This design comes from an exercise in tuning for small area on the open sky130 flow, not from production work.
At most, simulation tests tie the RTL to the original design; equivalence was not proved.
Some runs may be left out. An edit can pass the tests and still lose a function that they never use.
Only the layout flow was run in runs 2 to 7; the RTL was not checked for function there. No driver is modelled on the clock port, so clocking that relies on it looks cheaper here than on a real chip.

`flow/config.mk`:
```
export PLATFORM = sky130hd
export DESIGN_NAME = led_matrix_top
export DESIGN_NICKNAME = led_matrix_top
export VERILOG_FILES = /design/flow/design.v
export SDC_FILE = /design/flow/constraint.sdc
export NUM_CORES = 4
export LEC_CHECK = 0
export CAP_MARGIN = 20
export CORE_MARGIN = 2
export CORE_UTILIZATION = 50
export PLACE_DENSITY = 0.6
export SLEW_MARGIN = 20
```
`flow/constraint.sdc`:
```
create_clock -name core_clock -period 10.0 [get_ports {clk}]
set_input_delay 2.0000 -clock core_clock [delete_from_list [all_inputs] [get_ports {clk}]]
set_output_delay 2.0000 -clock core_clock [all_outputs]
set_load 0.01 [all_outputs]
```
`flow/design.v`:
```
module EBRController(input  logic clk,
                     input  logic reset,
                     input  logic w_enable,
                     input  logic r_enable,
                     input  logic get_buffer,
                     input  logic [63:0][5:0] y_in,
                     input  logic [4:0] addr,
                     output logic row_valid,
                     output logic [5:0] row_0_pos,
                     output logic [5:0] row_1_pos);
	logic st_clear, st_write;
	logic [63:0][5:0] w_pos, o_pos, d_pos;
	logic w_valid, o_valid, d_valid;
	always_ff @(posedge clk) begin
		if (reset) begin
			st_clear <= 1'b0;
			st_write <= 1'b0;
		end else begin
			st_clear <= ~st_clear & ~st_write & w_enable;
			st_write <= st_clear;
		end
	end
	always_ff @(posedge clk) begin
		if (st_clear) w_valid <= 1'b0;
		if (st_write) begin
			w_valid <= 1'b1;
			w_pos   <= y_in;
		end
	end
	always_ff @(posedge clk)
		if (~st_clear & ~st_write & get_buffer) begin
			o_valid <= w_valid;
			o_pos   <= w_pos;
		end
	always_ff @(posedge clk) begin
		if (r_enable) begin
			row_valid <= d_valid;
			row_0_pos <= d_pos[{1'b0, addr}];
			row_1_pos <= d_pos[{1'b1, addr}];
		end else if (get_buffer) begin
			d_valid <= o_valid;
			d_pos   <= o_pos;
		end
	end
endmodule
module DisplayController(input  logic clk,
                         input  logic reset,
                         input  logic row_valid,
                         input  logic [5:0] row_0_pos,
                         input  logic [5:0] row_1_pos,
                         output logic [4:0] current_addr,
                         output logic blank,
                         output logic latch,
                         output logic r0_out,
                         output logic r1_out,
                         output logic g0_out,
                         output logic g1_out,
                         output logic b0_out,
                         output logic b1_out,
                         output logic out_clk,
                         output logic read_en);
	localparam logic [2:0] M_RESET = 3'd0, M_MEMREAD = 3'd1, M_PWM = 3'd2,
	                       M_INC = 3'd3, M_WAIT = 3'd4, M_MWAIT = 3'd5;
	localparam logic [3:0] C_RESET = 4'd0, C_SHIFT = 4'd1, C_BLANK = 4'd2, C_ADDR = 4'd3,
	                       C_LATCH = 4'd4, C_UNBLANK = 4'd5, C_WAIT = 4'd6, C_INC = 4'd7,
	                       C_CHECK = 4'd8, C_OVF = 4'd9, C_MWAIT = 4'd10;
	logic [2:0] m_state, m_next;
	logic [3:0] c_state, c_next;
	logic [4:0] next_addr;
	logic [3:0] pwm_cnt;
	logic [5:0] count;
	logic col_shift;
	logic pwm_en, pwm_overflow, col_cnt_overflow, col_cnt_en;
	always_comb
		case (m_state)
			M_RESET:   m_next = M_MEMREAD;
			M_MEMREAD: m_next = M_PWM;
			M_PWM:     m_next = pwm_overflow ? M_INC : M_PWM;
			M_INC:     m_next = M_WAIT;
			M_WAIT:    m_next = M_MWAIT;
			M_MWAIT:   m_next = M_MEMREAD;
			default:   m_next = M_RESET;
		endcase
	always_comb
		case (c_state)
			C_RESET:   c_next = pwm_en ? C_ADDR : C_RESET;
			C_ADDR:    c_next = C_SHIFT;
			C_SHIFT:   c_next = col_cnt_overflow ? C_BLANK : C_SHIFT;
			C_BLANK:   c_next = C_LATCH;
			C_LATCH:   c_next = C_UNBLANK;
			C_UNBLANK: c_next = C_WAIT;
			C_WAIT:    c_next = C_INC;
			C_INC:     c_next = C_CHECK;
			C_CHECK:   c_next = (pwm_cnt == 4'd0) ? C_OVF : C_SHIFT;
			C_OVF:     c_next = C_MWAIT;
			C_MWAIT:   c_next = C_ADDR;
			default:   c_next = C_RESET;
		endcase
	assign pwm_en       = m_state == M_PWM;
	assign read_en      = m_state == M_MEMREAD;
	assign pwm_overflow = c_state == C_OVF;
	assign col_cnt_en   = c_state == C_SHIFT;
	assign col_cnt_overflow = count == 6'd63;
	assign latch        = c_state == C_LATCH;
	assign blank        = ~(c_state == C_UNBLANK || c_state == C_WAIT);
	assign out_clk      = col_shift & ~(~blank || c_state == C_LATCH || c_state == C_ADDR);
	always_ff @(posedge clk) begin
		if (reset) begin
			m_state   <= M_RESET;
			c_state   <= C_RESET;
			col_shift <= 1'b0;
			next_addr <= '0;
			pwm_cnt   <= '0;
			count     <= '0;
		end else begin
			m_state   <= m_next;
			c_state   <= c_next;
			col_shift <= col_shift ? ~col_cnt_overflow : col_cnt_en;
			next_addr <= next_addr + (m_state == M_INC);
			pwm_cnt   <= pwm_cnt + (c_state == C_INC);
			count     <= count + col_shift;
		end
	end
	always_ff @(posedge clk) begin
		if (c_state == C_ADDR) current_addr <= next_addr;
		else if (c_state == C_RESET) current_addr <= '0;
	end
	logic hit0, hit1, r_on, g_on, b_on;
	assign hit0 = row_valid & (row_0_pos == count);
	assign hit1 = row_valid & (row_1_pos == count);
	assign r_on = pwm_cnt != 4'd15;
	assign g_on = pwm_cnt < 4'd14;
	assign b_on = pwm_cnt < 4'd5;
	assign r0_out = hit0 & r_on;
	assign r1_out = hit1 & r_on;
	assign g0_out = hit0 & g_on;
	assign g1_out = hit1 & g_on;
	assign b0_out = hit0 & b_on;
	assign b1_out = hit1 & b_on;
endmodule
module led_matrix_top(input  logic clk,
                      input  logic r,
                      input  logic w_enable,
                      input  logic get_buffer,
                      input  logic [383:0] y_in,
                      output logic r0_out,
                      output logic r1_out,
                      output logic g0_out,
                      output logic g1_out,
                      output logic b0_out,
                      output logic b1_out,
                      output logic latch,
                      output logic OE,
                      output logic sck,
                      output logic [4:0] addr);
	logic reset, read_en, row_valid;
	logic [5:0] row_0_pos, row_1_pos;
	assign reset = ~r;
	EBRController FrameBuffer(.clk(clk), .reset(reset), .w_enable(w_enable), .r_enable(read_en),
		.get_buffer(get_buffer), .y_in(y_in), .addr(addr),
		.row_valid(row_valid), .row_0_pos(row_0_pos), .row_1_pos(row_1_pos));
	DisplayController Display(.clk(clk), .reset(reset), .row_valid(row_valid),
		.row_0_pos(row_0_pos), .row_1_pos(row_1_pos), .current_addr(addr), .blank(OE),
		.latch(latch), .r0_out(r0_out), .r1_out(r1_out), .g0_out(g0_out), .g1_out(g1_out),
		.b0_out(b0_out), .b1_out(b1_out), .out_clk(sck), .read_en(read_en));
endmodule
```
`flow/run.sh`:
```
#!/bin/bash
# synth_recipe.tcl (not shown) runs the flow's synth.tcl, then flattens the netlist and writes it again
# the make line also repeats each setting of config.mk as NAME=value (left out here)
make -C /OpenROAD-flow-scripts/flow DESIGN_CONFIG=/design/flow/config.mk WORK_HOME=/design/flow/orfs CLKGATE_MAP_FILE= SYNTH_SCRIPT=/design/flow/synth_recipe.tcl finish
```
==> metrics.md, run 1 <==
| Metric | Value |
|---|---|
| Hold_sp | `FrameBuffer.o_pos[148]$_DFFE_PP_` |
| Synth area leader | `edfxtp_1` |
| H-tree depth | `3` |
| Top cells by area, synth | `edfxtp_1, mux2i_1, dfxtp_1` |
| 1st-pass router iterations | `7` |
| Fin Setup TNS | `0 ps` |
| GPL Wtd Cong | `between 0.8 and 0.9` |
| Synth Area per Inst | `22.74 um2` |
| Global-route wire length before repair | `114.5 mm` |
| Placed cell area | `0.04520 mm2` |
| Non-Filler Instances | `between 3000 and 4000` |
| Layout cells sized above 1 | `0.09270` |
| Worst setup EP type | `primary output` |
| Initial Util | `0.5052` |
| Register-to-register setup slack | `6500 ps` |
| Initial antenna violation count | `2` |
| Post-synth ARST share | `0` |
| Post_cts resized | `0` |
| Syn Inst Count | `1758` |
| Nets | `2635` |
| Finished Cell Area | `0.04907 mm2` |
| Critical Path Source | `Display.count[3]$_SDFF_PN0_` |
| DRC | `0` |
| Max Root-Sink Buffers | `3` |
| Status | `timing/DRC/antenna clean` |
| Post-synth EDFFs | `1172` |
| Clock transition at path regs | `approximately 60 ps` |
| Fill count | `5578` |
| DP Wirelength | `51.36 mm` |
| Sequential share of the synthesized area | `0.8933` |
| Core area | `0.07913 mm2` |
| CTS tree | `yes` |
| Max Clk Rate | `211.4 MHz` |
| Number of antenna-violating nets in the routed design | `0` |
| Top-count cell post-synth | `edfxtp_1` |
| Critical setup path kind | `flop to primary output` |
| Rows | `103` |
| Vias in the first global route | `around 18000` |
| Worst Max-Slew Pin Slew | `1178 ps` |
| Worst slew margin | `0.2149` |
## run 1: kinds of logic after synthesis
family,Yosys count,share of synthesized area
simple gates,152,0.02000
compound gates,127,0.02222
buf+inv,59,0.009201
fa+ha+maj,6,0.001878
flops,1198,0.8933
mux,193,0.04832
xor+xnor,23,0.005039
## run 1: layer usage
metal  up-vias  global-route usage  share of wire  routed length [um]
met3       132             0.03339          0.049                3919
met2       488              0.3304           0.51               40330
met5         -                   0              0                   0
met4         0             0.07344          0.036                2881
met1      8738              0.2512           0.41               32130
li1       8043                   -              -                   -
## run 1: layout make-up
| class | instances | area, um2 | share of cell area |
|---|---|---|---|
| Clock buffer | 132 | 3034 | 0.06183 |
| Clock inverter | 84 | 830.8 | 0.01693 |
| Inverter | 4 | 15.01 | 0.0003060 |
| Multi-Input combinational cell | 501 | 3933 | 0.08014 |
| Sequential cell | 1198 | 35720 | 0.7279 |
| Tap cell | 1050 | 1314 | 0.02677 |
| Timing Repair Buffer | 422 | 4225 | 0.08611 |
## run 1: worst max-delay path, cell delays in order (launching register included)
cell,delay (ps)
dfxtp_1,440
xnor2_1,170
nand4_1,100
or4_1,540
a211oi_1,270
clkdlybuf4s50_1,570
Run 1, clock wiring as the flow saved it:
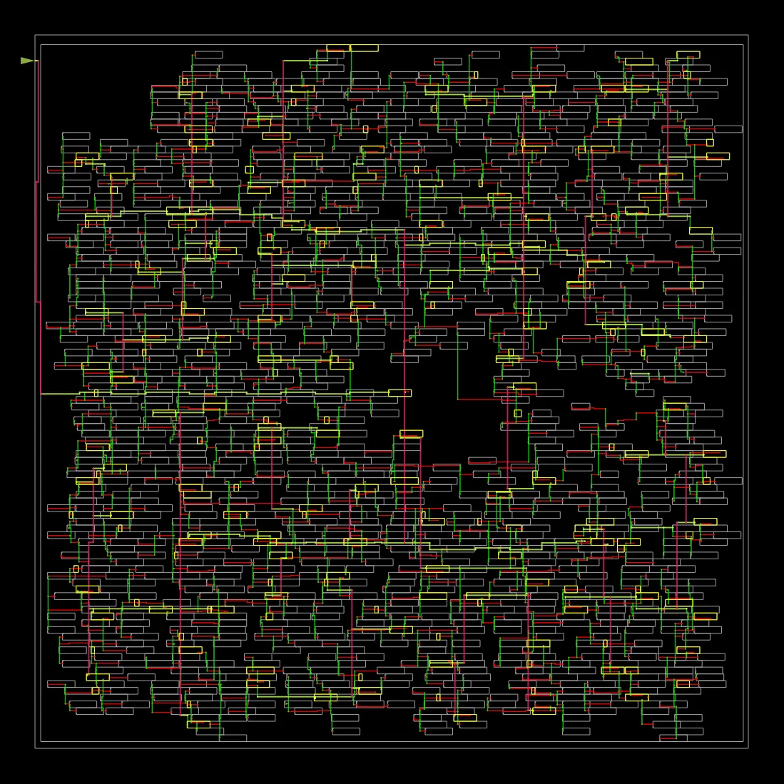
CTS Buf Count: 114
clock buf count: 132
skew final: 18.58 ps
Clock Latency Late Sink: 660 ps

Run 1, pin placement:
Pins as bars across the die edge, other pins in grey.
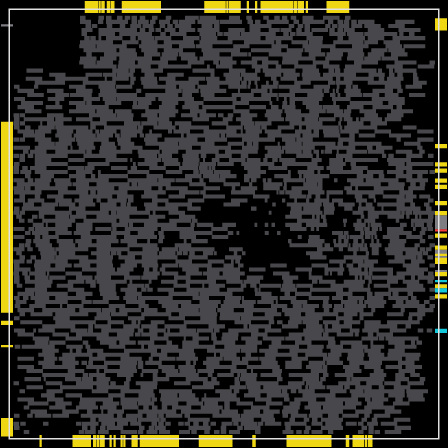
| port | colour | pins | direction | edge |
|---|---|---|---|---|
| `addr` | cyan | 5 | output | right |
| `b0_out` | red | 1 | output | right |
| `y_in` | yellow | 384 | input | 128 bottom, 116 top, 106 left, 34 right |
all pins by edge: 128 bottom, 116 top, 107 left, 51 right
Die W: 286.8 um
chip height: 286.8 um
Port Buffers: 401

Run 1, signal metal coverage by tile:
29 x 29 tiles, from white (low) to dark blue (high), scaled to the fullest tile. Values are wire area over tile area, all layers added.
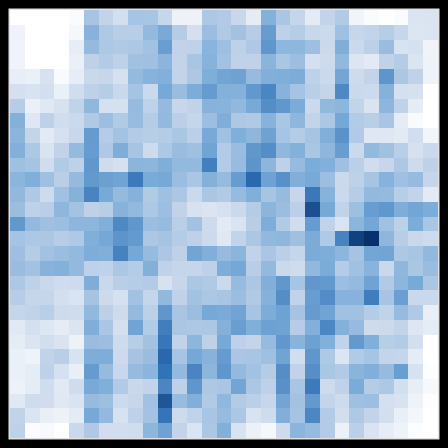
nearly empty tiles: 3.1%
mean over tiles: 0.15
fullest tile: 0.45
wire per inst: 23.38 um
Global Route Usage Sum: 0.1939
final wirelength: 79.27 mm
vias: 17400

--- run 2 (diff from run 1) ---
--- a/flow/design.v
+++ b/flow/design.v
@@ -32,11 +32,22 @@
 			o_valid <= w_valid;
 			o_pos   <= w_pos;
 		end
+	logic [31:0] sel;
+	logic [5:0] rd0, rd1;
+	always_comb begin
+		rd0 = '0;
+		rd1 = '0;
+		for (int k = 0; k < 32; k++) begin
+			sel[k] = addr == k[4:0];
+			rd0 = rd0 | ({6{sel[k]}} & d_pos[k]);
+			rd1 = rd1 | ({6{sel[k]}} & d_pos[k+32]);
+		end
+	end
 	always_ff @(posedge clk) begin
 		if (r_enable) begin
 			row_valid <= d_valid;
-			row_0_pos <= d_pos[{1'b0, addr}];
-			row_1_pos <= d_pos[{1'b1, addr}];
+			row_0_pos <= rd0;
+			row_1_pos <= rd1;
 		end else if (get_buffer) begin
 			d_valid <= o_valid;
 			d_pos   <= o_pos;
==> flow/flow/run.sh (new file) <==
#!/bin/bash
# Standard ORFS layout with smaller port buffers and a clock tree built from
# small clock buffers without dummy loads.
set -euo pipefail
bash standard.sh \
  BUFFER_PORTS_ARGS="-buffer_cell sky130_fd_sc_hd__buf_1" \
  CTS_ARGS="-sink_clustering_enable -repair_clock_nets -dont_use_dummy_load -buf_list {sky130_fd_sc_hd__clkbuf_4 sky130_fd_sc_hd__clkbuf_8}" \
  finish > flow.log 2>&1
==> flow/standard.sh (new file) <==
#!/bin/bash
# synth_recipe.tcl (not shown) runs the flow's synth.tcl, then flattens the netlist and writes it again
# the make line also repeats each setting of config.mk as NAME=value (left out here)
make -C /OpenROAD-flow-scripts/flow DESIGN_CONFIG=/design/flow/config.mk WORK_HOME=/design/flow/orfs CLKGATE_MAP_FILE= SYNTH_SCRIPT=/design/flow/synth_recipe.tcl "${@:-finish}"
removed: flow/run.sh
Run 2, pin placement:
Pins as bars across the die edge, other pins in grey.
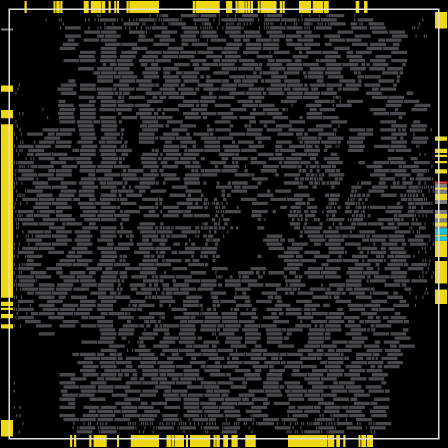
| port | colour | pins | direction | edge |
|---|---|---|---|---|
| `addr` | cyan | 5 | output | right |
| `y_in` | yellow | 384 | input | 118 bottom, 108 top, 107 left, 51 right |
| `b0_out` | red | 1 | output | right |
all pins by edge: 118 bottom, 108 left, 108 top, 68 right
Die W: 285.3 um
chip height: 285.3 um

Run 2, wires at chosen ports, followed through buffers:
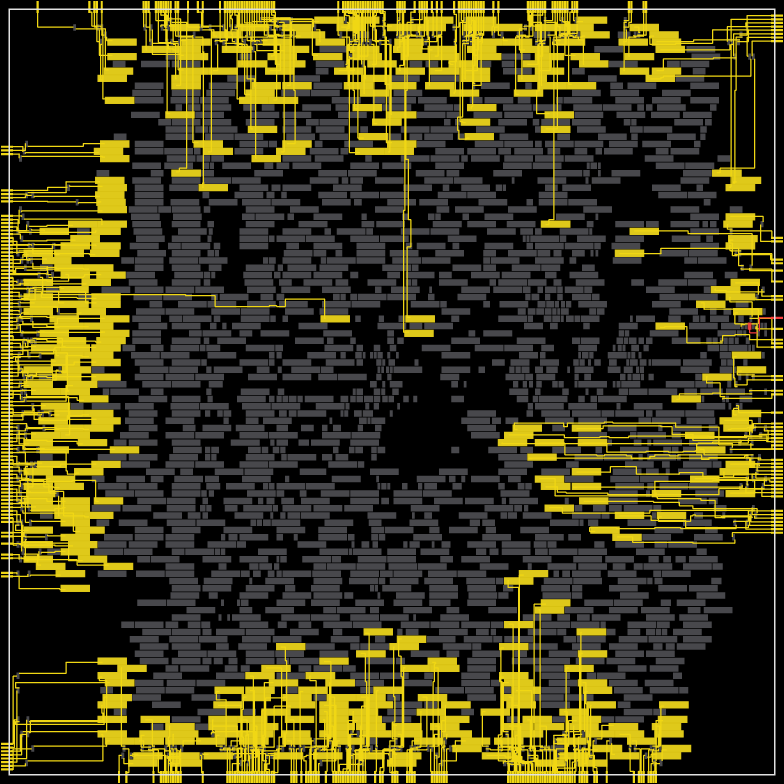
| port | colour | bits | direction | end cells | buffers | wire |
|---|---|---|---|---|---|---|
| `b0_out` | red | 1 | output | 1 | 1 | 14.2 um |
| `y_in` | yellow | 384 | input | 384 | 384 | 13000 um |
io pins: 402

==> run 2 against run 1 <==
Still clean. Area after synthesis down 1.0%. Routed wire length up 4.9%. Utilization down 4.8 points. Register-to-register slack worse by 720 ps. Critical endpoint is now r1_out.
==> metrics.md, run 2 <==
| Metric | Value |
|---|---|
| Number of antenna-violating nets in the routed design | `0 (unchanged)` |
| Rows | `103 (unchanged)` |
| Post_cts resized | `0 (unchanged)` |
| Vias | `17900 (+2.8%)` |
| Clock Latency Late Sink | `810 ps (+150 ps)` |
| CP max FO | `6` |
| Placed cell area | `0.04245 mm2 (-6.1%)` |
| Post-synth ARST share | `0 (unchanged)` |
| Met1 WL | `34.28 mm (+6.7%)` |
| Req. time, crit path | `8000 ps` |
| Setup violators final | `0` |
| Final wirelength | `83.15 mm (+4.9%)` |
| DRC | `0 (unchanged)` |
| Clock transition at path regs | `60 ps (about the same)` |
| Post-Synth Simple-Gate Area | `0.03459 (+0.01459)` |
| Status | `timing/DRC/antenna clean` |
| H-tree depth | `4 (+1)` |
| Non-Filler Instances | `3370 (-0.62%)` |
| Post-Syn Area | `0.03957 mm2` |
| CP max-delay cell | `or4_1` |
| Finished Cell Area | `0.04499 mm2 (-8.3%)` |
| Met3 routed WL | `4.682 mm (+19%)` |
| GR Layer Usage met2 | `0.3458 (+0.01544)` |
| Largest net degree at the start of global routing | `approximately 170` |
| Post-synthesis mux area share | `0.01609 (-0.03223)` |
| Initial Util | `0.5034 (-0.001844)` |
| YS warnings | `2` |
| Met1 Use GR | `0.2735 (+0.02225)` |
| Max Root-Sink Buffers | `3 (unchanged)` |
| Post-synth EDFFs | `1172 (unchanged)` |
| Hold WS | `roughly 380 ps` |
| Worst Max-Slew Pin Slew | `1296 ps (+118.8 ps)` |
| Multi-input gate area | `0.003651 mm2 (-7.2%)` |
| Post-synthesis compound-gate area fraction | `0.03301 (+0.01079)` |
| Initial antenna violation count | `2 (unchanged)` |
| Core area | `0.07861 mm2 (-0.65%)` |
| Syn Inst Count | `1749 (-0.51%)` |
| Die area | `between 0.08 and 0.09 mm2` |
| Setup WS post-layout | `between 5000 and 6000 ps` |
| Synth Area per Inst | `22.63 um2 (-0.50%)` |
| Grt peak-use layer | `met2` |
| Critical Path Source | `Display.count[3]$_SDFF_PN0_` |
| Fin Setup TNS | `0 ps (unchanged)` |
| Max Clk Rate | `227.9 MHz (+7.8%)` |
| Post-synthesis xor/xnor area fraction | `0.005533 (+0.0004943)` |
| Top cells by count, synth | `edfxtp_1, a22oi_1, nor2_1` |
| Top-count cell post-synth | `edfxtp_1` |
| Synth top area share | `0.8893` |
| Cell Chain, Critical Path | `xnor2_1 -> nand4_1 -> or4_1 -> a21oi_1 -> buf_1` |
| CTS tree | `yes` |
| Fill count | `5926 (+6.2%)` |
| CTS Hold Bufs | `0` |
| Port Buffers | `401 (unchanged)` |
| Top FF cell, synth | `edfxtp_1` |
| Register area | `0.03572 mm2 (unchanged)` |
| Synth area leader | `edfxtp_1` |
| Hold_sp | `FrameBuffer.o_pos[236]$_DFFE_PP_` |
| Global-route wire length before repair | `120.2 mm (+5.0%)` |
| Worst setup EP type | `primary output` |
| Worst slew margin | `0.1134 (-0.1015)` |
| CTS Buf Count | `184 (+61%)` |
| Bufs and invs on worst path | `1 (unchanged)` |
| Number of max-cap violations | `0` |
| GPL Wtd Cong | `0.7972 (-1.4%)` |
| Met3 GRT Util | `0.04280 (+0.009414)` |
| 1st-pass router iterations | `6 (-1)` |
| Layout cells sized above 1 | `0.1122 (+0.01947)` |
| Worst path max stage delay | `530 ps (-40 ps)` |
| Sequential share of the synthesized area | `0.9025 (+0.009151)` |
| Register-to-register setup slack | `5780 ps (-720 ps)` |
| Vias in the first global route | `19050 (+5.7%)` |
| RSZ-0062 raised after global routing | `false` |
| Period utilisation layout | `0.4389` |
| Skew final | `59.28 ps (+40.71 ps)` |
| Crit path time final | `4389 ps` |
| Commonest non-fill, non-tap cell in the layout | `edfxtp_1` |
| Placed cell count | `3184` |
| Setup crit start kind | `flop` |
| Final Util | `0.5723` |
| Max Used Layer | `met4` |
| Adder-cell area share of the yosys netlist | `0.001897 (+0.00001924)` |
| Largest delay contributor family on the critical path | `simple AND/OR/NAND/NOR gates` |
| Nets | `2714 (+3.0%)` |
| Worst path arrival time | `2390 ps` |
| DP Wirelength | `55.38 mm (+7.8%)` |
| Reg2reg start | `Display.current_addr[0]$_SDFFCE_PN0P_` |
| Met2 WL post-DR | `42.25 mm (+4.8%)` |
| Largest family of logic cells by synthesized area | `simple AND/OR/NAND/NOR gates` |
| Top cells by area, synth | `edfxtp_1, a22oi_1, dfxtp_1` |
| Critical setup path kind | `flop to primary output` |
| Clock Root Buffer | `clkbuf_8` |
Run 2, signal metal coverage by tile:
29 x 29 tiles, from white (low) to dark blue (high), scaled to the fullest tile. Values are wire area over tile area, all layers added.
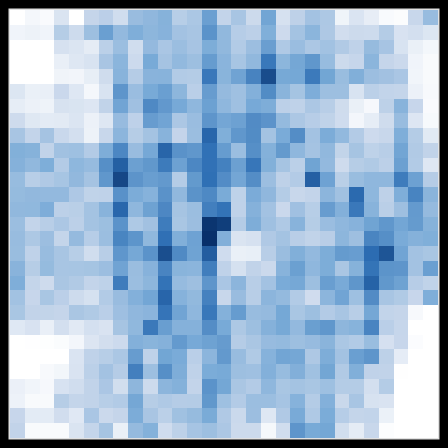
nearly empty tiles: 5.2%
fullest tile: 0.45
tiles over half the peak: 21%
mean over tiles: 0.16
Global Route Usage Sum: 0.2069
wire per inst: 24.67 um

-- run 2: changes by cell type after synthesis, moves of 13 or more --
cell | previous run | this run
and3_1 | 1 | 42
nor2_1 | 11 | 46
a22oi_1 | 48 | 81
a22o_1 | 24 | 2
mux2_2 | 0 | 19
mux2i_1 | 193 | 40
a21oi_1 | 31 | 18
-- run 2: final timing paths --
check	endpoint	depth (start not counted)
max	r1_out	5
min	FrameBuffer.d_pos[236]$_DFFE_PP_	0
min reg2reg	FrameBuffer.d_pos[236]$_DFFE_PP_	0
max reg2reg	FrameBuffer.row_1_pos[0]$_DFFE_PP_	6
-- run 2: cell type report --
cell class / count / share of cell area
sequential: 1198 / 0.7939
timing repair buffer: 430 / 0.03888
clock buffer: 184 / 0.05629
inverter: 5 / 0.0004172
tap: 1050 / 0.02920
multi-input combinational: 501 / 0.08115
antenna: 2 / 0.0001112
--- run 3 (diff from run 2) ---
--- a/flow/config.mk
+++ b/flow/config.mk
@@ -7,6 +7,6 @@
 export LEC_CHECK = 0
 export CAP_MARGIN = 20
 export CORE_MARGIN = 2
-export CORE_UTILIZATION = 50
-export PLACE_DENSITY = 0.6
+export CORE_UTILIZATION = 70
+export PLACE_DENSITY = 0.8
 export SLEW_MARGIN = 20
Run 3, clock wiring as the flow saved it:
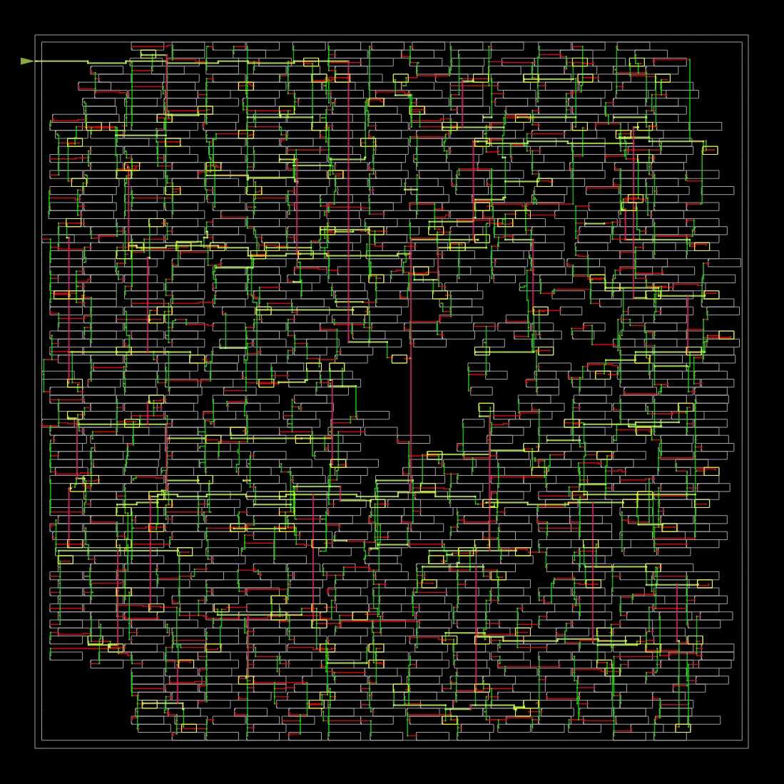
clock buf count: 174
Seq cells: 1198
Clock Latency Late Sink: 790 ps
skew final: 51.99 ps

Run 3, hierarchy map of the flops:
Bar = 50 um. Other cells in grey.
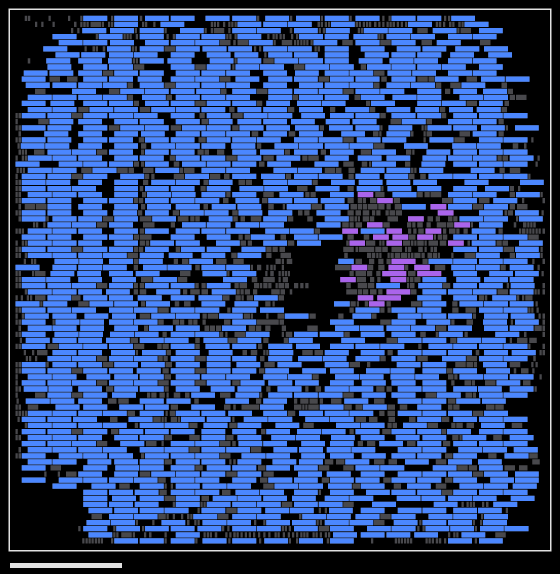
| scope | colour | placed flops |
|---|---|---|
| `FrameBuffer` | blue | 1170 |
| `Display` | purple | 28 |
Non-Filler Instances: 3066
die area: 0.05845 mm2
Final Util: 0.7919

==> run 3 against run 2 <==
Final area decreased by 1.1%. Sequential share of layout area increased by 0.91 points. Non-clock buffer count unchanged. First-iteration DRC count increased by 4.4%. Setup slack improved by 40 ps. Critical path type unchanged.
==> metrics.md, run 3 <==
| Metric | Value |
|---|---|
| Status | `timing/DRC/antenna clean` |
| Worst slew margin | `0.2398 (+0.1265)` |
| Met3 GRT Util | `0.05583 (+0.01303)` |
| Initial antenna violation count | `4 (+2)` |
| Worst path arrival time | `2350 ps (-40 ps)` |
| Post_cts resized | `0 (unchanged)` |
| Rows | `87 (-16%)` |
| Placed cell area | `0.04207 mm2 (-0.89%)` |
| Top FF cell, synth | `edfxtp_1` |
| Max Root-Sink Buffers | `3 (unchanged)` |
| Setup crit start kind | `flop` |
| Met2 WL post-DR | `38.98 mm (-7.7%)` |
| Cell Chain, Critical Path | `xnor2_1 -> nand4_1 -> or4_1 -> a21oi_1 -> buf_1` |
| Post-synthesis mux area share | `0.01609 (unchanged)` |
| Post-synth EDFFs | `1172 (unchanged)` |
| Synth Area per Inst | `22.63 um2 (unchanged)` |
| Worst path max stage delay | `530 ps (about the same)` |
| Hold WS | `390.1 ps (+13.50 ps)` |
| Core area | `0.05617 mm2 (-29%)` |
| Synth top area share | `0.8893 (unchanged)` |
| Clock Root Buffer | `clkbuf_8` |
| Vias | `18360 (+2.6%)` |
| Top cells by count, synth | `edfxtp_1, a22oi_1, nor2_1` |
| Final wirelength | `77.24 mm (-7.1%)` |
| Wire per inst | `25.19 um (+2.1%)` |
| Global Route Usage Sum | `0.2715 (+0.06463)` |
| Commonest non-fill, non-tap cell in the layout | `edfxtp_1` |
| Setup WS post-layout | `5651 ps (+40.04 ps)` |
| Req. time, crit path | `8000 ps (about the same)` |
| Critical setup path kind | `flop to primary output` |
| Number of max-cap violations | `0 (unchanged)` |
| CTS tree | `yes` |
| Post-synthesis xor/xnor area fraction | `0.005533 (unchanged)` |
| Largest net degree at the start of global routing | `188 (+11%)` |
| Syn Inst Count | `1749 (unchanged)` |
| Crit path time final | `4349 ps (-40.04 ps)` |
| Post-Synth Simple-Gate Area | `0.03459 (unchanged)` |
| 1st-pass router iterations | `5 (-1)` |
| Top cells by area, synth | `edfxtp_1, a22oi_1, dfxtp_1` |
| Sequential share of the synthesized area | `0.9025 (unchanged)` |
| Initial Util | `0.7045 (+0.2011)` |
| Post-Syn Area | `0.03957 mm2 (unchanged)` |
| YS warnings | `2 (unchanged)` |
| Vias in the first global route | `18720 (-1.7%)` |
| CP max FO | `6 (unchanged)` |
| CP max-delay cell | `or4_1` |
| GPL Wtd Cong | `0.8351 (+4.8%)` |
| Largest family of logic cells by synthesized area | `simple AND/OR/NAND/NOR gates` |
| Worst setup EP type | `primary output` |
| Max Clk Rate | `229.9 MHz (+0.92%)` |
| DRC | `0 (unchanged)` |
| Worst Max-Slew Pin Slew | `1136 ps (-160.4 ps)` |
| Post-synth ARST share | `0 (unchanged)` |
| GR Layer Usage met2 | `0.4384 (+0.09257)` |
| DP Wirelength | `51.52 mm (-7.0%)` |
| Adder-cell area share of the yosys netlist | `0.001897 (unchanged)` |
| Number of antenna-violating nets in the routed design | `0 (unchanged)` |
| Post-synthesis compound-gate area fraction | `0.03301 (unchanged)` |
| Met1 WL | `28.98 mm (-15%)` |
| Finished Cell Area | `0.04448 mm2 (-1.1%)` |
Run 3, pin placement:
Pins as bars across the die edge, other pins in grey.
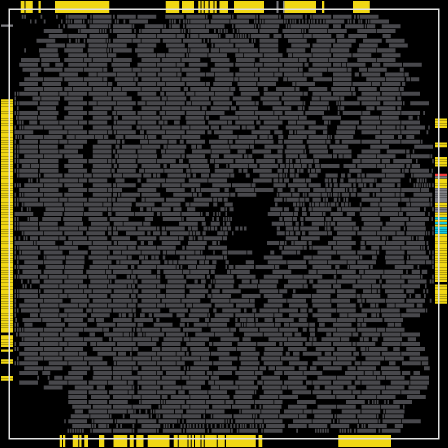
| port | colour | pins | direction | edge |
|---|---|---|---|---|
| `b0_out` | red | 1 | output | right |
| `y_in` | yellow | 384 | input | 115 top, 114 bottom, 107 left, 48 right |
| `addr` | cyan | 5 | output | right |
all pins by edge: 117 top, 114 bottom, 108 left, 63 right
chip height: 241.8 um
Die W: 241.8 um

[run 3: area by class of cell]
type / count / area [um2]
flip-flops and latches: 1198 / 35720
fillers: 2691 / 11690
multi-input cells: 501 / 3641
clock buffers: 174 / 2395
repair buffers: 430 / 1755
well taps: 756 / 945.9
inverters: 5 / 18.77
diodes: 2 / 5.005
[run 3: worst paths after layout]
| kind | from | to | slack [ps] | cells after the start |
|---|---|---|---|---|
| worst max-delay path | Display.count[3]$_SDFF_PN0_ | r1_out | 5650 | 5 |
| worst min-delay path | FrameBuffer.w_pos[29]$_DFFE_PP_ | FrameBuffer.o_pos[29]$_DFFE_PP_ | 390 | 0 |
| worst max register to register | Display.current_addr[0]$_SDFFCE_PN0P_ | FrameBuffer.row_1_pos[0]$_DFFE_PP_ | 6100 | 7 |
| worst min register to register | FrameBuffer.w_pos[29]$_DFFE_PP_ | FrameBuffer.o_pos[29]$_DFFE_PP_ | 390 | 0 |
[run 3: critical path: cells and delay by family, from the launching register on]
kind | cells | cell delay, ps
buf+inv | 1 | 180
compound gates | 1 | 170
xor+xnor | 1 | 180
flops | 1 | 460
simple gates | 2 | 630
--- run 4 (diff from run 3) ---
==> flow/flow/run.sh (replaced) <==
#!/bin/bash
# Standard ORFS layout with smaller port buffers and a clock tree built from
# larger sink clusters of small clock buffers, without dummy loads.
set -euo pipefail
bash standard.sh \
  BUFFER_PORTS_ARGS="-buffer_cell sky130_fd_sc_hd__buf_1" \
  CTS_ARGS="-sink_clustering_enable -repair_clock_nets -dont_use_dummy_load -sink_clustering_size 30 -sink_clustering_max_diameter 80 -buf_list {sky130_fd_sc_hd__clkbuf_8 sky130_fd_sc_hd__clkbuf_16}" \
  finish > flow.log 2>&1
--- a/flow/config.mk
+++ b/flow/config.mk
@@ -7,6 +7,6 @@
 export LEC_CHECK = 0
 export CAP_MARGIN = 20
 export CORE_MARGIN = 2
-export CORE_UTILIZATION = 70
-export PLACE_DENSITY = 0.8
+export CORE_UTILIZATION = 50
+export PLACE_DENSITY = 0.6
 export SLEW_MARGIN = 20
Run 4, signal metal coverage by tile:
29 x 29 tiles, from white (low) to dark blue (high), scaled to the fullest tile. Values are wire area over tile area, all layers added.
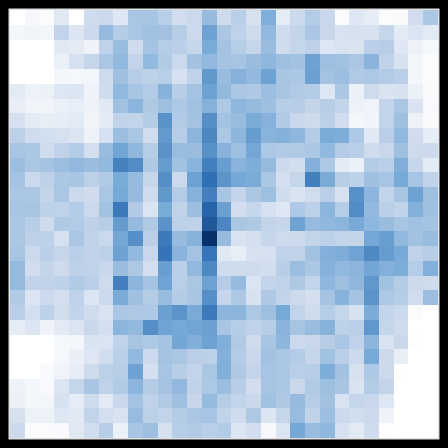
tiles over half the peak: 9.0%
fullest tile: 0.53
nearly empty tiles: 5.0%
mean over tiles: 0.16
vias: 17330
Global Route Usage Sum: 0.1997

Run 4, wires at chosen ports, followed through buffers:
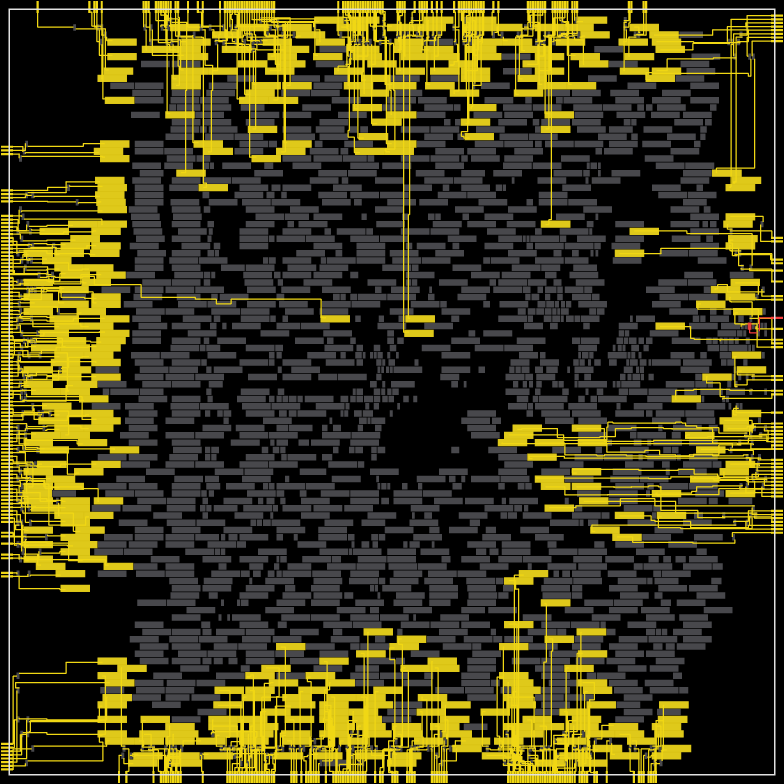
| port | colour | bits | direction | end cells | buffers | wire |
|---|---|---|---|---|---|---|
| `y_in` | yellow | 384 | input | 384 | 384 | 12900 um |
| `b0_out` | red | 1 | output | 1 | 1 | 14.2 um |

==> run 4 against run 3 <==
Still clean on timing, DRC and antenna. Sequential cell count is the same. Via count shrank 5.6%. Area after synthesis is the same. Critical path type unchanged. Highest routed layer unchanged.
==> metrics.md, run 4 <==
| Metric | Value |
|---|---|
| CP max FO | `6 (unchanged)` |
| Critical setup path kind | `flop to primary output` |
| DRC | `0 (unchanged)` |
| Number of max-cap violations | `0 (unchanged)` |
| R2r endpoint | `FrameBuffer.row_1_pos[0]$_DFFE_PP_` |
| Met3 GRT Util | `0.02560 (-0.03023)` |
| Sequential share of the synthesized area | `0.9025 (unchanged)` |
| Post-Syn Area | `0.03957 mm2 (unchanged)` |
| Clock Root Buffer | `clkbuf_16` |
| Hold_sp | `FrameBuffer.w_pos[351]$_DFFE_PP_` |
| Initial Util | `0.5034 (-0.2011)` |
| Register-to-register setup slack | `5850 ps (-250 ps)` |
| Setup crit start kind | `flop` |
| Top cells by count, synth | `edfxtp_1, a22oi_1, nor2_1` |
| Initial antenna violation count | `0 (-4)` |
| Post-synth EDFFs | `1172 (unchanged)` |
| Status | `timing/DRC/antenna clean` |
| Top cells by area, synth | `edfxtp_1, a22oi_1, dfxtp_1` |
| Core area | `0.07861 mm2 (+40%)` |
| CTS tree | `yes` |
| Req. time, crit path | `8000 ps (about the same)` |
| Cell Chain, Critical Path | `xnor2_1 -> nand4_1 -> or4_1 -> a21oi_1 -> buf_1` |
| Wire per inst | `25.12 um (-0.28%)` |
| Number of antenna-violating nets in the routed design | `0 (unchanged)` |
| Final wirelength | `81.30 mm (+5.2%)` |
| Hold depth | `0 (unchanged)` |
| Syn Inst Count | `1749 (unchanged)` |
| DP Wirelength | `55.38 mm (+7.5%)` |
| Synth top area share | `0.8893 (unchanged)` |
| Worst Max-Slew Pin Slew | `1272 ps (+135.8 ps)` |
| Max Clk Rate | `234.1 MHz (+1.8%)` |
| Commonest non-fill, non-tap cell in the layout | `edfxtp_1` |
| GPL Wtd Cong | `0.7972 (-4.5%)` |
| Worst setup EP type | `primary output` |
| Crit path time final | `4272 ps (-76.99 ps)` |
| Non-Filler Instances | `3236 (+5.5%)` |
| Max Root-Sink Buffers | `3 (unchanged)` |
| GR Layer Usage met2 | `0.3427 (-0.09567)` |
| Worst path arrival time | `2270 ps (-80 ps)` |
| Worst path max stage delay | `530 ps (about the same)` |
| Worst Hold Endpoint | `FrameBuffer.o_pos[351]$_DFFE_PP_` |
| Largest net degree at the start of global routing | `169 (-10%)` |
| Post-synth ARST share | `0 (unchanged)` |
| Top FF cell, synth | `edfxtp_1` |
| Critical Path Source | `Display.count[3]$_SDFF_PN0_` |
| YS warnings | `2 (unchanged)` |
| 1st-pass router iterations | `5 (unchanged)` |
| Post_cts resized | `0 (unchanged)` |
| Reg2reg start | `Display.current_addr[0]$_SDFFCE_PN0P_` |
| Hold WS | `373.3 ps (-16.82 ps)` |
Run 4, pin placement:
Pins as bars across the die edge, other pins in grey.
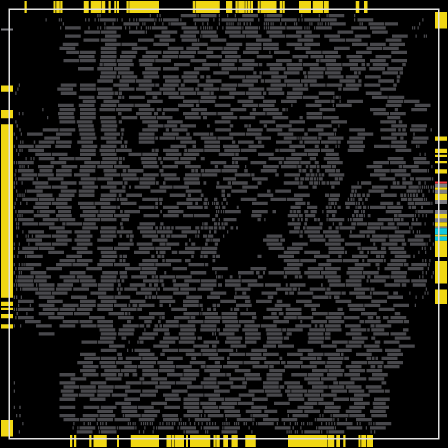
| port | colour | pins | direction | edge |
|---|---|---|---|---|
| `y_in` | yellow | 384 | input | 118 bottom, 108 top, 107 left, 51 right |
| `b0_out` | red | 1 | output | right |
| `addr` | cyan | 5 | output | right |
chip height: 285.3 um
Die W: 285.3 um

## run 4: logic make-up after synthesis
kind of cell / share of synthesized area
compound gates: 0.03301
xor+xnor: 0.005533
fa+ha+maj: 0.001897
buf+inv: 0.006387
flops: 0.9025
mux: 0.01609
simple gates: 0.03459
## run 4: layout make-up
cell class / instances / area [um2]
diodes: 2 / 5.005
clock buffers: 50 / 1251
fillers: 6034 / 34900
inverters: 5 / 18.77
multi-input cells: 501 / 3656
flip-flops and latches: 1198 / 35720
well taps: 1050 / 1314
repair buffers: 430 / 1749
## run 4: per-stage QoR
step                      setup WS (ps)  cell area, um2
after floorplan                  -21570           39580
after global placement             5449           42440
after detailed placement           5378           42450
after CTS                          5699           43700
after global routing               5612           43710
final                              5728           43710
## run 4: critical path: cells and delay by family (launching register included)
kind	cells	cell delay, ps
flip-flops	1	460
AO/OA/AOI/OAI	1	200
buffers and inverters	1	170
AND/OR/NAND/NOR	2	650
XOR/XNOR	1	160
## run 4: metal layers
layer,routed length [um],part of all wire,up-vias
li1,-,-,7880
met2,41460,0.51,508
met1,33930,0.42,8847
met4,1901,0.023,0
met5,0,0,-
met3,3998,0.049,92
--- run 5 (diff from run 4) ---
==> flow/flow/run.sh (replaced) <==
#!/bin/bash
# Standard ORFS layout with smaller port buffers and a clock tree built from
# larger sink clusters of small clock buffers, without dummy loads.
set -euo pipefail
bash standard.sh \
  BUFFER_PORTS_ARGS="-buffer_cell sky130_fd_sc_hd__buf_1" \
  CTS_ARGS="-sink_clustering_enable -repair_clock_nets -dont_use_dummy_load -sink_clustering_size 20 -sink_clustering_max_diameter 50 -buf_list {sky130_fd_sc_hd__clkbuf_4 sky130_fd_sc_hd__clkbuf_8}" \
  finish > flow.log 2>&1
Run 5, pin placement:
Pins as bars across the die edge, other pins in grey.
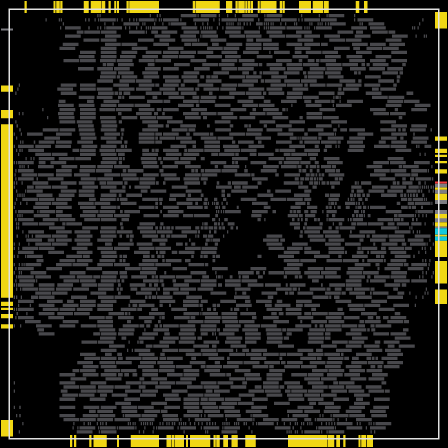
| port | colour | pins | direction | edge |
|---|---|---|---|---|
| `b0_out` | red | 1 | output | right |
| `y_in` | yellow | 384 | input | 118 bottom, 108 top, 107 left, 51 right |
| `addr` | cyan | 5 | output | right |
all pins by edge: 118 bottom, 108 left, 108 top, 68 right

Run 5, hierarchy map of the flops:
Bar = 100 um. Other cells in grey.
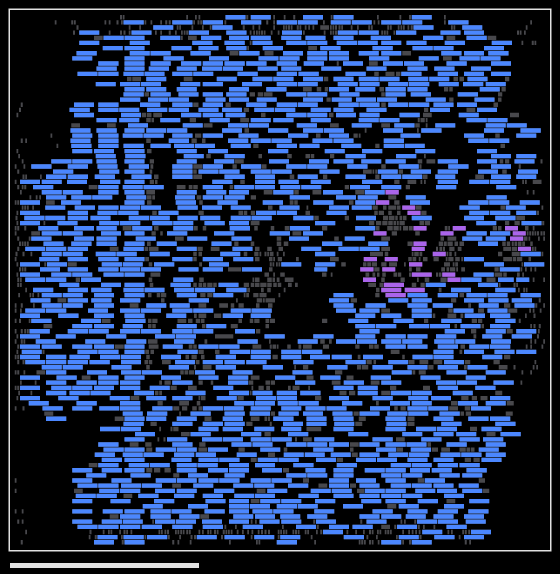
| scope | colour | placed flops | where |
|---|---|---|---|
| `FrameBuffer` | blue | 1170 | widely spread |
| `Display` | purple | 28 | right middle |
Non-Filler Instances: 3291
die area: 0.08141 mm2
Final Util: 0.5587

==> run 5 against run 4 <==
Register-to-register slack improved by 50 ps. Setup slack worse by 64 ps. First-iteration DRC count fell by 1.4%. Die area unchanged. Non-clock buffer count did not move. Utilization up 0.26 points. Final cell count is 1.7% higher. Sequential cell count unchanged. Hold slack better by 11 ps. Final area increased by 0.47%. Largest cell class unchanged.
==> metrics.md, run 5 <==
| Metric | Value |
|---|---|
| Status | `timing/DRC/antenna clean` |
| Postcts setup bufs | `0` |
| YS warnings | `2 (unchanged)` |
| Post-synth EDFFs | `1172 (unchanged)` |
| Worst setup EP type | `primary output` |
| Post-synth ARST share | `0 (unchanged)` |
| CP max FO | `6 (unchanged)` |
| GPL Wtd Cong | `0.7972 (unchanged)` |
| Top cells by count, synth | `edfxtp_1, a22oi_1, nor2_1` |
| Top FF cell, synth | `edfxtp_1` |
| Setup WS post-layout | `5664 ps (-64.48 ps)` |
| Largest family of logic cells by synthesized area | `simple AND/OR/NAND/NOR gates` |
| Global-route wire length before repair | `roughly 120 mm` |
| Critical setup path kind | `flop to primary output` |
| Post_cts resized | `0 (unchanged)` |
| Final hold vios | `0` |
| Number of max-cap violations | `0 (unchanged)` |
| H-tree depth | `3` |
| Met3 GRT Util | `0.04000 (+0.01440)` |
| Post-Syn Area | `0.03957 mm2 (unchanged)` |
| Top cells by area, synth | `edfxtp_1, a22oi_1, dfxtp_1` |
| Syn Inst Count | `1749 (unchanged)` |
| DRC | `0 (unchanged)` |
| Nets | `2636` |
| Top Registers | `FrameBuffer.d_pos (384), FrameBuffer.o_pos (384), FrameBuffer.w_pos (384)` |
| Post-Synth Simple-Gate Area | `0.03459 (unchanged)` |
| Crit path time final | `4336 ps (+64.48 ps)` |
| Synth top area share | `0.8893 (unchanged)` |
| Die W | `285.3 um (unchanged)` |
| Port Buffers | `401` |
| Met1 WL | `33.12 mm (-2.4%)` |
| Post-synthesis xor/xnor area fraction | `0.005533 (unchanged)` |
| Core area | `0.07861 mm2 (unchanged)` |
| Placed cell area | `0.04245 mm2 (unchanged)` |
| Post-synthesis mux area share | `0.01609 (unchanged)` |
| Largest net degree at the start of global routing | `169 (unchanged)` |
| Max Used Layer | `met4` |
| Register area | `0.03572 mm2 (unchanged)` |
| Worst path max stage delay | `530 ps (about the same)` |
| Worst path arrival time | `2340 ps (+70 ps)` |
| Sequential share of the synthesized area | `0.9025 (unchanged)` |
| Final wirelength | `82.09 mm (+0.97%)` |
| DP Wirelength | `55.38 mm (unchanged)` |
| R2r endpoint | `FrameBuffer.row_1_pos[0]$_DFFE_PP_` |
| Finished Cell Area | `0.04392 mm2 (+0.47%)` |
| Initial Util | `0.5034 (unchanged)` |
| Cell Chain, Critical Path | `xnor2_1 -> nand4_1 -> or4_1 -> a21oi_1 -> buf_1` |
| CP max-delay cell | `or4_1` |
| Chip height | `285.3 um (unchanged)` |
| CTS Hold Bufs | `0` |
| Req. time, crit path | `8000 ps (about the same)` |
| GR Layer Usage met2 | `0.3347 (-0.008010)` |
| Critical Path Source | `Display.count[2]$_SDFF_PN0_` |
| Commonest non-fill, non-tap cell in the layout | `edfxtp_1` |
| Max Root-Sink Buffers | `3 (unchanged)` |
| Max Clk Rate | `230.6 MHz (-1.5%)` |
| Placed cell count | `3184` |
| 1st-pass router iterations | `5 (unchanged)` |
| Initial antenna violation count | `8 (+8)` |
| Multi-input gate area | `0.003656 mm2 (unchanged)` |
| Adder-cell area share of the yosys netlist | `0.001897 (unchanged)` |
| Number of antenna-violating nets in the routed design | `0 (unchanged)` |
| Met3 routed WL | `5.096 mm (+27%)` |
| Clock Root Buffer | `clkbuf_8` |
| Setup crit start kind | `flop` |
| Hold WS | `384.2 ps (+10.96 ps)` |
| Reg2reg start | `Display.current_addr[0]$_SDFFCE_PN0P_` |
| Post-synthesis compound-gate area fraction | `0.03301 (unchanged)` |
| Post-place setup slack | `5378 ps (unchanged)` |
| Setup violators final | `0` |
| Hold depth | `0 (unchanged)` |
| Fill count | `6027 (-0.12%)` |
| Met2 WL post-DR | `40.81 mm (-1.6%)` |
| CTS tree | `yes` |
| Register-to-register setup slack | `5900 ps (+50 ps)` |
| Worst Max-Slew Pin Slew | `1275 ps (+3.051 ps)` |
Run 5, signal metal coverage by tile:
29 x 29 tiles, from white (low) to dark blue (high), scaled to the fullest tile. Values are wire area over tile area, all layers added.
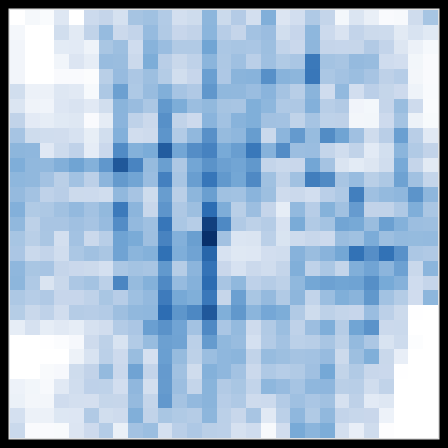
nearly empty tiles: 5.4%
tiles over half the peak: 14%
mean over tiles: 0.16
fullest tile: 0.51
vias: 17570
wire per inst: 24.94 um
Global Route Usage Sum: 0.2027

run 5: how the worst min path moves through the flow:
stage	startpoint	endpoint
3_3_place_gp	FrameBuffer.o_pos[314]$_DFFE_PP_	FrameBuffer.d_pos[314]$_DFFE_PP_
4_1_cts	FrameBuffer.w_pos[98]$_DFFE_PP_	FrameBuffer.o_pos[98]$_DFFE_PP_
5_1_grt	FrameBuffer.w_pos[59]$_DFFE_PP_	FrameBuffer.o_pos[59]$_DFFE_PP_
3_5_place_dp	FrameBuffer.o_pos[134]$_DFFE_PP_	FrameBuffer.d_pos[134]$_DFFE_PP_
2_1_floorplan	FrameBuffer.o_pos[0]$_DFFE_PP_	FrameBuffer.d_pos[0]$_DFFE_PP_
6_report	FrameBuffer.w_pos[98]$_DFFE_PP_	FrameBuffer.o_pos[98]$_DFFE_PP_
run 5: critical path: cells and delay by family, from the launching register on:
family | cells | cell delay (ps)
xor+xnor | 1 | 150
compound gates | 1 | 200
buf+inv | 1 | 170
simple gates | 2 | 650
flops | 1 | 450
run 5: layout make-up:
class,instances,share of cell area
tap,1050,0.02991
sequential,1198,0.8133
timing repair buffer,430,0.03983
multi-input combinational,501,0.08325
inverter,5,0.0004274
antenna,1,0.00005698
clock buffer,106,0.03322
## Run 6: files that changed since run 5, shown whole
==> flow/design.v <==
module EBRController(input  logic clk,
                     input  logic reset,
                     input  logic w_enable,
                     input  logic r_enable,
                     input  logic get_buffer,
                     input  logic [63:0][5:0] y_in,
                     input  logic [4:0] addr,
                     output logic row_valid,
                     output logic [5:0] row_0_pos,
                     output logic [5:0] row_1_pos);
	logic st_clear, st_write;
	logic [63:0][5:0] w_pos, o_pos, d_pos;
	logic w_valid, o_valid, d_valid;
	always_ff @(posedge clk) begin
		if (reset) begin
			st_clear <= 1'b0;
			st_write <= 1'b0;
		end else begin
			st_clear <= ~st_clear & ~st_write & w_enable;
			st_write <= st_clear;
		end
	end
	always_ff @(posedge clk) begin
		if (st_clear) w_valid <= 1'b0;
		if (st_write) begin
			w_valid <= 1'b1;
			w_pos   <= y_in;
		end
	end
	always_ff @(posedge clk)
		if (~st_clear & ~st_write & get_buffer) begin
			o_valid <= w_valid;
			o_pos   <= w_pos;
		end
	logic [31:0] sel;
	logic [5:0] rd0, rd1;
	always_comb begin
		rd0 = '0;
		rd1 = '0;
		for (int k = 0; k < 32; k++) begin
			sel[k] = addr == k[4:0];
			rd0 = rd0 | ({6{sel[k]}} & d_pos[k]);
			rd1 = rd1 | ({6{sel[k]}} & d_pos[k+32]);
		end
	end
	always_ff @(posedge clk) begin
		if (r_enable) begin
			row_valid <= d_valid;
			row_0_pos <= rd0;
			row_1_pos <= rd1;
		end else if (get_buffer) begin
			d_valid <= o_valid;
			d_pos   <= o_pos;
		end
	end
endmodule
module DisplayController(input  logic clk,
                         input  logic reset,
                         input  logic row_valid,
                         input  logic [5:0] row_0_pos,
                         input  logic [5:0] row_1_pos,
                         output logic [4:0] current_addr,
                         output logic blank,
                         output logic latch,
                         output logic r0_out,
                         output logic r1_out,
                         output logic g0_out,
                         output logic g1_out,
                         output logic b0_out,
                         output logic b1_out,
                         output logic out_clk,
                         output logic read_en);
	localparam logic [3:0] S_R0 = 4'd0, S_R1 = 4'd1, S_R2 = 4'd2, S_ADDR = 4'd3,
	                       S_SHIFT0 = 4'd4, S_SHIFT = 4'd5, S_BLANK = 4'd6, S_LATCH = 4'd7,
	                       S_UNBLANK = 4'd8, S_WAIT = 4'd9, S_INC = 4'd10, S_CHECK = 4'd11,
	                       S_OVF = 4'd12, S_MWAIT = 4'd13;
	logic [3:0] state, next;
	logic [3:0] pwm_cnt;
	logic [5:0] count;
	logic first;	 
	always_comb
		case (state)
			S_R0:      next = S_R1;
			S_R1:      next = S_R2;
			S_R2:      next = S_ADDR;
			S_ADDR:    next = S_SHIFT0;
			S_SHIFT0:  next = S_SHIFT;
			S_SHIFT:   next = (count == 6'd63) ? S_BLANK : S_SHIFT;
			S_BLANK:   next = S_LATCH;
			S_LATCH:   next = S_UNBLANK;
			S_UNBLANK: next = S_WAIT;
			S_WAIT:    next = S_INC;
			S_INC:     next = S_CHECK;
			S_CHECK:   next = (pwm_cnt == 4'd0) ? S_OVF : S_SHIFT0;
			S_OVF:     next = S_MWAIT;
			S_MWAIT:   next = S_ADDR;
			default:   next = S_R0;
		endcase
	always_ff @(posedge clk) begin
		if (reset) begin
			state   <= S_R0;
			first   <= 1'b1;
			pwm_cnt <= '0;
			count   <= '0;
		end else begin
			state   <= next;
			if (state == S_OVF) first <= 1'b0;
			pwm_cnt <= pwm_cnt + (state == S_INC);
			count   <= count + (state == S_SHIFT);
		end
	end
	always_ff @(posedge clk) begin
		if (state == S_R0 || state == S_R1 || state == S_R2) current_addr <= '0;
		else if (state == S_ADDR && !first) current_addr <= current_addr + 5'd1;
	end
	assign latch   = state == S_LATCH;
	assign blank   = ~(state == S_UNBLANK || state == S_WAIT);
	assign out_clk = state == S_SHIFT;
	assign read_en = state == S_R1 ||
	                 (state == S_SHIFT && count == 6'd0 && pwm_cnt == 4'd0 && !first);
	logic hit0, hit1, r_on, g_on, b_on;
	assign hit0 = row_valid & (row_0_pos == count);
	assign hit1 = row_valid & (row_1_pos == count);
	assign r_on = pwm_cnt != 4'd15;
	assign g_on = pwm_cnt < 4'd14;
	assign b_on = pwm_cnt < 4'd5;
	assign r0_out = hit0 & r_on;
	assign r1_out = hit1 & r_on;
	assign g0_out = hit0 & g_on;
	assign g1_out = hit1 & g_on;
	assign b0_out = hit0 & b_on;
	assign b1_out = hit1 & b_on;
endmodule
module led_matrix_top(input  logic clk,
                      input  logic r,
                      input  logic w_enable,
                      input  logic get_buffer,
                      input  logic [383:0] y_in,
                      output logic r0_out,
                      output logic r1_out,
                      output logic g0_out,
                      output logic g1_out,
                      output logic b0_out,
                      output logic b1_out,
                      output logic latch,
                      output logic OE,
                      output logic sck,
                      output logic [4:0] addr);
	logic reset, read_en, row_valid;
	logic [5:0] row_0_pos, row_1_pos;
	assign reset = ~r;
	EBRController FrameBuffer(.clk(clk), .reset(reset), .w_enable(w_enable), .r_enable(read_en),
		.get_buffer(get_buffer), .y_in(y_in), .addr(addr),
		.row_valid(row_valid), .row_0_pos(row_0_pos), .row_1_pos(row_1_pos));
	DisplayController Display(.clk(clk), .reset(reset), .row_valid(row_valid),
		.row_0_pos(row_0_pos), .row_1_pos(row_1_pos), .current_addr(addr), .blank(OE),
		.latch(latch), .r0_out(r0_out), .r1_out(r1_out), .g0_out(g0_out), .g1_out(g1_out),
		.b0_out(b0_out), .b1_out(b1_out), .out_clk(sck), .read_en(read_en));
endmodule
==> flow/flow/run.sh <==
#!/bin/bash
# Standard ORFS layout with smaller port buffers and a clock tree built from
# larger sink clusters, without dummy loads.
set -euo pipefail
bash standard.sh \
  BUFFER_PORTS_ARGS="-buffer_cell sky130_fd_sc_hd__buf_1" \
  CTS_ARGS="-sink_clustering_enable -repair_clock_nets -dont_use_dummy_load -sink_clustering_size 30 -sink_clustering_max_diameter 60 -buf_list {sky130_fd_sc_hd__clkbuf_16}" \
  finish > flow.log 2>&1
==> flow/config.mk <==
export PLATFORM = sky130hd
export DESIGN_NAME = led_matrix_top
export DESIGN_NICKNAME = led_matrix_top
export VERILOG_FILES = /design/flow/design.v
export SDC_FILE = /design/flow/constraint.sdc
export NUM_CORES = 4
export LEC_CHECK = 0
export CAP_MARGIN = 20
export CORE_MARGIN = 2
export CORE_UTILIZATION = 70
export PLACE_DENSITY = 0.8
export SLEW_MARGIN = 20
Run 6, pin placement:
Pins as bars across the die edge, other pins in grey.
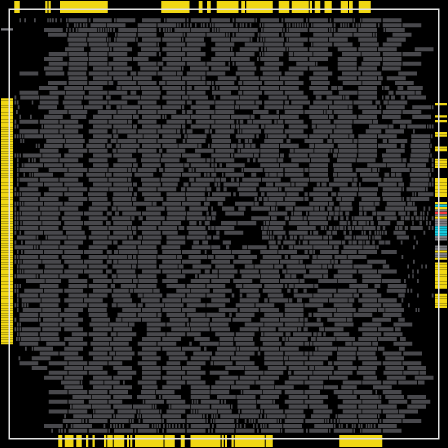
| port | colour | pins | direction | edge |
|---|---|---|---|---|
| `b0_out` | red | 1 | output | right |
| `y_in` | yellow | 384 | input | 123 top, 118 bottom, 102 left, 41 right |
| `addr` | cyan | 5 | output | right |
chip height: 241.1 um
Die W: 241.1 um

Run 6, signal metal coverage by tile:
24 x 24 tiles, from white (low) to dark blue (high), scaled to the fullest tile. Values are wire area over tile area, all layers added.
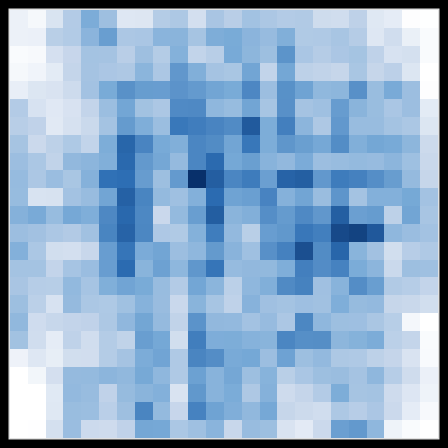
mean over tiles: 0.22
nearly empty tiles: 2.3%
fullest tile: 0.54
tiles over half the peak: 26%
wire per inst: 26.82 um
final wirelength: 76.63 mm
Global Route Usage Sum: 0.2679

==> run 6 against run 5 <==
Die area is 29% lower. Sequential cell count fell by 8. Non-clock buffer count decreased by 14. Still clean. Critical endpoint unchanged. Register-to-register slack gained 590 ps. Critical path type unchanged. Clock skew is 14 ps lower. Setup slack improved by 48 ps. Largest cell class unchanged. Final area is 1.9% lower. Highest routed layer is now met5. Via count about the same. Hold slack got worse by 4.1 ps. Area after synthesis shrank 0.57%.
==> metrics.md, run 6 <==
| Metric | Value |
|---|---|
| Status | `timing/DRC/antenna clean` |
| Crit path time final | `4288 ps (-48.19 ps)` |
| Largest delay contributor family on the critical path | `simple AND/OR/NAND/NOR gates` |
| CP max-delay cell | `or4_1` |
| Hold_sp | `FrameBuffer.w_pos[128]$_DFFE_PP_` |
| Finished Cell Area | `0.04308 mm2 (-1.9%)` |
| Met3 routed WL | `6.274 mm (+23%)` |
| Syn Inst Count | `1695 (-3.1%)` |
| Top cells by count, synth | `edfxtp_1, a22oi_1, nand3_1` |
| Hold WS | `380.2 ps (-4.086 ps)` |
| Postcts setup bufs | `0 (unchanged)` |
| DP Wirelength | `49.67 mm (-10%)` |
| Top Registers | `FrameBuffer.d_pos (384), FrameBuffer.o_pos (384), FrameBuffer.w_pos (384)` |
| Post-synth ARST share | `0 (unchanged)` |
| Bufs and invs on worst path | `1 (unchanged)` |
| DRC | `0 (unchanged)` |
| Setup WS post-layout | `5712 ps (+48.19 ps)` |
| Setup violators final | `0 (unchanged)` |
| Worst path arrival time | `2290 ps (-50 ps)` |
| Post-synthesis compound-gate area fraction | `0.03472 (+0.001714)` |
| Placed cell count | `2803 (-12%)` |
| Initial Util | `0.7115 (+0.2081)` |
| Top FF cell, synth | `edfxtp_1` |
| Number of antenna-violating nets in the routed design | `0 (unchanged)` |
| Req. time, crit path | `8000 ps (about the same)` |
| Port Buffers | `401 (unchanged)` |
| GR Layer Usage met2 | `0.4545 (+0.1197)` |
| Placed cell area | `0.04172 mm2 (-1.7%)` |
| Nets | `2509 (-4.8%)` |
| Post-synth EDFFs | `1167 (-0.43%)` |
| Initial antenna violation count | `2 (-6)` |
| # diodes | `0 (-1)` |
| GPL Wtd Cong | `0.8176 (+2.6%)` |
| Synth top area share | `0.8906 (+0.001246)` |
| Commonest non-fill, non-tap cell in the layout | `edfxtp_1` |
| CP max FO | `7 (+1)` |
| Post-Syn Area | `0.03935 mm2 (-0.57%)` |
| Post-place setup slack | `5575 ps (+197.1 ps)` |
| Max Used Layer | `met5` |
| CTS tree | `yes` |
| Met1 WL | `28.25 mm (-15%)` |
| CTS Hold Bufs | `0 (unchanged)` |
| Setup crit start kind | `flop` |
| Vias | `17580 (+0.051%)` |
| Worst Max-Slew Pin Slew | `1099 ps (-176.1 ps)` |
| H-tree depth | `2 (-1)` |
| Post-synthesis xor/xnor area fraction | `0.004452 (-0.001081)` |
| YS warnings | `2 (unchanged)` |
| Hold depth | `0 (unchanged)` |
| Final hold vios | `0 (unchanged)` |
| Met3 GRT Util | `0.03591 (-0.004086)` |
| R2r endpoint | `FrameBuffer.row_1_pos[3]$_DFFE_PP_` |
| Adder-cell area share of the yosys netlist | `0.003180 (+0.001283)` |
| Global-route wire length before repair | `109.4 mm (-7.2%)` |
| Sequential share of the synthesized area | `0.9023 (about the same)` |
| Largest net degree at the start of global routing | `211 (+25%)` |
| Met2 WL post-DR | `39.69 mm (-2.7%)` |
| Critical setup path kind | `flop to primary output` |
| Post-Synth Simple-Gate Area | `0.02595 (-0.008643)` |
| Post_cts resized | `0 (unchanged)` |
| 1st-pass router iterations | `5 (unchanged)` |
Run 6, hierarchy map of the flops:
Bar = 50 um. Other cells in grey.
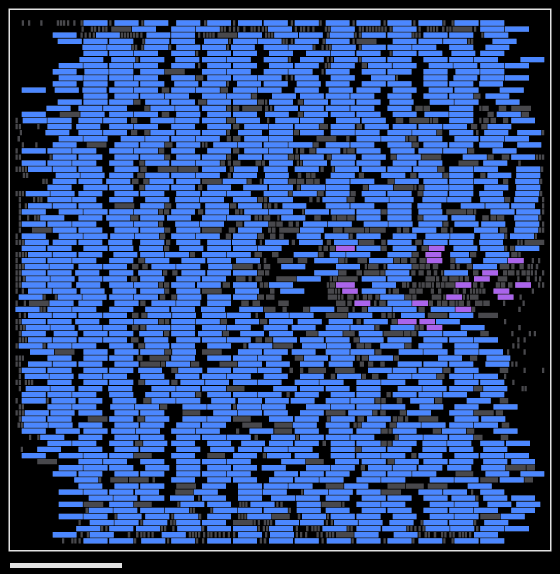
| scope | colour | placed flops | where |
|---|---|---|---|
| `FrameBuffer` | blue | 1170 | widely spread |
| `Display` | purple | 20 | right middle |
Final Util: 0.7790
die area: 0.05812 mm2
Non-Filler Instances: 2857

run 6: cell types whose count changed in the layout (fill, tap and decap cells not counted), moves of 12 or more:
| cell | delta |
|---|---|
| nand3_1 | +15 |
| buf_4 | -16 |
| a22oi_1 | -27 |
| mux4_2 | +19 |
| clkbuf_16 | +52 |
| a221oi_1 | -12 |
| mux2_2 | -13 |
| mux2i_1 | -14 |
| nor2_1 | -24 |
| clkbuf_8 | -106 |
| and3_1 | -39 |
| o2111ai_1 | +19 |
| a22o_1 | +22 |
run 6: layout make-up:
| class | instances | area [um2] |
|---|---|---|
| inverters | 5 | 18.77 |
| flip-flops and latches | 1190 | 35520 |
| clock buffers | 52 | 1301 |
| fillers | 2801 | 12220 |
| multi-input cells | 446 | 3617 |
| repair buffers | 416 | 1692 |
| well taps | 748 | 935.9 |
run 6: how the worst max path moves through the flow:
stage / to / cells past startpoint
finish: r1_out / 5
global route: r0_out / 5
CTS: r0_out / 5
detailed placement: FrameBuffer.d_pos[61]$_DFFE_PP_ / 3
global placement: FrameBuffer.d_pos[49]$_DFFE_PP_ / 3
floorplan: FrameBuffer.o_pos[0]$_DFFE_PP_ / 1
--- run 7 (diff from run 6) ---
==> flow/flow/run.sh (replaced) <==
#!/bin/bash
# Standard ORFS layout with smaller port buffers and a clock tree built from
# larger sink clusters, without dummy loads.
set -euo pipefail
bash standard.sh \
  BUFFER_PORTS_ARGS="-buffer_cell sky130_fd_sc_hd__buf_1" \
  CTS_ARGS="-sink_clustering_enable -repair_clock_nets -dont_use_dummy_load -sink_clustering_size 36 -sink_clustering_max_diameter 50 -buf_list {sky130_fd_sc_hd__clkbuf_16}" \
  finish > flow.log 2>&1
Run 7, clock wiring as the flow saved it:
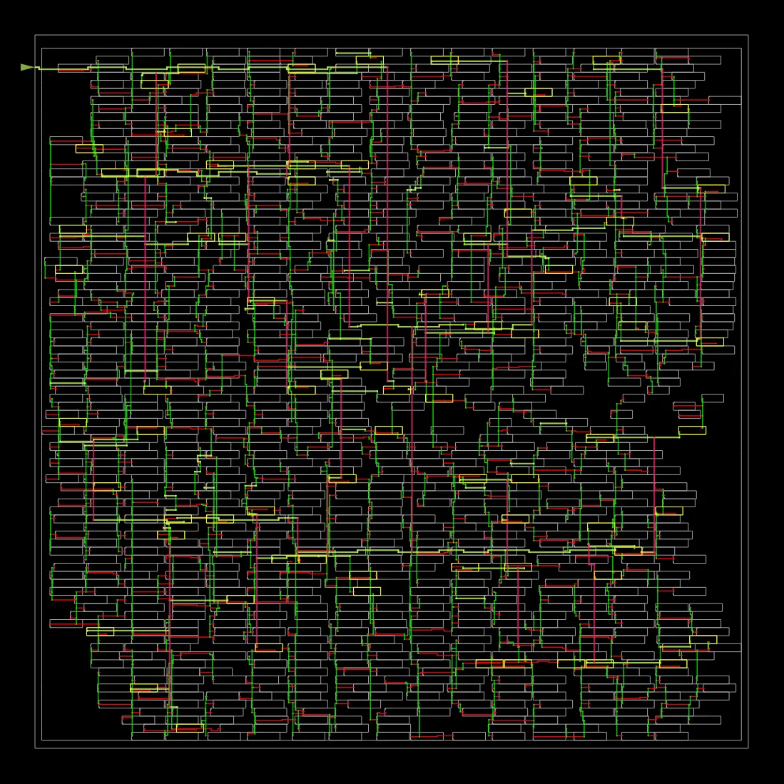
skew final: 79.81 ps
CTS Buf Count: 75
Clock Latency Late Sink: 650 ps
clock buf count: 75
Seq cells: 1190

Run 7, hierarchy map of the flops:
Bar = 50 um. Other cells in grey.
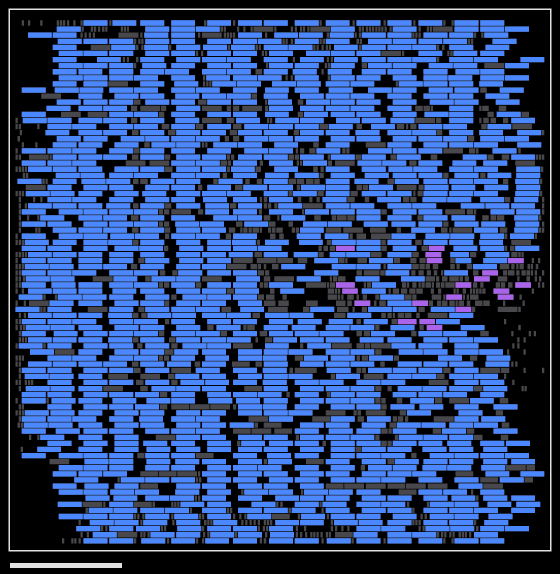
| scope | colour | placed flops | where |
|---|---|---|---|
| `Display` | purple | 20 | right middle |
| `FrameBuffer` | blue | 1170 | widely spread |
Non-Filler Instances: 2881
Final Util: 0.7894

==> run 7 against run 6 <==
Still clean on timing, DRC and antenna. Via count increased by 1.6%. Clock skew increased by 4.1 ps. Setup slack improved by 33 ps. Area after synthesis unchanged. Register-to-register slack got worse by 20 ps. Clock-buffer cell count increased by 23. Sequential share of layout area decreased by 1.1 points. Hold slack improved by 5.8 ps. Critical path type unchanged.
==> metrics.md, run 7 <==
| Metric | Value |
|---|---|
| Status | `timing/DRC/antenna clean` |
| Fill count | `2709 (-3.3%)` |
| Inverters | `5 (unchanged)` |
| Commonest non-fill, non-tap cell in the layout | `edfxtp_1` |
| YS warnings | `2 (unchanged)` |
| Chip height | `241.1 um (unchanged)` |
| Signal buffers | `416 (unchanged)` |
| Vias | `17860 (+1.6%)` |
| Worst Max-Slew Pin Slew | `1148 ps (+49.52 ps)` |
| 1st-pass router iterations | `5 (unchanged)` |
| Nets | `2532 (+0.92%)` |
| Postcts setup bufs | `0 (unchanged)` |
| H-tree depth | `3 (+1)` |
| Crit path time final | `4255 ps (-32.92 ps)` |
| Met3 GRT Util | `0.04678 (+0.01087)` |
| Tapcells | `748 (unchanged)` |
| Post-synth EDFFs | `1167 (unchanged)` |
| # diodes | `1 (+1)` |
| Req. time, crit path | `8000 ps (about the same)` |
| CP max FO | `7 (unchanged)` |
| Fraction of area in registers | `0.8135 (-0.01092)` |
| Die W | `241.1 um (unchanged)` |
| DP Wirelength | `49.67 mm (unchanged)` |
| Final hold vios | `0 (unchanged)` |
| Initial antenna violation count | `4 (+2)` |
| CP max-delay cell | `or4_1` |
| Initial Util | `0.7115 (unchanged)` |
| Post_cts resized | `0 (unchanged)` |
| Sequential share of the synthesized area | `0.9023 (unchanged)` |
| Largest net degree at the start of global routing | `211 (unchanged)` |
| Hold_sp | `FrameBuffer.w_pos[350]$_DFFE_PP_` |
| Setup crit start kind | `flop` |
| Hold depth | `0 (unchanged)` |
| Critical setup path kind | `flop to primary output` |
| Worst path arrival time | `2260 ps (-30 ps)` |
| Multi-input gate share of total cell area | `0.08285 (-0.001112)` |
| Top Registers | `FrameBuffer.d_pos (384), FrameBuffer.o_pos (384), FrameBuffer.w_pos (384)` |
| Setup violators final | `0 (unchanged)` |
Run 7, signal metal coverage by tile:
24 x 24 tiles, from white (low) to dark blue (high), scaled to the fullest tile. Values are wire area over tile area, all layers added.
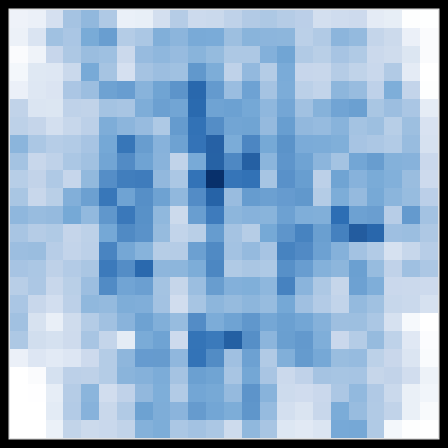
nearly empty tiles: 2.6%
fullest tile: 0.60
mean over tiles: 0.23
tiles over half the peak: 25%
Global Route Usage Sum: 0.2772
wire per inst: 27.67 um
final wirelength: 79.70 mm

-- run 7: cell counts after synthesis --
Identical to the previous run, type by type.
-- run 7: final timing paths --
path | to
hold / removal | FrameBuffer.o_pos[350]$_DFFE_PP_
hold reg to reg | FrameBuffer.o_pos[350]$_DFFE_PP_
setup / recovery | r1_out
setup reg to reg | FrameBuffer.row_1_pos[3]$_DFFE_PP_
-- run 7: cells by family after synthesis --
logic type | synth area share
xor+xnor | 0.004451
buf+inv | 0.007250
fa+ha+maj | 0.003180
mux | 0.02216
simple gates | 0.02595
compound gates | 0.03472
flops | 0.9023
-- run 7: metrics by stage --
stage,instances,setup slack [ps],util
floorplan,1695,-21570,-
global placement,2803,5700,0.7543
detailed placement,2803,5575,0.7544
CTS,2878,5750,0.7883
global route,2880,5616,0.7894
finish,2881,5745,0.7894
-- run 7: per-layer routing --
metal	vias to the layer above	wire length (um)
met1	8915	28630
li1	7719	-
met2	1054	41050
met4	2	3072
met5	-	18
met3	166	6925
-- run 7: critical path: cells and delay by family (launching register included) --
kind | cells | cell delay [ps]
AOI/OAI and AO/OA | 1 | 170
xor gates and xnor gates | 1 | 190
buffers and inverters | 1 | 170
DFF | 1 | 500
and+or+nand+nor | 2 | 620
--- run 8 (diff from run 7) ---
--- a/flow/design.v
+++ b/flow/design.v
@@ -34,15 +34,9 @@
 		end
 	logic [31:0] sel;
 	logic [5:0] rd0, rd1;
-	always_comb begin
-		rd0 = '0;
-		rd1 = '0;
-		for (int k = 0; k < 32; k++) begin
-			sel[k] = addr == k[4:0];
-			rd0 = rd0 | ({6{sel[k]}} & d_pos[k]);
-			rd1 = rd1 | ({6{sel[k]}} & d_pos[k+32]);
-		end
-	end
+	RowDecode Dec(.addr(addr), .sel(sel));
+	RowSelect Sel0(.sel(sel), .rows(d_pos[31:0]), .row(rd0));
+	RowSelect Sel1(.sel(sel), .rows(d_pos[63:32]), .row(rd1));
 	always_ff @(posedge clk) begin
 		if (r_enable) begin
 			row_valid <= d_valid;
@@ -52,6 +46,16 @@
 			d_valid <= o_valid;
 			d_pos   <= o_pos;
 		end
+	end
+endmodule
+module RowDecode(input logic [4:0] addr, output logic [31:0] sel);
+	always_comb
+		for (int k = 0; k < 32; k++) sel[k] = addr == k[4:0];
+endmodule
+module RowSelect(input logic [31:0] sel, input logic [31:0][5:0] rows, output logic [5:0] row);
+	always_comb begin
+		row = '0;
+		for (int k = 0; k < 32; k++) row = row | ({6{sel[k]}} & rows[k]);
 	end
 endmodule
 module DisplayController(input  logic clk,
==> flow/flow/run.sh (replaced) <==
#!/bin/bash
# Standard ORFS layout with smaller port buffers and a clock tree built from
# larger sink clusters, without dummy loads.
set -euo pipefail
bash standard.sh \
  BUFFER_PORTS_ARGS="-buffer_cell sky130_fd_sc_hd__buf_1" \
  CTS_ARGS="-sink_clustering_enable -repair_clock_nets -dont_use_dummy_load -sink_clustering_size 34 -sink_clustering_max_diameter 70 -buf_list {sky130_fd_sc_hd__clkbuf_16}" \
  finish > flow.log 2>&1
--- a/flow/config.mk
+++ b/flow/config.mk
@@ -7,6 +7,8 @@
 export LEC_CHECK = 0
 export CAP_MARGIN = 20
 export CORE_MARGIN = 2
-export CORE_UTILIZATION = 70
-export PLACE_DENSITY = 0.8
+export CORE_UTILIZATION = 80
+export PLACE_DENSITY = 0.88
 export SLEW_MARGIN = 20
+export SYNTH_HIERARCHICAL = 1
+export SYNTH_MINIMUM_KEEP_SIZE = 0
Run 8, hierarchy map of the flops:
Bar = 50 um. Other cells in grey.
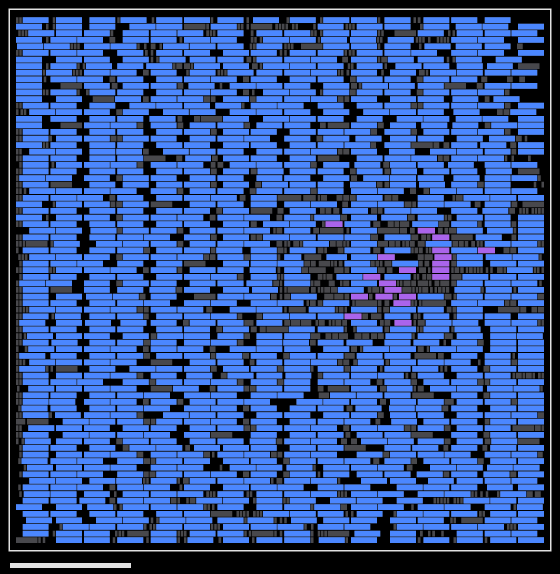
| scope | colour | placed flops | where |
|---|---|---|---|
| `Display` | purple | 20 | right middle |
| `FrameBuffer` | blue | 1170 | widely spread |
Final Util: 0.8886
die area: 0.04978 mm2
Non-Filler Instances: 2717

Run 8, pin placement:
Pins as bars across the die edge, other pins in grey.
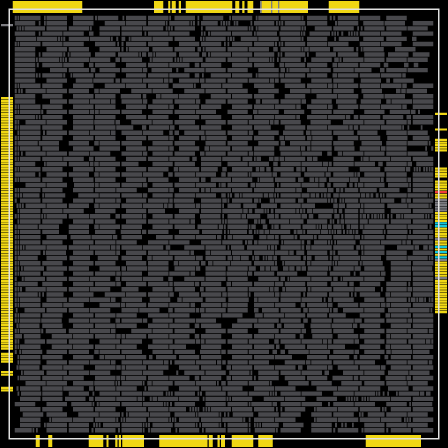
| port | colour | pins | direction | edge |
|---|---|---|---|---|
| `y_in` | yellow | 384 | input | 121 top, 110 bottom, 105 left, 48 right |
| `addr` | cyan | 5 | output | right |
| `b0_out` | red | 1 | output | right |
all pins by edge: 124 top, 110 bottom, 106 left, 62 right
chip height: 223.1 um
Die W: 223.1 um

==> run 8 against run 7 <==
Sequential share of layout area increased by 2.7 points. Largest cell class unchanged. Maximum frequency increased by 0.30%. Area after synthesis decreased by 2.4%. Global-route usage increased by 8.3 points. Via count increased by 4.5%. Setup slack improved by 13 ps. First-iteration DRC count increased by 43%. Critical endpoint is now r0_out. Clock skew decreased by 34 ps.
==> metrics.md, run 8 <==
| Metric | Value |
|---|---|
| Status | `timing/DRC/antenna clean` |
| Setup WS post-layout | `5758 ps (+12.72 ps)` |
| Finished Cell Area | `0.04225 mm2` |
| Fin Setup TNS | `0 ps` |
| Met1 WL | `28.25 mm (-1.3%)` |
| Post-synth cell types | `44` |
| CP endpoint | `r0_out` |
| DRC | `0` |
| Global Route Usage Sum | `0.3607 (+0.08347)` |
| Synth Area per Inst | `23.70 um2` |
| DRT iter0 DRCs | `3185` |
| Clock Root Buffer | `clkbuf_16` |
| Commonest non-fill, non-tap cell in the layout | `edfxtp_1` |
| Crit path time final | `4242 ps (-12.72 ps)` |
| Max Clk Rate | `235.7 MHz` |
| Grt peak-use layer | `met2` |
| Placed cell count | `2661 (-5.1%)` |
| Top Registers | `FrameBuffer.d_pos (384), FrameBuffer.o_pos (384), FrameBuffer.w_pos (384)` |
| Reg2reg start | `Display.state[3]$_SDFF_PP0_` |
| Fill count | `1499 (-45%)` |
| Worst Max-Slew Pin Slew | `1125 ps (-23.40 ps)` |
| Wire per inst | `32.32 um (+17%)` |
| Top cells by area, synth | `edfxtp_1, a22oi_1, dfxtp_1` |
| Nets | `2489 (-1.7%)` |
| Critical Path Source | `Display.count[2]$_SDFF_PP0_` |
| Worst slew margin | `0.2501` |
| Post_cts resized | `0 (unchanged)` |
| Setup violators final | `0 (unchanged)` |
| Final hold vios | `0 (unchanged)` |
| Post-Synth Simple-Gate Area | `0.02525 (-0.0007016)` |
| Vias in the first global route | `18710` |
| Post-Syn Area | `a little under 0.04 mm2` |
| Setup crit start kind | `flop` |
| Largest family of logic cells by synthesized area | `compound AO/OA/AOI/OAI gates` |
| Worst setup EP type | `primary output` |
| CTS Buf Count | `47 (-37%)` |
| Max Root-Sink Buffers | `3` |
| Hold Path Class | `flop to flop` |
| YS warnings | `10 (+8)` |
| Met2 WL post-DR | `44.95 mm (+9.5%)` |
| Period utilisation layout | `0.4242` |
| Met3 routed WL | `9.690 mm (+40%)` |
| Req. time, crit path | `8000 ps (about the same)` |
| Post-synth EDFFs | `1167 (unchanged)` |
| Post-synthesis xor/xnor area fraction | `0.003648 (-0.0008033)` |
| Post-place setup slack | `5325 ps (-250.2 ps)` |
| Adder-cell area share of the yosys netlist | `0.001303 (-0.001877)` |
| Core area | `0.04755 mm2` |
| Hold_sp | `FrameBuffer.w_pos[207]$_DFFE_PP_` |
| Initial Util | `0.8079 (+0.09642)` |
| Register area | `0.03551 mm2` |
| Number of max-cap violations | `0` |
| Top FF cell, synth | `edfxtp_1` |
| Port Buffers | `401` |
| Register-to-register setup slack | `6700 ps` |
| 1st-pass router iterations | `8 (+3)` |
| Number of antenna-violating nets in the routed design | `0` |
| CTS Hold Bufs | `0` |
| Placed cell area | `0.04098 mm2` |
| H-tree depth | `2 (-1)` |
| Postcts setup bufs | `0 (unchanged)` |
| Post-synthesis compound-gate area fraction | `0.04199 (+0.007265)` |
| Met3 GRT Util | `0.08574 (+0.03896)` |
| GPL Wtd Cong | `0.8279` |
| Max Used Layer | `met5` |
| Top-count cell post-synth | `edfxtp_1` |
| Most frequent cells in the layout | `edfxtp_1, buf_1, a22oi_1` |
| R2r endpoint | `FrameBuffer.d_pos[167]$_DFFE_PP_` |
| Final wirelength | `87.82 mm (+10%)` |
| Rows | `80` |
| Post-synthesis mux area share | `0.0008469 (-0.02132)` |
| Sequential share of the synthesized area | `0.9243 (+0.02204)` |
| Initial antenna violation count | `14 (+10)` |
| Final Max Slew Viols | `0` |
| Clock Latency Late Sink | `650 ps (about the same)` |
| Worst path arrival time | `2240 ps (-20 ps)` |
| Vias/cell | `6.866` |
| Synth area leader | `edfxtp_1` |
| CP max FO | `6 (-1)` |
| DP Wirelength | `52.62 mm (+5.9%)` |
| R2r worst-path depth | `7` |
| Vias | `18660 (+4.5%)` |
| Critical setup path kind | `flop to primary output` |
| Synthesized flop and latch total | `1190` |
| Met1 Use GR | `0.4578` |
| Largest net degree at the start of global routing | `212 (+0.47%)` |
| Clock transition at path regs | `around 120 ps` |
| RSZ-0062 raised after global routing | `false` |
Run 8, clock wiring as the flow saved it:
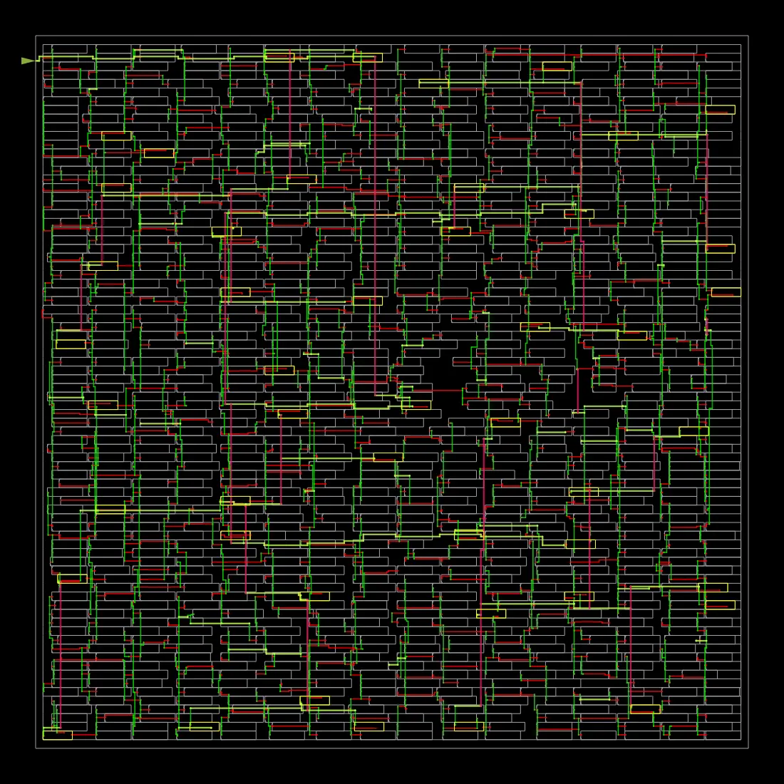
skew final: 45.64 ps
CTS sink cnt: 1190

[run 8: worst max-delay path, stage by stage, from the launching register on]
cell and delay (ps):
dfxtp_1 540, xnor2_1 210, nand4_1 270, nor3_1 380, buf_1 210
[run 8: cell type report]
cell class              instances  share of cell area
repair buffers                442             0.04528
well taps                     615             0.01821
clock buffers                  47             0.02784
flip-flops and latches       1190              0.8405
inverters                       9           0.0007996
multi-input cells             407             0.06699
diodes                          7           0.0004146
[run 8: worst min-delay path by stage]
stage | end | slack, ps | cells past startpoint
after floorplan | FrameBuffer.d_pos[0]$_DFFE_PP_ | 400 | 0
after global placement | FrameBuffer.d_pos[176]$_DFFE_PP_ | 400 | 0
after detailed placement | FrameBuffer.d_pos[117]$_DFFE_PP_ | 400 | 0
after CTS | FrameBuffer.d_pos[378]$_DFFE_PP_ | 400 | 0
after global routing | FrameBuffer.o_pos[311]$_DFFE_PP_ | 400 | 0
final | FrameBuffer.o_pos[207]$_DFFE_PP_ | 390 | 0
[run 8: logic make-up after synthesis]
group           count (synthesis)
flops                        1190
xor+xnor                       16
compound gates                217
buf+inv                        24
mux                             3
fa+ha+maj                       4
simple gates                  167
--- run 9 (diff from run 8) ---
==> flow/flow/run.sh (replaced) <==
#!/bin/bash
# Standard ORFS layout with smaller port buffers and a clock tree built from
# larger sink clusters, without dummy loads.
set -euo pipefail
bash standard.sh \
  BUFFER_PORTS_ARGS="-buffer_cell sky130_fd_sc_hd__buf_1" \
  CTS_ARGS="-sink_clustering_enable -repair_clock_nets -dont_use_dummy_load -sink_clustering_size 30 -sink_clustering_max_diameter 60 -buf_list {sky130_fd_sc_hd__clkbuf_16}" \
  finish > flow.log 2>&1
==> flow/config.mk (replaced) <==
export PLATFORM = sky130hd
export DESIGN_NAME = led_matrix_top
export DESIGN_NICKNAME = led_matrix_top
export VERILOG_FILES = /design/flow/design.v
export SDC_FILE = /design/flow/constraint.sdc
export NUM_CORES = 4
export LEC_CHECK = 0
export CAP_MARGIN = 0
export CORE_MARGIN = 2
export CORE_UTILIZATION = 70
export PLACE_DENSITY = 0.8
export SLEW_MARGIN = 0
export SYNTH_HIERARCHICAL = 1
export SYNTH_MINIMUM_KEEP_SIZE = 0
Run 9, wires at chosen ports, followed through buffers:
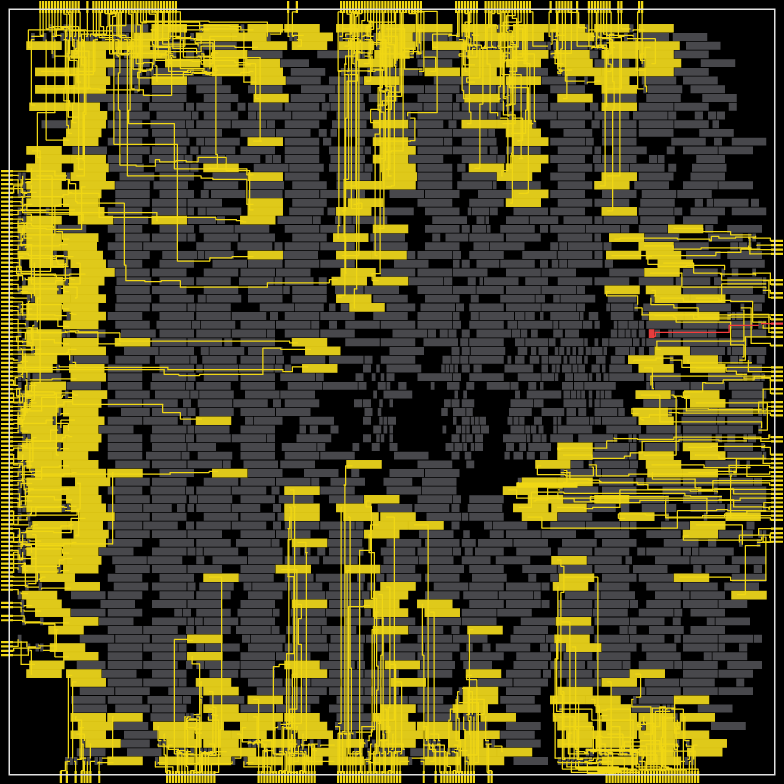
| port | colour | bits | direction | end cells | buffers | wire |
|---|---|---|---|---|---|---|
| `y_in` | yellow | 384 | input | 384 | 384 | 14800 um |
| `b0_out` | red | 1 | output | 1 | 1 | 40.1 um |

Run 9, hierarchy map of the flops:
Bar = 50 um. Other cells in grey.
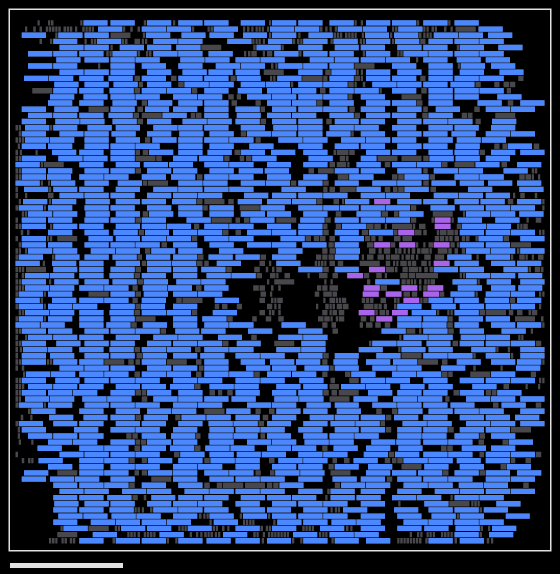
| scope | colour | placed flops | where |
|---|---|---|---|
| `FrameBuffer` | blue | 1170 | widely spread |
| `Display` | purple | 20 | right middle |
die area: 0.05676 mm2
Final Util: 0.7847
Non-Filler Instances: 2801

==> run 9 against run 8 <==
Sequential cell count unchanged. Synthesized cell count is the same. Hold slack lost 33 ps. Via count shrank 7.8%. Setup slack better by 220 ps.
==> metrics.md, run 9 <==
| Metric | Value |
|---|---|
| Wire per inst | `26.48 um (-18%)` |
| Worst Hold Endpoint | `FrameBuffer.o_pos[297]$_DFFE_PP_` |
| Chip height | `238.3 um (+6.8%)` |
| Post-Syn Area | `0.03841 mm2 (unchanged)` |
| Worst Max-Slew Pin Slew | `1290 ps (+165.1 ps)` |
| CP max FO | `220 (+214)` |
| Post-synth cell types | `44 (unchanged)` |
| Setup WS post-layout | `5976 ps (+218.3 ps)` |
| Post-synth EDFFs | `1167 (unchanged)` |
| R2r worst-path depth | `7 (unchanged)` |
| Clock Root Buffer | `clkbuf_16` |
| DP Wirelength | `49.83 mm (-5.3%)` |
| Final hold vios | `0 (unchanged)` |
| Number of antenna-violating nets in the routed design | `0 (unchanged)` |
| Number of max-cap violations | `0 (unchanged)` |
| Critical Path Source | `get_buffer` |
| Largest delay contributor family on the critical path | `buffers and inverters` |
| Sequential share of the synthesized area | `0.9243 (unchanged)` |
| Max Root-Sink Buffers | `3 (unchanged)` |
| Worst slew margin | `0.1400 (-0.1101)` |
| Commonest non-fill, non-tap cell in the layout | `edfxtp_1` |
| Initial Util | `0.7110 (-0.09691)` |
| Initial antenna violation count | `3 (-11)` |
| Reg2reg start | `Display.state[3]$_SDFF_PP0_` |
| Die W | `238.3 um (+6.8%)` |
| CTS sink cnt | `1190 (unchanged)` |
| Max Clk Rate | `248.5 MHz (+5.4%)` |
| GPL Wtd Cong | `0.8624 (+4.2%)` |
| 1st-pass router iterations | `5 (-3)` |
| Register-to-register setup slack | `6370 ps (-330 ps)` |
| Top Registers | `FrameBuffer.d_pos (384), FrameBuffer.o_pos (384), FrameBuffer.w_pos (384)` |
| Nets | `2495 (+0.24%)` |
| Worst path max stage delay | `760 ps (+220 ps)` |
| Placed cell count | `2745 (+3.2%)` |
| Global Route Usage Sum | `0.2658 (-0.09483)` |
| DRT iter0 DRCs | `1893 (-41%)` |
| RSZ-0062 raised after global routing | `false` |
| Final wirelength | `74.17 mm (-16%)` |
| Vias | `17200 (-7.8%)` |
| Synth Area per Inst | `23.70 um2 (unchanged)` |
| DRC | `0 (unchanged)` |
| Clock transition at path regs | `100 ps (-20 ps)` |
| Clock Latency Late Sink | `630 ps (-20 ps)` |
| Setup violators final | `0 (unchanged)` |
| Rows | `85 (+6.3%)` |
| Post_cts resized | `0 (unchanged)` |
| Top cells by area, synth | `edfxtp_1, a22oi_1, dfxtp_1` |
| Final Max Slew Viols | `0 (unchanged)` |
| CP Depth | `4 (unchanged)` |
| Critical setup path kind | `input port to flop` |
| Port Buffers | `401 (unchanged)` |
| Largest net degree at the start of global routing | `221 (+4.2%)` |
| Req. time, crit path | `10200 ps (+2200 ps)` |
| Status | `timing/DRC/antenna clean` |
| Fin Setup TNS | `0 ps (unchanged)` |
| CP endpoint | `FrameBuffer.d_pos[212]$_DFFE_PP_` |
| Worst setup EP type | `flop` |
| Finished Cell Area | `0.04240 mm2 (+0.35%)` |
| R2r endpoint | `FrameBuffer.d_pos[212]$_DFFE_PP_` |
| Most frequent cells in the layout | `edfxtp_1, buf_1, a22oi_1` |
| Synth area leader | `edfxtp_1` |
| Hold depth | `0 (unchanged)` |
| Bufs and invs on worst path | `3 (+2)` |
| Period utilisation layout | `0.4024 (-0.02183)` |
| Placed cell area | `0.04109 mm2 (+0.27%)` |
| Postcts setup bufs | `0 (unchanged)` |
| Crit path time final | `4024 ps (-218.3 ps)` |
| Core area | `0.05403 mm2 (+14%)` |
| Top FF cell, synth | `edfxtp_1` |
| YS warnings | `10 (unchanged)` |
| Setup crit start kind | `input port` |
Run 9, clock wiring as the flow saved it:
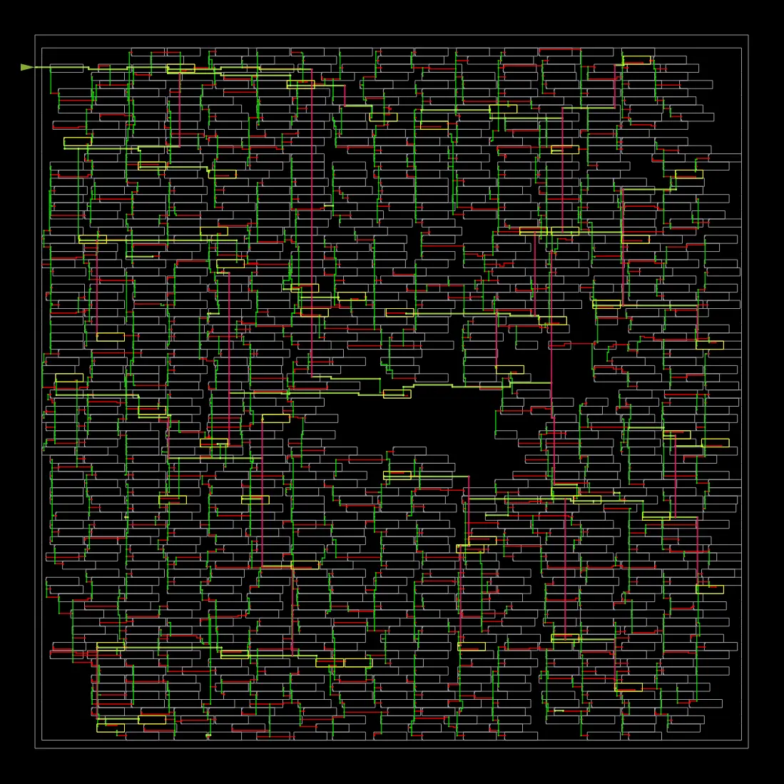
CTS Buf Count: 52
skew final: 62.45 ps

## run 9: layer usage
layer / vias up / share of wire / wire length [um] / track usage
li1: 7615 / - / - / -
met1: 8628 / 0.38 / 27940 / 0.3668
met2: 819 / 0.51 / 37650 / 0.4439
met3: 135 / 0.082 / 6050 / 0.04477
met4: 4 / 0.034 / 2506 / 0.08958
met5: - / 0.00040 / 30 / 0
## run 9: cell families (layout without fill, tap and decap cells)
| logic type | Yosys count | in the layout | synth area share |
|---|---|---|---|
| and+or+nand+nor | 167 | 167 | 0.02525 |
| buffers and inverters | 24 | 504 | 0.002638 |
| other | 0 | 4 | 0 |
| AOI/OAI and AO/OA | 217 | 217 | 0.04199 |
| adders and majority gates | 4 | 4 | 0.001303 |
| muxes | 3 | 3 | 0.0008469 |
| DFF | 1190 | 1190 | 0.9243 |
| xor gates and xnor gates | 16 | 16 | 0.003648 |
## run 9: cell type report
cell class / instances / area [um2]
Clock buffer: 52 / 1301
Multi-Input combinational cell: 407 / 2828
Tap cell: 696 / 870.8
Sequential cell: 1190 / 35510
Antenna cell: 4 / 10.01
Fill cell: 2664 / 11630
Inverter: 9 / 33.78
Timing Repair Buffer: 443 / 1846
--- run 10 (diff from run 9) ---
--- a/flow/config.mk
+++ b/flow/config.mk
@@ -5,10 +5,10 @@
 export SDC_FILE = /design/flow/constraint.sdc
 export NUM_CORES = 4
 export LEC_CHECK = 0
-export CAP_MARGIN = 0
+export CAP_MARGIN = 20
 export CORE_MARGIN = 2
 export CORE_UTILIZATION = 70
 export PLACE_DENSITY = 0.8
-export SLEW_MARGIN = 0
+export SLEW_MARGIN = 20
 export SYNTH_HIERARCHICAL = 1
 export SYNTH_MINIMUM_KEEP_SIZE = 0
Run 10, wires at chosen ports, followed through buffers:
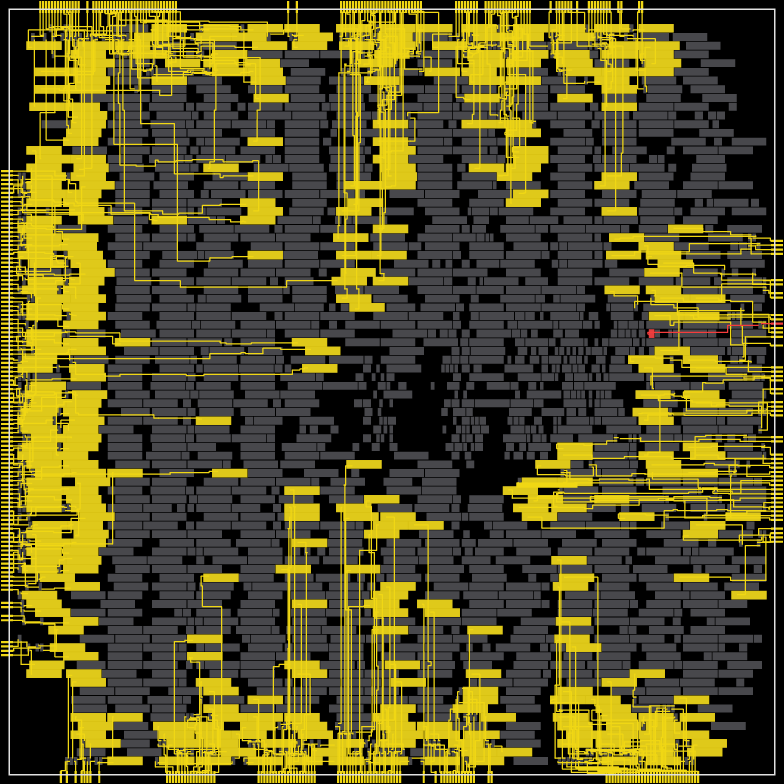
| port | colour | bits | direction | end cells | buffers | wire |
|---|---|---|---|---|---|---|
| `b0_out` | red | 1 | output | 1 | 1 | 41.6 um |
| `y_in` | yellow | 384 | input | 384 | 384 | 14800 um |

Run 10, hierarchy map of the flops:
Bar = 50 um. Other cells in grey.
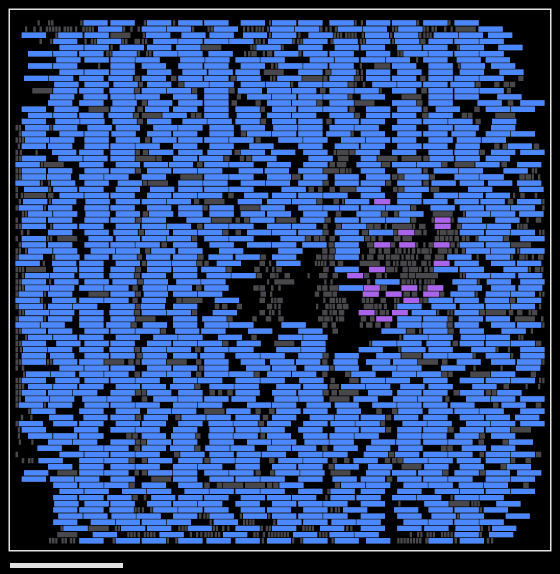
| scope | colour | placed flops | where |
|---|---|---|---|
| `FrameBuffer` | blue | 1170 | widely spread |
| `Display` | purple | 20 | right middle |
Non-Filler Instances: 2805
Final Util: 0.7864

==> run 10 against run 9 <==
Utilization is 0.16 points higher. Maximum frequency is 2.3% lower. Via count hardly changed. Die area stayed put. Setup slack worse by 96 ps. Critical path type unchanged. Highest routed layer unchanged.
==> metrics.md, run 10 <==
| Metric | Value |
|---|---|
| Post-synthesis xor/xnor area fraction | `0.003648 (unchanged)` |
| R2r worst-path depth | `8 (+1)` |
| Worst Hold Endpoint | `FrameBuffer.o_pos[297]$_DFFE_PP_` |
| GPL Wtd Cong | `0.8624 (unchanged)` |
| Register-to-register setup slack | `6260 ps (-110 ps)` |
| Setup WS post-layout | `5880 ps (-96.22 ps)` |
| Met2 WL post-DR | `37.70 mm (+0.15%)` |
| Max Used Layer | `met5` |
| Synth Area per Inst | `23.70 um2 (unchanged)` |
| Placed cell count | `2745 (unchanged)` |
| Chip height | `238.3 um (unchanged)` |
| Clock Latency Late Sink | `630 ps (about the same)` |
| Crit path time final | `4120 ps (+96.22 ps)` |
| Skew final | `64.67 ps (+2.225 ps)` |
| Status | `timing/DRC/antenna clean` |
| Synth area leader | `edfxtp_1` |
| Initial antenna violation count | `3 (unchanged)` |
| CTS sink cnt | `1190 (unchanged)` |
| Req. time, crit path | `10220 ps (+20 ps)` |
| Critical Path Source | `get_buffer` |
| Critical setup path kind | `input port to flop` |
| Post-Syn Area | `0.03841 mm2 (unchanged)` |
| Largest net degree at the start of global routing | `221 (unchanged)` |
| RSZ-0062 raised after global routing | `false` |
| Post-synth EDFFs | `1167 (unchanged)` |
| Max Root-Sink Buffers | `3 (unchanged)` |
| Worst setup EP type | `flop` |
| Final Max Slew Viols | `0 (unchanged)` |
| Met3 routed WL | `6.147 mm (+1.6%)` |
| Top Registers | `FrameBuffer.d_pos (384), FrameBuffer.o_pos (384), FrameBuffer.w_pos (384)` |
| Top cells by area, synth | `edfxtp_1, a22oi_1, dfxtp_1` |
| Clock Root Buffer | `clkbuf_16` |
| Register area | `0.03551 mm2 (unchanged)` |
| Clock transition at path regs | `100 ps (about the same)` |
| Hold depth | `0 (unchanged)` |
| Post-Synth Simple-Gate Area | `0.02525 (unchanged)` |
| Max Clk Rate | `242.7 MHz (-2.3%)` |
| Sequential share of the synthesized area | `0.9243 (unchanged)` |
| Nets | `2498 (+0.12%)` |
| Number of antenna-violating nets in the routed design | `0 (unchanged)` |
| DP Wirelength | `49.83 mm (unchanged)` |
| Met1 WL | `27.80 mm (-0.51%)` |
| Die W | `238.3 um (unchanged)` |
| Most frequent cells in the layout | `edfxtp_1, buf_1, a22oi_1` |
| CP endpoint | `FrameBuffer.d_pos[212]$_DFFE_PP_` |
Run 10, signal metal coverage by tile:
24 x 24 tiles, from white (low) to dark blue (high), scaled to the fullest tile. Values are wire area over tile area, all layers added.
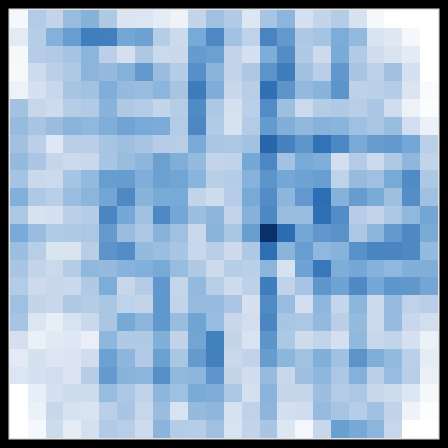
emptiest ninth of the die: bottom left
nearly empty tiles: 2.3%
mean over tiles: 0.22
Global Route Usage Sum: 0.2658
final wirelength: 74.34 mm
vias: 17210
wire per inst: 26.50 um

-- run 10: cell counts after synthesis --
No cell type changed its count.
-- run 10: layout make-up --
| class | count | share of cell area |
|---|---|---|
| clock buffer | 52 | 0.03063 |
| antenna | 5 | 0.0002945 |
| tap | 696 | 0.02050 |
| multi-input combinational | 407 | 0.06656 |
| inverter | 9 | 0.0007951 |
| timing repair buffer | 446 | 0.04547 |
| sequential | 1190 | 0.8358 |
-- run 10: logic make-up (layout without fill, tap and decap cells) --
logic type,after synthesis,after routing
compound gates,217,217
xor+xnor,16,16
fa+ha+maj,4,4
buf+inv,24,507
flops,1190,1190
mux,3,3
other cells,0,5
simple gates,167,167
-- run 10: worst max-delay path: stages --
cell     delay, ps
buf_1           90
nor2b_4        360
buf_4          760
buf_12         430
buf_16         490
-- run 10: Yosys stat by module, one instance, submodules excluded --
module	cells inside	cell area, um2
led_matrix_top	1	3.754
EBRController	1176	35150
DisplayController	145	1196
RowSelect	126	920.9
RowDecode	47	221.5
-- run 10: per-layer routing --
metal,track usage,vias up
met3,0.04477,140
met5,0,-
met1,0.3668,8613
met2,0.4439,831
li1,-,7624
met4,0.08958,4
--- run 11 (diff from run 10) ---
--- a/flow/design.v
+++ b/flow/design.v
@@ -74,66 +74,45 @@
                          output logic b1_out,
                          output logic out_clk,
                          output logic read_en);
-	localparam logic [3:0] S_R0 = 4'd0, S_R1 = 4'd1, S_R2 = 4'd2, S_ADDR = 4'd3,
-	                       S_SHIFT0 = 4'd4, S_SHIFT = 4'd5, S_BLANK = 4'd6, S_LATCH = 4'd7,
-	                       S_UNBLANK = 4'd8, S_WAIT = 4'd9, S_INC = 4'd10, S_CHECK = 4'd11,
-	                       S_OVF = 4'd12, S_MWAIT = 4'd13;
-	logic [3:0] state, next;
+	logic [6:0] t;
 	logic [3:0] pwm_cnt;
-	logic [5:0] count;
 	logic first;	 
-	always_comb
-		case (state)
-			S_R0:      next = S_R1;
-			S_R1:      next = S_R2;
-			S_R2:      next = S_ADDR;
-			S_ADDR:    next = S_SHIFT0;
-			S_SHIFT0:  next = S_SHIFT;
-			S_SHIFT:   next = (count == 6'd63) ? S_BLANK : S_SHIFT;
-			S_BLANK:   next = S_LATCH;
-			S_LATCH:   next = S_UNBLANK;
-			S_UNBLANK: next = S_WAIT;
-			S_WAIT:    next = S_INC;
-			S_INC:     next = S_CHECK;
-			S_CHECK:   next = (pwm_cnt == 4'd0) ? S_OVF : S_SHIFT0;
-			S_OVF:     next = S_MWAIT;
-			S_MWAIT:   next = S_ADDR;
-			default:   next = S_R0;
-		endcase
 	always_ff @(posedge clk) begin
 		if (reset) begin
-			state   <= S_R0;
+			t       <= 7'd59;
 			first   <= 1'b1;
 			pwm_cnt <= '0;
-			count   <= '0;
 		end else begin
-			state   <= next;
-			if (state == S_OVF) first <= 1'b0;
-			pwm_cnt <= pwm_cnt + (state == S_INC);
-			count   <= count + (state == S_SHIFT);
+			if (t == 7'd5) t <= (pwm_cnt == 4'd0) ? 7'd60 : 7'd63;
+			else           t <= t + 7'd1;
+			if (t == 7'd5) first <= 1'b0;
+			pwm_cnt <= pwm_cnt + (t == 7'd4);
 		end
 	end
 	always_ff @(posedge clk) begin
-		if (state == S_R0 || state == S_R1 || state == S_R2) current_addr <= '0;
-		else if (state == S_ADDR && !first) current_addr <= current_addr + 5'd1;
+		if (first && (t == 7'd59 || t == 7'd60 || t == 7'd61)) current_addr <= '0;
+		else if (t == 7'd62 && !first) current_addr <= current_addr + 5'd1;
 	end
-	assign latch   = state == S_LATCH;
-	assign blank   = ~(state == S_UNBLANK || state == S_WAIT);
-	assign out_clk = state == S_SHIFT;
-	assign read_en = state == S_R1 ||
-	                 (state == S_SHIFT && count == 6'd0 && pwm_cnt == 4'd0 && !first);
+	assign latch   = t == 7'd1;
+	assign blank   = ~(t == 7'd2 || t == 7'd3);
+	assign out_clk = t[6];
+	assign read_en = (t == 7'd60 && first) || (t == 7'd64 && pwm_cnt == 4'd0 && !first);
+	PixelColour Colour(.row_valid(row_valid), .row_0_pos(row_0_pos), .row_1_pos(row_1_pos),
+		.count(t[5:0] & {6{t[6]}}), .pwm_cnt(pwm_cnt), .rgb({r0_out, r1_out, g0_out, g1_out, b0_out, b1_out}));
+endmodule
+module PixelColour(input  logic row_valid,
+                   input  logic [5:0] row_0_pos,
+                   input  logic [5:0] row_1_pos,
+                   input  logic [5:0] count,
+                   input  logic [3:0] pwm_cnt,
+                   output logic [5:0] rgb);
 	logic hit0, hit1, r_on, g_on, b_on;
 	assign hit0 = row_valid & (row_0_pos == count);
 	assign hit1 = row_valid & (row_1_pos == count);
 	assign r_on = pwm_cnt != 4'd15;
 	assign g_on = pwm_cnt < 4'd14;
 	assign b_on = pwm_cnt < 4'd5;
-	assign r0_out = hit0 & r_on;
-	assign r1_out = hit1 & r_on;
-	assign g0_out = hit0 & g_on;
-	assign g1_out = hit1 & g_on;
-	assign b0_out = hit0 & b_on;
-	assign b1_out = hit1 & b_on;
+	assign rgb = {hit0 & r_on, hit1 & r_on, hit0 & g_on, hit1 & g_on, hit0 & b_on, hit1 & b_on};
 endmodule
 module led_matrix_top(input  logic clk,
                       input  logic r,
--- a/flow/config.mk
+++ b/flow/config.mk
@@ -5,10 +5,10 @@
 export SDC_FILE = /design/flow/constraint.sdc
 export NUM_CORES = 4
 export LEC_CHECK = 0
-export CAP_MARGIN = 20
+export CAP_MARGIN = 0
 export CORE_MARGIN = 2
 export CORE_UTILIZATION = 70
 export PLACE_DENSITY = 0.8
-export SLEW_MARGIN = 20
+export SLEW_MARGIN = 0
 export SYNTH_HIERARCHICAL = 1
 export SYNTH_MINIMUM_KEEP_SIZE = 0
Run 11, clock wiring as the flow saved it:
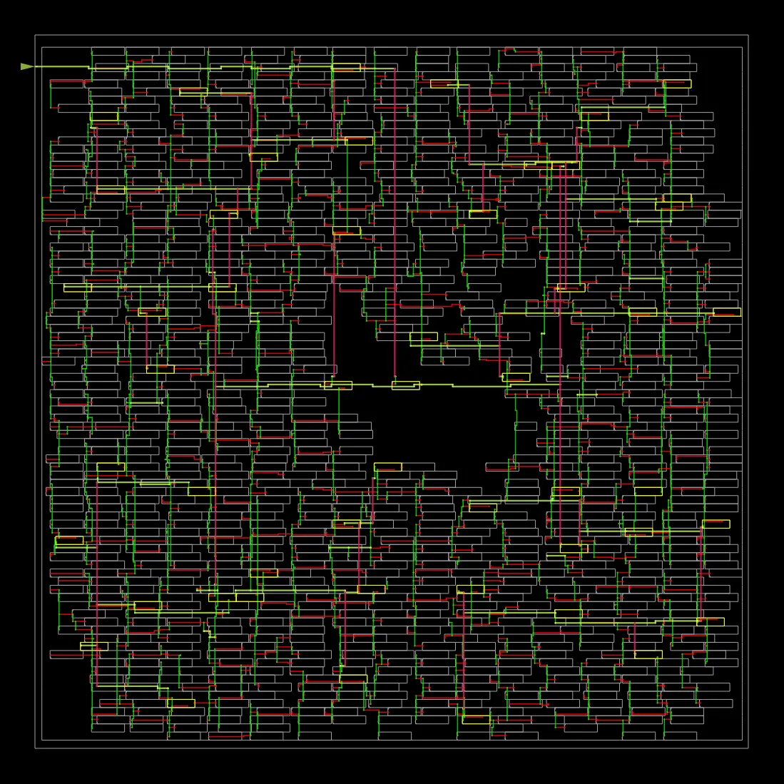
Seq cells: 1187
CTS Buf Count: 51
CTS sink cnt: 1187
clock buf count: 51
skew final: 63.52 ps

Run 11, wires at chosen ports, followed through buffers:
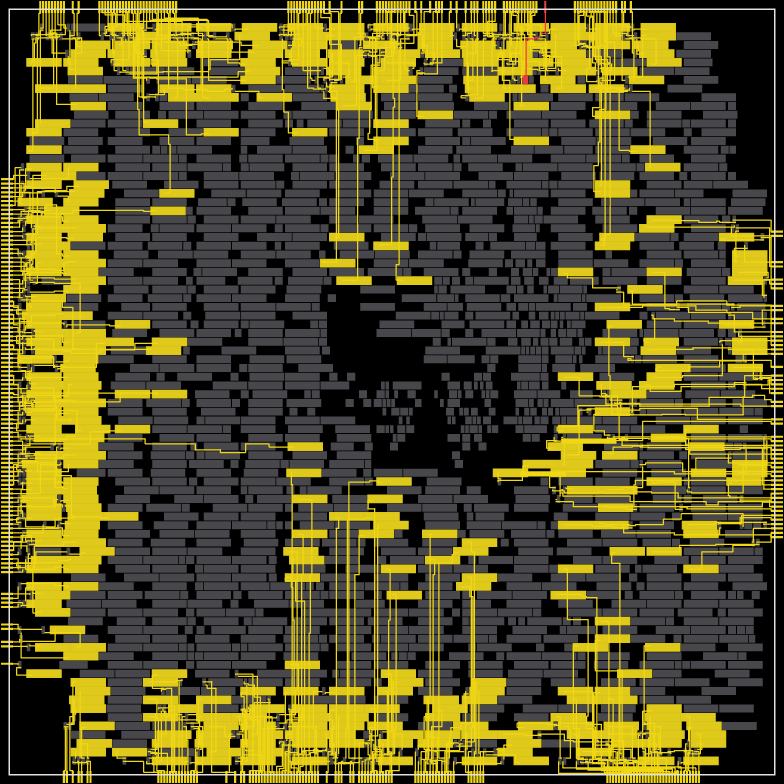
| port | colour | bits | direction | end cells | buffers | wire |
|---|---|---|---|---|---|---|
| `y_in` | yellow | 384 | input | 384 | 384 | 13400 um |
| `b0_out` | red | 1 | output | 1 | 1 | 24.9 um |

==> run 11 against run 10 <==
Still clean on timing, DRC and antenna. Critical path depth rose by 1. Clock skew fell by 1.2 ps. Final cell count fell by 0.46%.
==> metrics.md, run 11 <==
| Metric | Value |
|---|---|
| Met3 routed WL | `6.675 mm (+8.6%)` |
| Clk tree area frac | `0.03017 (-0.0004595)` |
| Max Root-Sink Buffers | `3 (unchanged)` |
| Tapcells | `696 (unchanged)` |
| R2r worst-path depth | `6 (-2)` |
| Crit path time final | `4463 ps (+342.4 ps)` |
| Die W | `238.0 um (-0.10%)` |
| RSZ-0062 raised after global routing | `false` |
| CP Depth | `6 (+1)` |
| Leading cell kind | `flip-flops and latches` |
| Max Used Layer | `met5` |
| Post-synth EDFFs | `1167 (unchanged)` |
| Hold depth | `0 (unchanged)` |
| Multi-In Gates | `404 (-0.74%)` |
| Post-Syn Area | `0.03833 mm2 (-0.21%)` |
| Req. time, crit path | `8000 ps (-2220 ps)` |
| Total gr overflow | `0` |
| Vias | `17130 (-0.49%)` |
| Clock Latency Late Sink | `640 ps (about the same)` |
| GPL Wtd Cong | `0.8645 (+0.24%)` |
| Top Registers | `FrameBuffer.d_pos (384), FrameBuffer.o_pos (384), FrameBuffer.w_pos (384)` |
| CP max-delay cell | `dfxtp_1` |
| Clock transition at path regs | `110 ps (about the same)` |
| Synth Area per Inst | `23.84 um2 (+0.60%)` |
| Wire per inst | `27.04 um (+2.0%)` |
| Worst path max stage delay | `550 ps (-210 ps)` |
| Met1 Use GR | `0.3593 (-0.007488)` |
| DP Wirelength | `49.31 mm (-1.0%)` |
| Adder-cell area share of the yosys netlist | `0.002285` |
| Initial antenna violation count | `12 (+9)` |
| Max Clk Rate | `224.1 MHz (-7.7%)` |
| Status | `timing/DRC/antenna clean` |
| Setup WS post-layout | `5537 ps (-342.4 ps)` |
| Cell Chain, Critical Path | `inv_1 -> nor2_1 -> xnor2_1 -> nand4_1 -> nor3_1 -> buf_1` |
| Nets | `2486 (-0.48%)` |
| Largest net degree at the start of global routing | `195 (-12%)` |
| Placed cell count | `2734 (-0.40%)` |
| Signal buffers | `439 (-1.6%)` |
| Non-clock buffer share | `0.04351 (-0.001963)` |
| Largest delay contributor family on the critical path | `simple AND/OR/NAND/NOR gates` |
| Number of antenna-violating nets in the routed design | `0 (unchanged)` |
| Top cells by area, synth | `edfxtp_1, a22oi_1, dfxtp_1` |
| # diodes | `7 (+2)` |
| Clock Root Buffer | `clkbuf_16` |
| Sequential share of the synthesized area | `0.9247 (about the same)` |
| Inverters | `8 (-1)` |
| Grt peak-use layer | `met2` |
| GR Layer Usage met2 | `0.4693 (+0.02531)` |
| Worst setup EP type | `primary output` |
| Fraction of area in registers | `0.8379 (+0.002187)` |
| Post-synthesis xor/xnor area fraction | `0.003656 (+0.000007622)` |
| Layout cells sized above 1 | `0.05074` |
| Final Max Slew Viols | `0 (unchanged)` |
| Met1 WL | `27.27 mm (-1.9%)` |
| Final wirelength | `75.51 mm (+1.6%)` |
| Worst Max-Slew Pin Slew | `between 1000 and 1500 ps` |
| Post-synth cell types | `between 40 and 50` |
| Rows | `85` |
| Met3 GRT Util | `0.05090 (+0.006131)` |
| Critical setup path kind | `flop to primary output` |
| Synth area leader | `edfxtp_1` |
| Bufs and invs on worst path | `2 (-2)` |
| Global Route Usage Sum | `0.2717 (+0.005843)` |
| Chip height | `238.0 um (-0.10%)` |
| Register area | `0.03545 mm2 (-0.17%)` |
Run 11, hierarchy map of the flops:
Bar = 50 um. Other cells in grey.
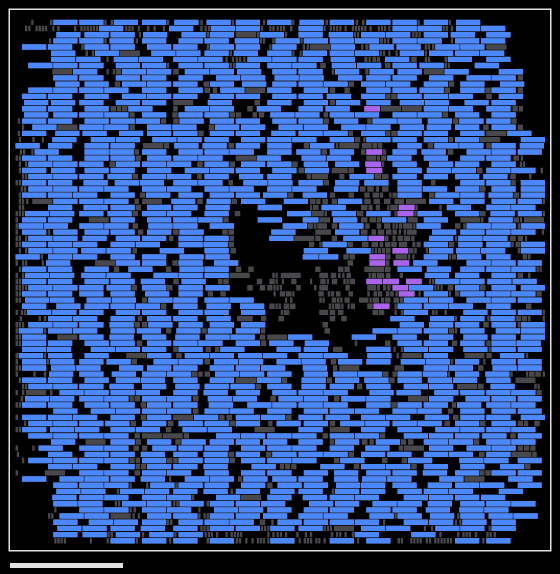
| scope | colour | placed flops |
|---|---|---|
| `Display` | purple | 17 |
| `FrameBuffer` | blue | 1170 |
die area: 0.05665 mm2
Final Util: 0.7830
Non-Filler Instances: 2792

run 11: cell count changes in the layout (fill, tap and decap cells not counted), sizes merged, moves of 3 or more:
cell and change:
nor4 -3, dfxtp -3, buf -7, nor2b -4, and2 +5, ha +3
nand2 -4
run 11: final timing paths:
path | from | slack (ps) | endpoint
setup / recovery | Display.t[6]$_SDFF_PP0_ | 5540 | g0_out
hold / removal | FrameBuffer.w_pos[102]$_DFFE_PP_ | 370 | FrameBuffer.o_pos[102]$_DFFE_PP_
setup reg to reg | Display.t[2]$_SDFF_PP0_ | 6470 | FrameBuffer.d_pos[47]$_DFFE_PP_
hold reg to reg | FrameBuffer.w_pos[102]$_DFFE_PP_ | 370 | FrameBuffer.o_pos[102]$_DFFE_PP_
run 11: per-stage QoR:
stage / area [um2] / setup TNS (ps)
2_1_floorplan: 38340 / -8307040
3_3_place_gp: 41010 / 0
3_5_place_dp: 41010 / 0
4_1_cts: 42290 / 0
5_1_grt: 42290 / 0
6_report: 42300 / 0
run 11: per-module statistics from Yosys (local to each module, per instance):
module             cells inside  times used
RowSelect                   126           2
RowDecode                    47           1
DisplayController           106           1
EBRController              1176           1
led_matrix_top                1           1
PixelColour                  26           1
--- run 12 (diff from run 11) ---
--- a/flow/design.v
+++ b/flow/design.v
@@ -52,10 +52,23 @@
 	always_comb
 		for (int k = 0; k < 32; k++) sel[k] = addr == k[4:0];
 endmodule
+module SelectAOI3(input logic [2:0] sel, input logic [2:0] d, output logic y_n);
+	assign y_n = ~|(sel & d);
+endmodule
 module RowSelect(input logic [31:0] sel, input logic [31:0][5:0] rows, output logic [5:0] row);
-	always_comb begin
-		row = '0;
-		for (int k = 0; k < 32; k++) row = row | ({6{sel[k]}} & rows[k]);
+	logic [32:0] sel_x;
+	logic [5:0][32:0] d_x;
+	logic [5:0][10:0] part_n;
+	assign sel_x = {1'b0, sel};
+	for (genvar b = 0; b < 6; b++) begin : g_bit
+		for (genvar k = 0; k < 33; k++) begin : g_row
+			if (k < 32) assign d_x[b][k] = rows[k][b];
+			else        assign d_x[b][k] = 1'b0;
+		end
+		for (genvar g = 0; g < 11; g++) begin : g_grp
+			SelectAOI3 Aoi(.sel(sel_x[3*g +: 3]), .d(d_x[b][3*g +: 3]), .y_n(part_n[b][g]));
+		end
+		assign row[b] = ~&part_n[b];
 	end
 endmodule
 module DisplayController(input  logic clk,
--- a/flow/config.mk
+++ b/flow/config.mk
@@ -5,10 +5,12 @@
 export SDC_FILE = /design/flow/constraint.sdc
 export NUM_CORES = 4
 export LEC_CHECK = 0
-export CAP_MARGIN = 0
+export CAP_MARGIN = 20
 export CORE_MARGIN = 2
 export CORE_UTILIZATION = 70
+export GPL_ROUTABILITY_DRIVEN = 0
+export GPL_TIMING_DRIVEN = 0
 export PLACE_DENSITY = 0.8
-export SLEW_MARGIN = 0
+export SLEW_MARGIN = 20
 export SYNTH_HIERARCHICAL = 1
 export SYNTH_MINIMUM_KEEP_SIZE = 0
Run 12, wires at chosen ports, followed through buffers:
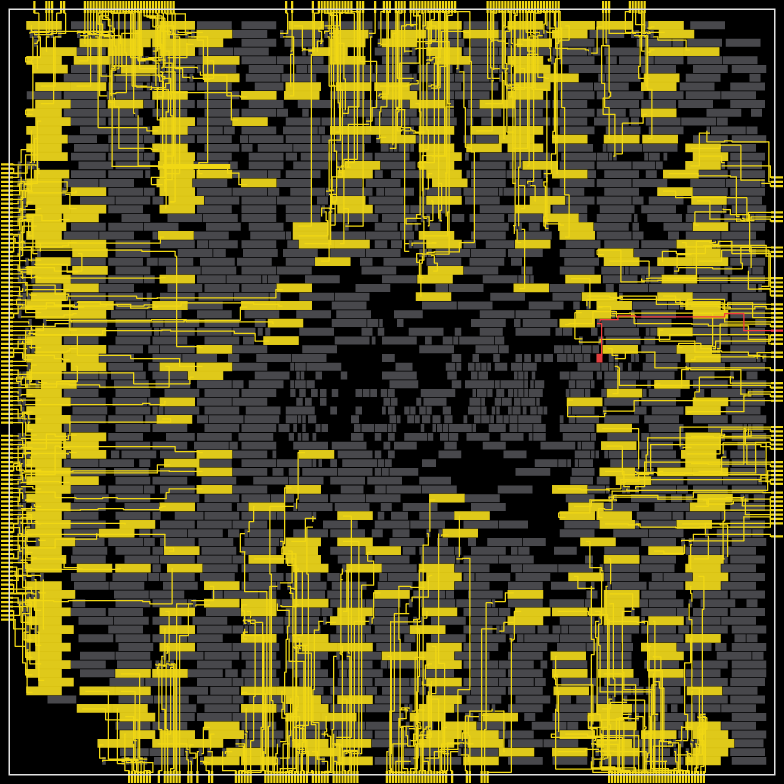
| port | colour | bits | direction | end cells | buffers | wire |
|---|---|---|---|---|---|---|
| `y_in` | yellow | 384 | input | 384 | 384 | 16400 um |
| `b0_out` | red | 1 | output | 1 | 1 | 73.6 um |

Run 12, signal metal coverage by tile:
24 x 24 tiles, from white (low) to dark blue (high), scaled to the fullest tile. Values are wire area over tile area, all layers added.
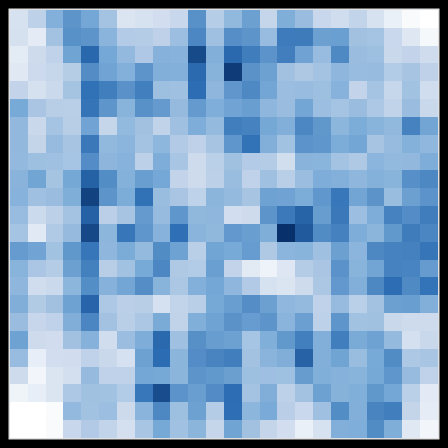
mean over tiles: 0.22
tiles over half the peak: 34%
nearly empty tiles: 0.90%
emptiest ninth of the die: bottom left
fullest tile: 0.50
wire per inst: 26.53 um
Global Route Usage Sum: 0.2661
vias: 17240
final wirelength: 74.27 mm

==> run 12 against run 11 <==
Non-clock buffer count is 45 higher. Critical path depth is 1 higher. Register-to-register slack about the same. Setup slack lost 190 ps. Clock skew decreased by 24 ps. Critical path type unchanged. Largest cell class unchanged. Highest routed layer unchanged.
==> metrics.md, run 12 <==
| Metric | Value |
|---|---|
| Placed cell count | `2731 (-0.11%)` |
| Register area | `0.03545 mm2 (unchanged)` |
| R2r endpoint | `FrameBuffer.row_0_pos[1]$_DFFE_PP_` |
| Worst Hold Endpoint | `FrameBuffer.o_pos[350]$_DFFE_PP_` |
| Layout cells sized above 1 | `0.07958 (+0.02884)` |
| CP max-delay cell | `dfxtp_1` |
| Crit path time final | `4653 ps (+190.0 ps)` |
| Sequential share of the synthesized area | `0.9302 (+0.005526)` |
| Fin Setup TNS | `0 ps (unchanged)` |
| Largest net degree at the start of global routing | `69 (-65%)` |
| Hold depth | `0 (unchanged)` |
| Status | `timing/DRC/antenna clean` |
| Clock Latency Late Sink | `630 ps (about the same)` |
| Final Max Slew Viols | `0 (unchanged)` |
| Skew final | `39.33 ps (-24.19 ps)` |
| Placed cell area | `0.04165 mm2 (+1.6%)` |
| Post-synth EDFFs | `1167 (unchanged)` |
| Hold_sp | `FrameBuffer.w_pos[350]$_DFFE_PP_` |
| Critical Path Source | `Display.t[6]$_SDFF_PP0_` |
| Req. time, crit path | `8000 ps (about the same)` |
| Max Clk Rate | `214.9 MHz (-4.1%)` |
| Cell Chain, Critical Path | `clkbuf_1 -> inv_1 -> nor2_1 -> xnor2_1 -> nand3_1 -> nor3_1 -> buf_1` |
| Rows | `85 (unchanged)` |
| Worst setup EP type | `primary output` |
| Reg2reg start | `Display.current_addr[2]$_SDFFE_PP0P_` |
| Largest delay contributor family on the critical path | `buffers and inverters` |
| CP endpoint | `g0_out` |
| Top cells by area, synth | `edfxtp_1, a222oi_1, dfxtp_1` |
| DP Wirelength | `52.81 mm (+7.1%)` |
| Clock transition at path regs | `100 ps (about the same)` |
| Finished Cell Area | `0.04297 mm2 (+1.6%)` |
| Total gr overflow | `0 (unchanged)` |
| Chip height | `237.3 um (-0.29%)` |
| Nets | `2483 (-0.12%)` |
| Top Registers | `FrameBuffer.d_pos (384), FrameBuffer.o_pos (384), FrameBuffer.w_pos (384)` |
| CTS Buf Count | `51 (unchanged)` |
| Synth Area per Inst | `24.77 um2 (+3.9%)` |
| Bufs and invs on worst path | `3 (+1)` |
| Post-Syn Area | `0.03810 mm2 (-0.59%)` |
| Number of antenna-violating nets in the routed design | `0 (unchanged)` |
| Worst path max stage delay | `390 ps (-160 ps)` |
| CTS sink cnt | `1187 (unchanged)` |
| R2r worst-path depth | `6 (unchanged)` |
| Worst Max-Slew Pin Slew | `1106 ps (-176.8 ps)` |
| CP Depth | `7 (+1)` |
| Initial antenna violation count | `16 (+4)` |
| Max Root-Sink Buffers | `3 (unchanged)` |
Run 12, hierarchy map of the flops:
Bar = 50 um. Other cells in grey.
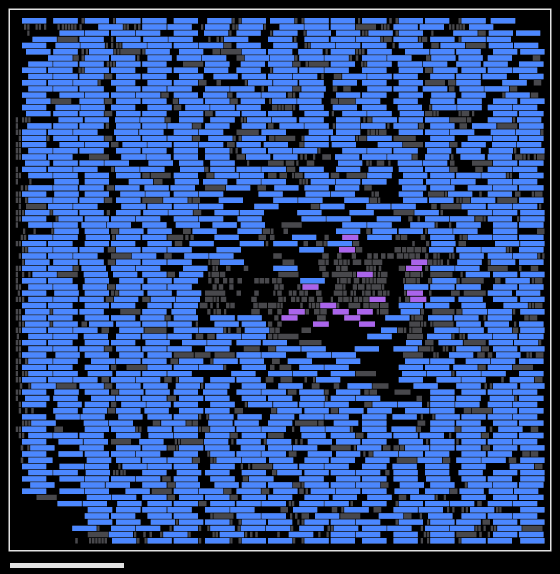
| scope | colour | placed flops |
|---|---|---|
| `Display` | purple | 17 |
| `FrameBuffer` | blue | 1170 |
Non-Filler Instances: 2799
die area: 0.05631 mm2
Final Util: 0.7985

## run 12: cell count changes after synthesis
cell / delta
a22oi_1: -190
a222oi_1: +132
nand4_1: -24
nand3_1: +12
or3_1: +12
or4_1: -12
a22oi_2: -2
conb_1: +2
## run 12: final cells by class
cell class                      instances  share of cell area
Sequential cell                      1187              0.8250
Multi-Input combinational cell        356             0.06360
Timing Repair Buffer                  475             0.05847
Clock buffer                           51             0.02970
Tap cell                              696             0.02027
Buffer                                  9            0.001310
Antenna cell                           17           0.0009900
Inverter                                8           0.0006989
## run 12: routing by layer
metal  vias up  GRT usage  share of wire
li1       7595          -              -
met1      8565     0.3704           0.37
met2       942     0.4380           0.50
met3       134    0.04506          0.090
met4         2    0.09625          0.033
met5         -          0        0.00026
## run 12: cell families after synthesis
group | synth area share
fa+ha+maj | 0.002299
simple gates | 0.02279
buf+inv | 0.002266
xor+xnor | 0.003678
other cells | 0.0001971
compound gates | 0.03855
flops | 0.9302

## re-timing with driven ports
How much do the figures lean on ideal ports? The routed layouts below were timed once more, with nothing changed but the port constraints. Step 1 (the two cells are an assumption about what drives the block):
set clk [get_ports {clk}]
set_driving_cell -lib_cell sky130_fd_sc_hd__clkbuf_16 $clk
set_driving_cell -lib_cell sky130_fd_sc_hd__buf_2 [delete_from_list [all_inputs] $clk]
Step 2 adds t to the input delays and takes it off the output delays; t is the mean of the earliest and latest rising clock arrival at the registers after step 1. Input paths then give back, and output paths get back, about the clock's delay inside the block. Slacks: no drivers / after step 1 / after step 2; pairs: no drivers / after step 1.
run	shift t [ns]	setup WS [ns]	worst hold slack (ns)	clock arrival spread, ns	pins driven straight from the clock port
run 1	0.720	5.270 / 5.204 / 4.940	0.413 / 0.413 / 0.413	0.021 / 0.020	1
run 2	0.849	5.611 / 5.542 / 5.407	0.377 / 0.377 / 0.377	0.074 / 0.074	1
run 3	0.820	5.651 / 5.593 / 5.407	0.390 / 0.390 / 0.390	0.062 / 0.062	1
run 4	0.676	5.728 / 5.660 / 5.424	0.373 / 0.373 / 0.373	0.069 / 0.070	1
run 5	0.747	5.664 / 5.602 / 5.400	0.384 / 0.384 / 0.384	0.092 / 0.092	1
run 6	0.679	5.712 / 5.649 / 5.989	0.380 / 0.380 / 0.380	0.078 / 0.079	1
run 7	0.675	5.745 / 5.679 / 5.938	0.386 / 0.386 / 0.386	0.080 / 0.080	1
run 8	0.695	5.758 / 5.695 / 5.456	0.390 / 0.390 / 0.390	0.060 / 0.060	1
run 9	0.655	5.976 / 5.953 / 5.299	0.357 / 0.357 / 0.357	0.062 / 0.063	1
run 10	0.655	5.880 / 5.861 / 5.205	0.356 / 0.356 / 0.356	0.065 / 0.065	1
run 11	0.677	5.537 / 5.476 / 5.181	0.370 / 0.370 / 0.370	0.070 / 0.069	1
run 12	0.665	5.347 / 5.287 / 5.226	0.383 / 0.383 / 0.383	0.059 / 0.058	1
After both steps setup and hold are still met in every run listed. For run 9, which loses most, drivers alone change the setup slack by -0.023 ns; drivers and shift together by -0.677 ns.
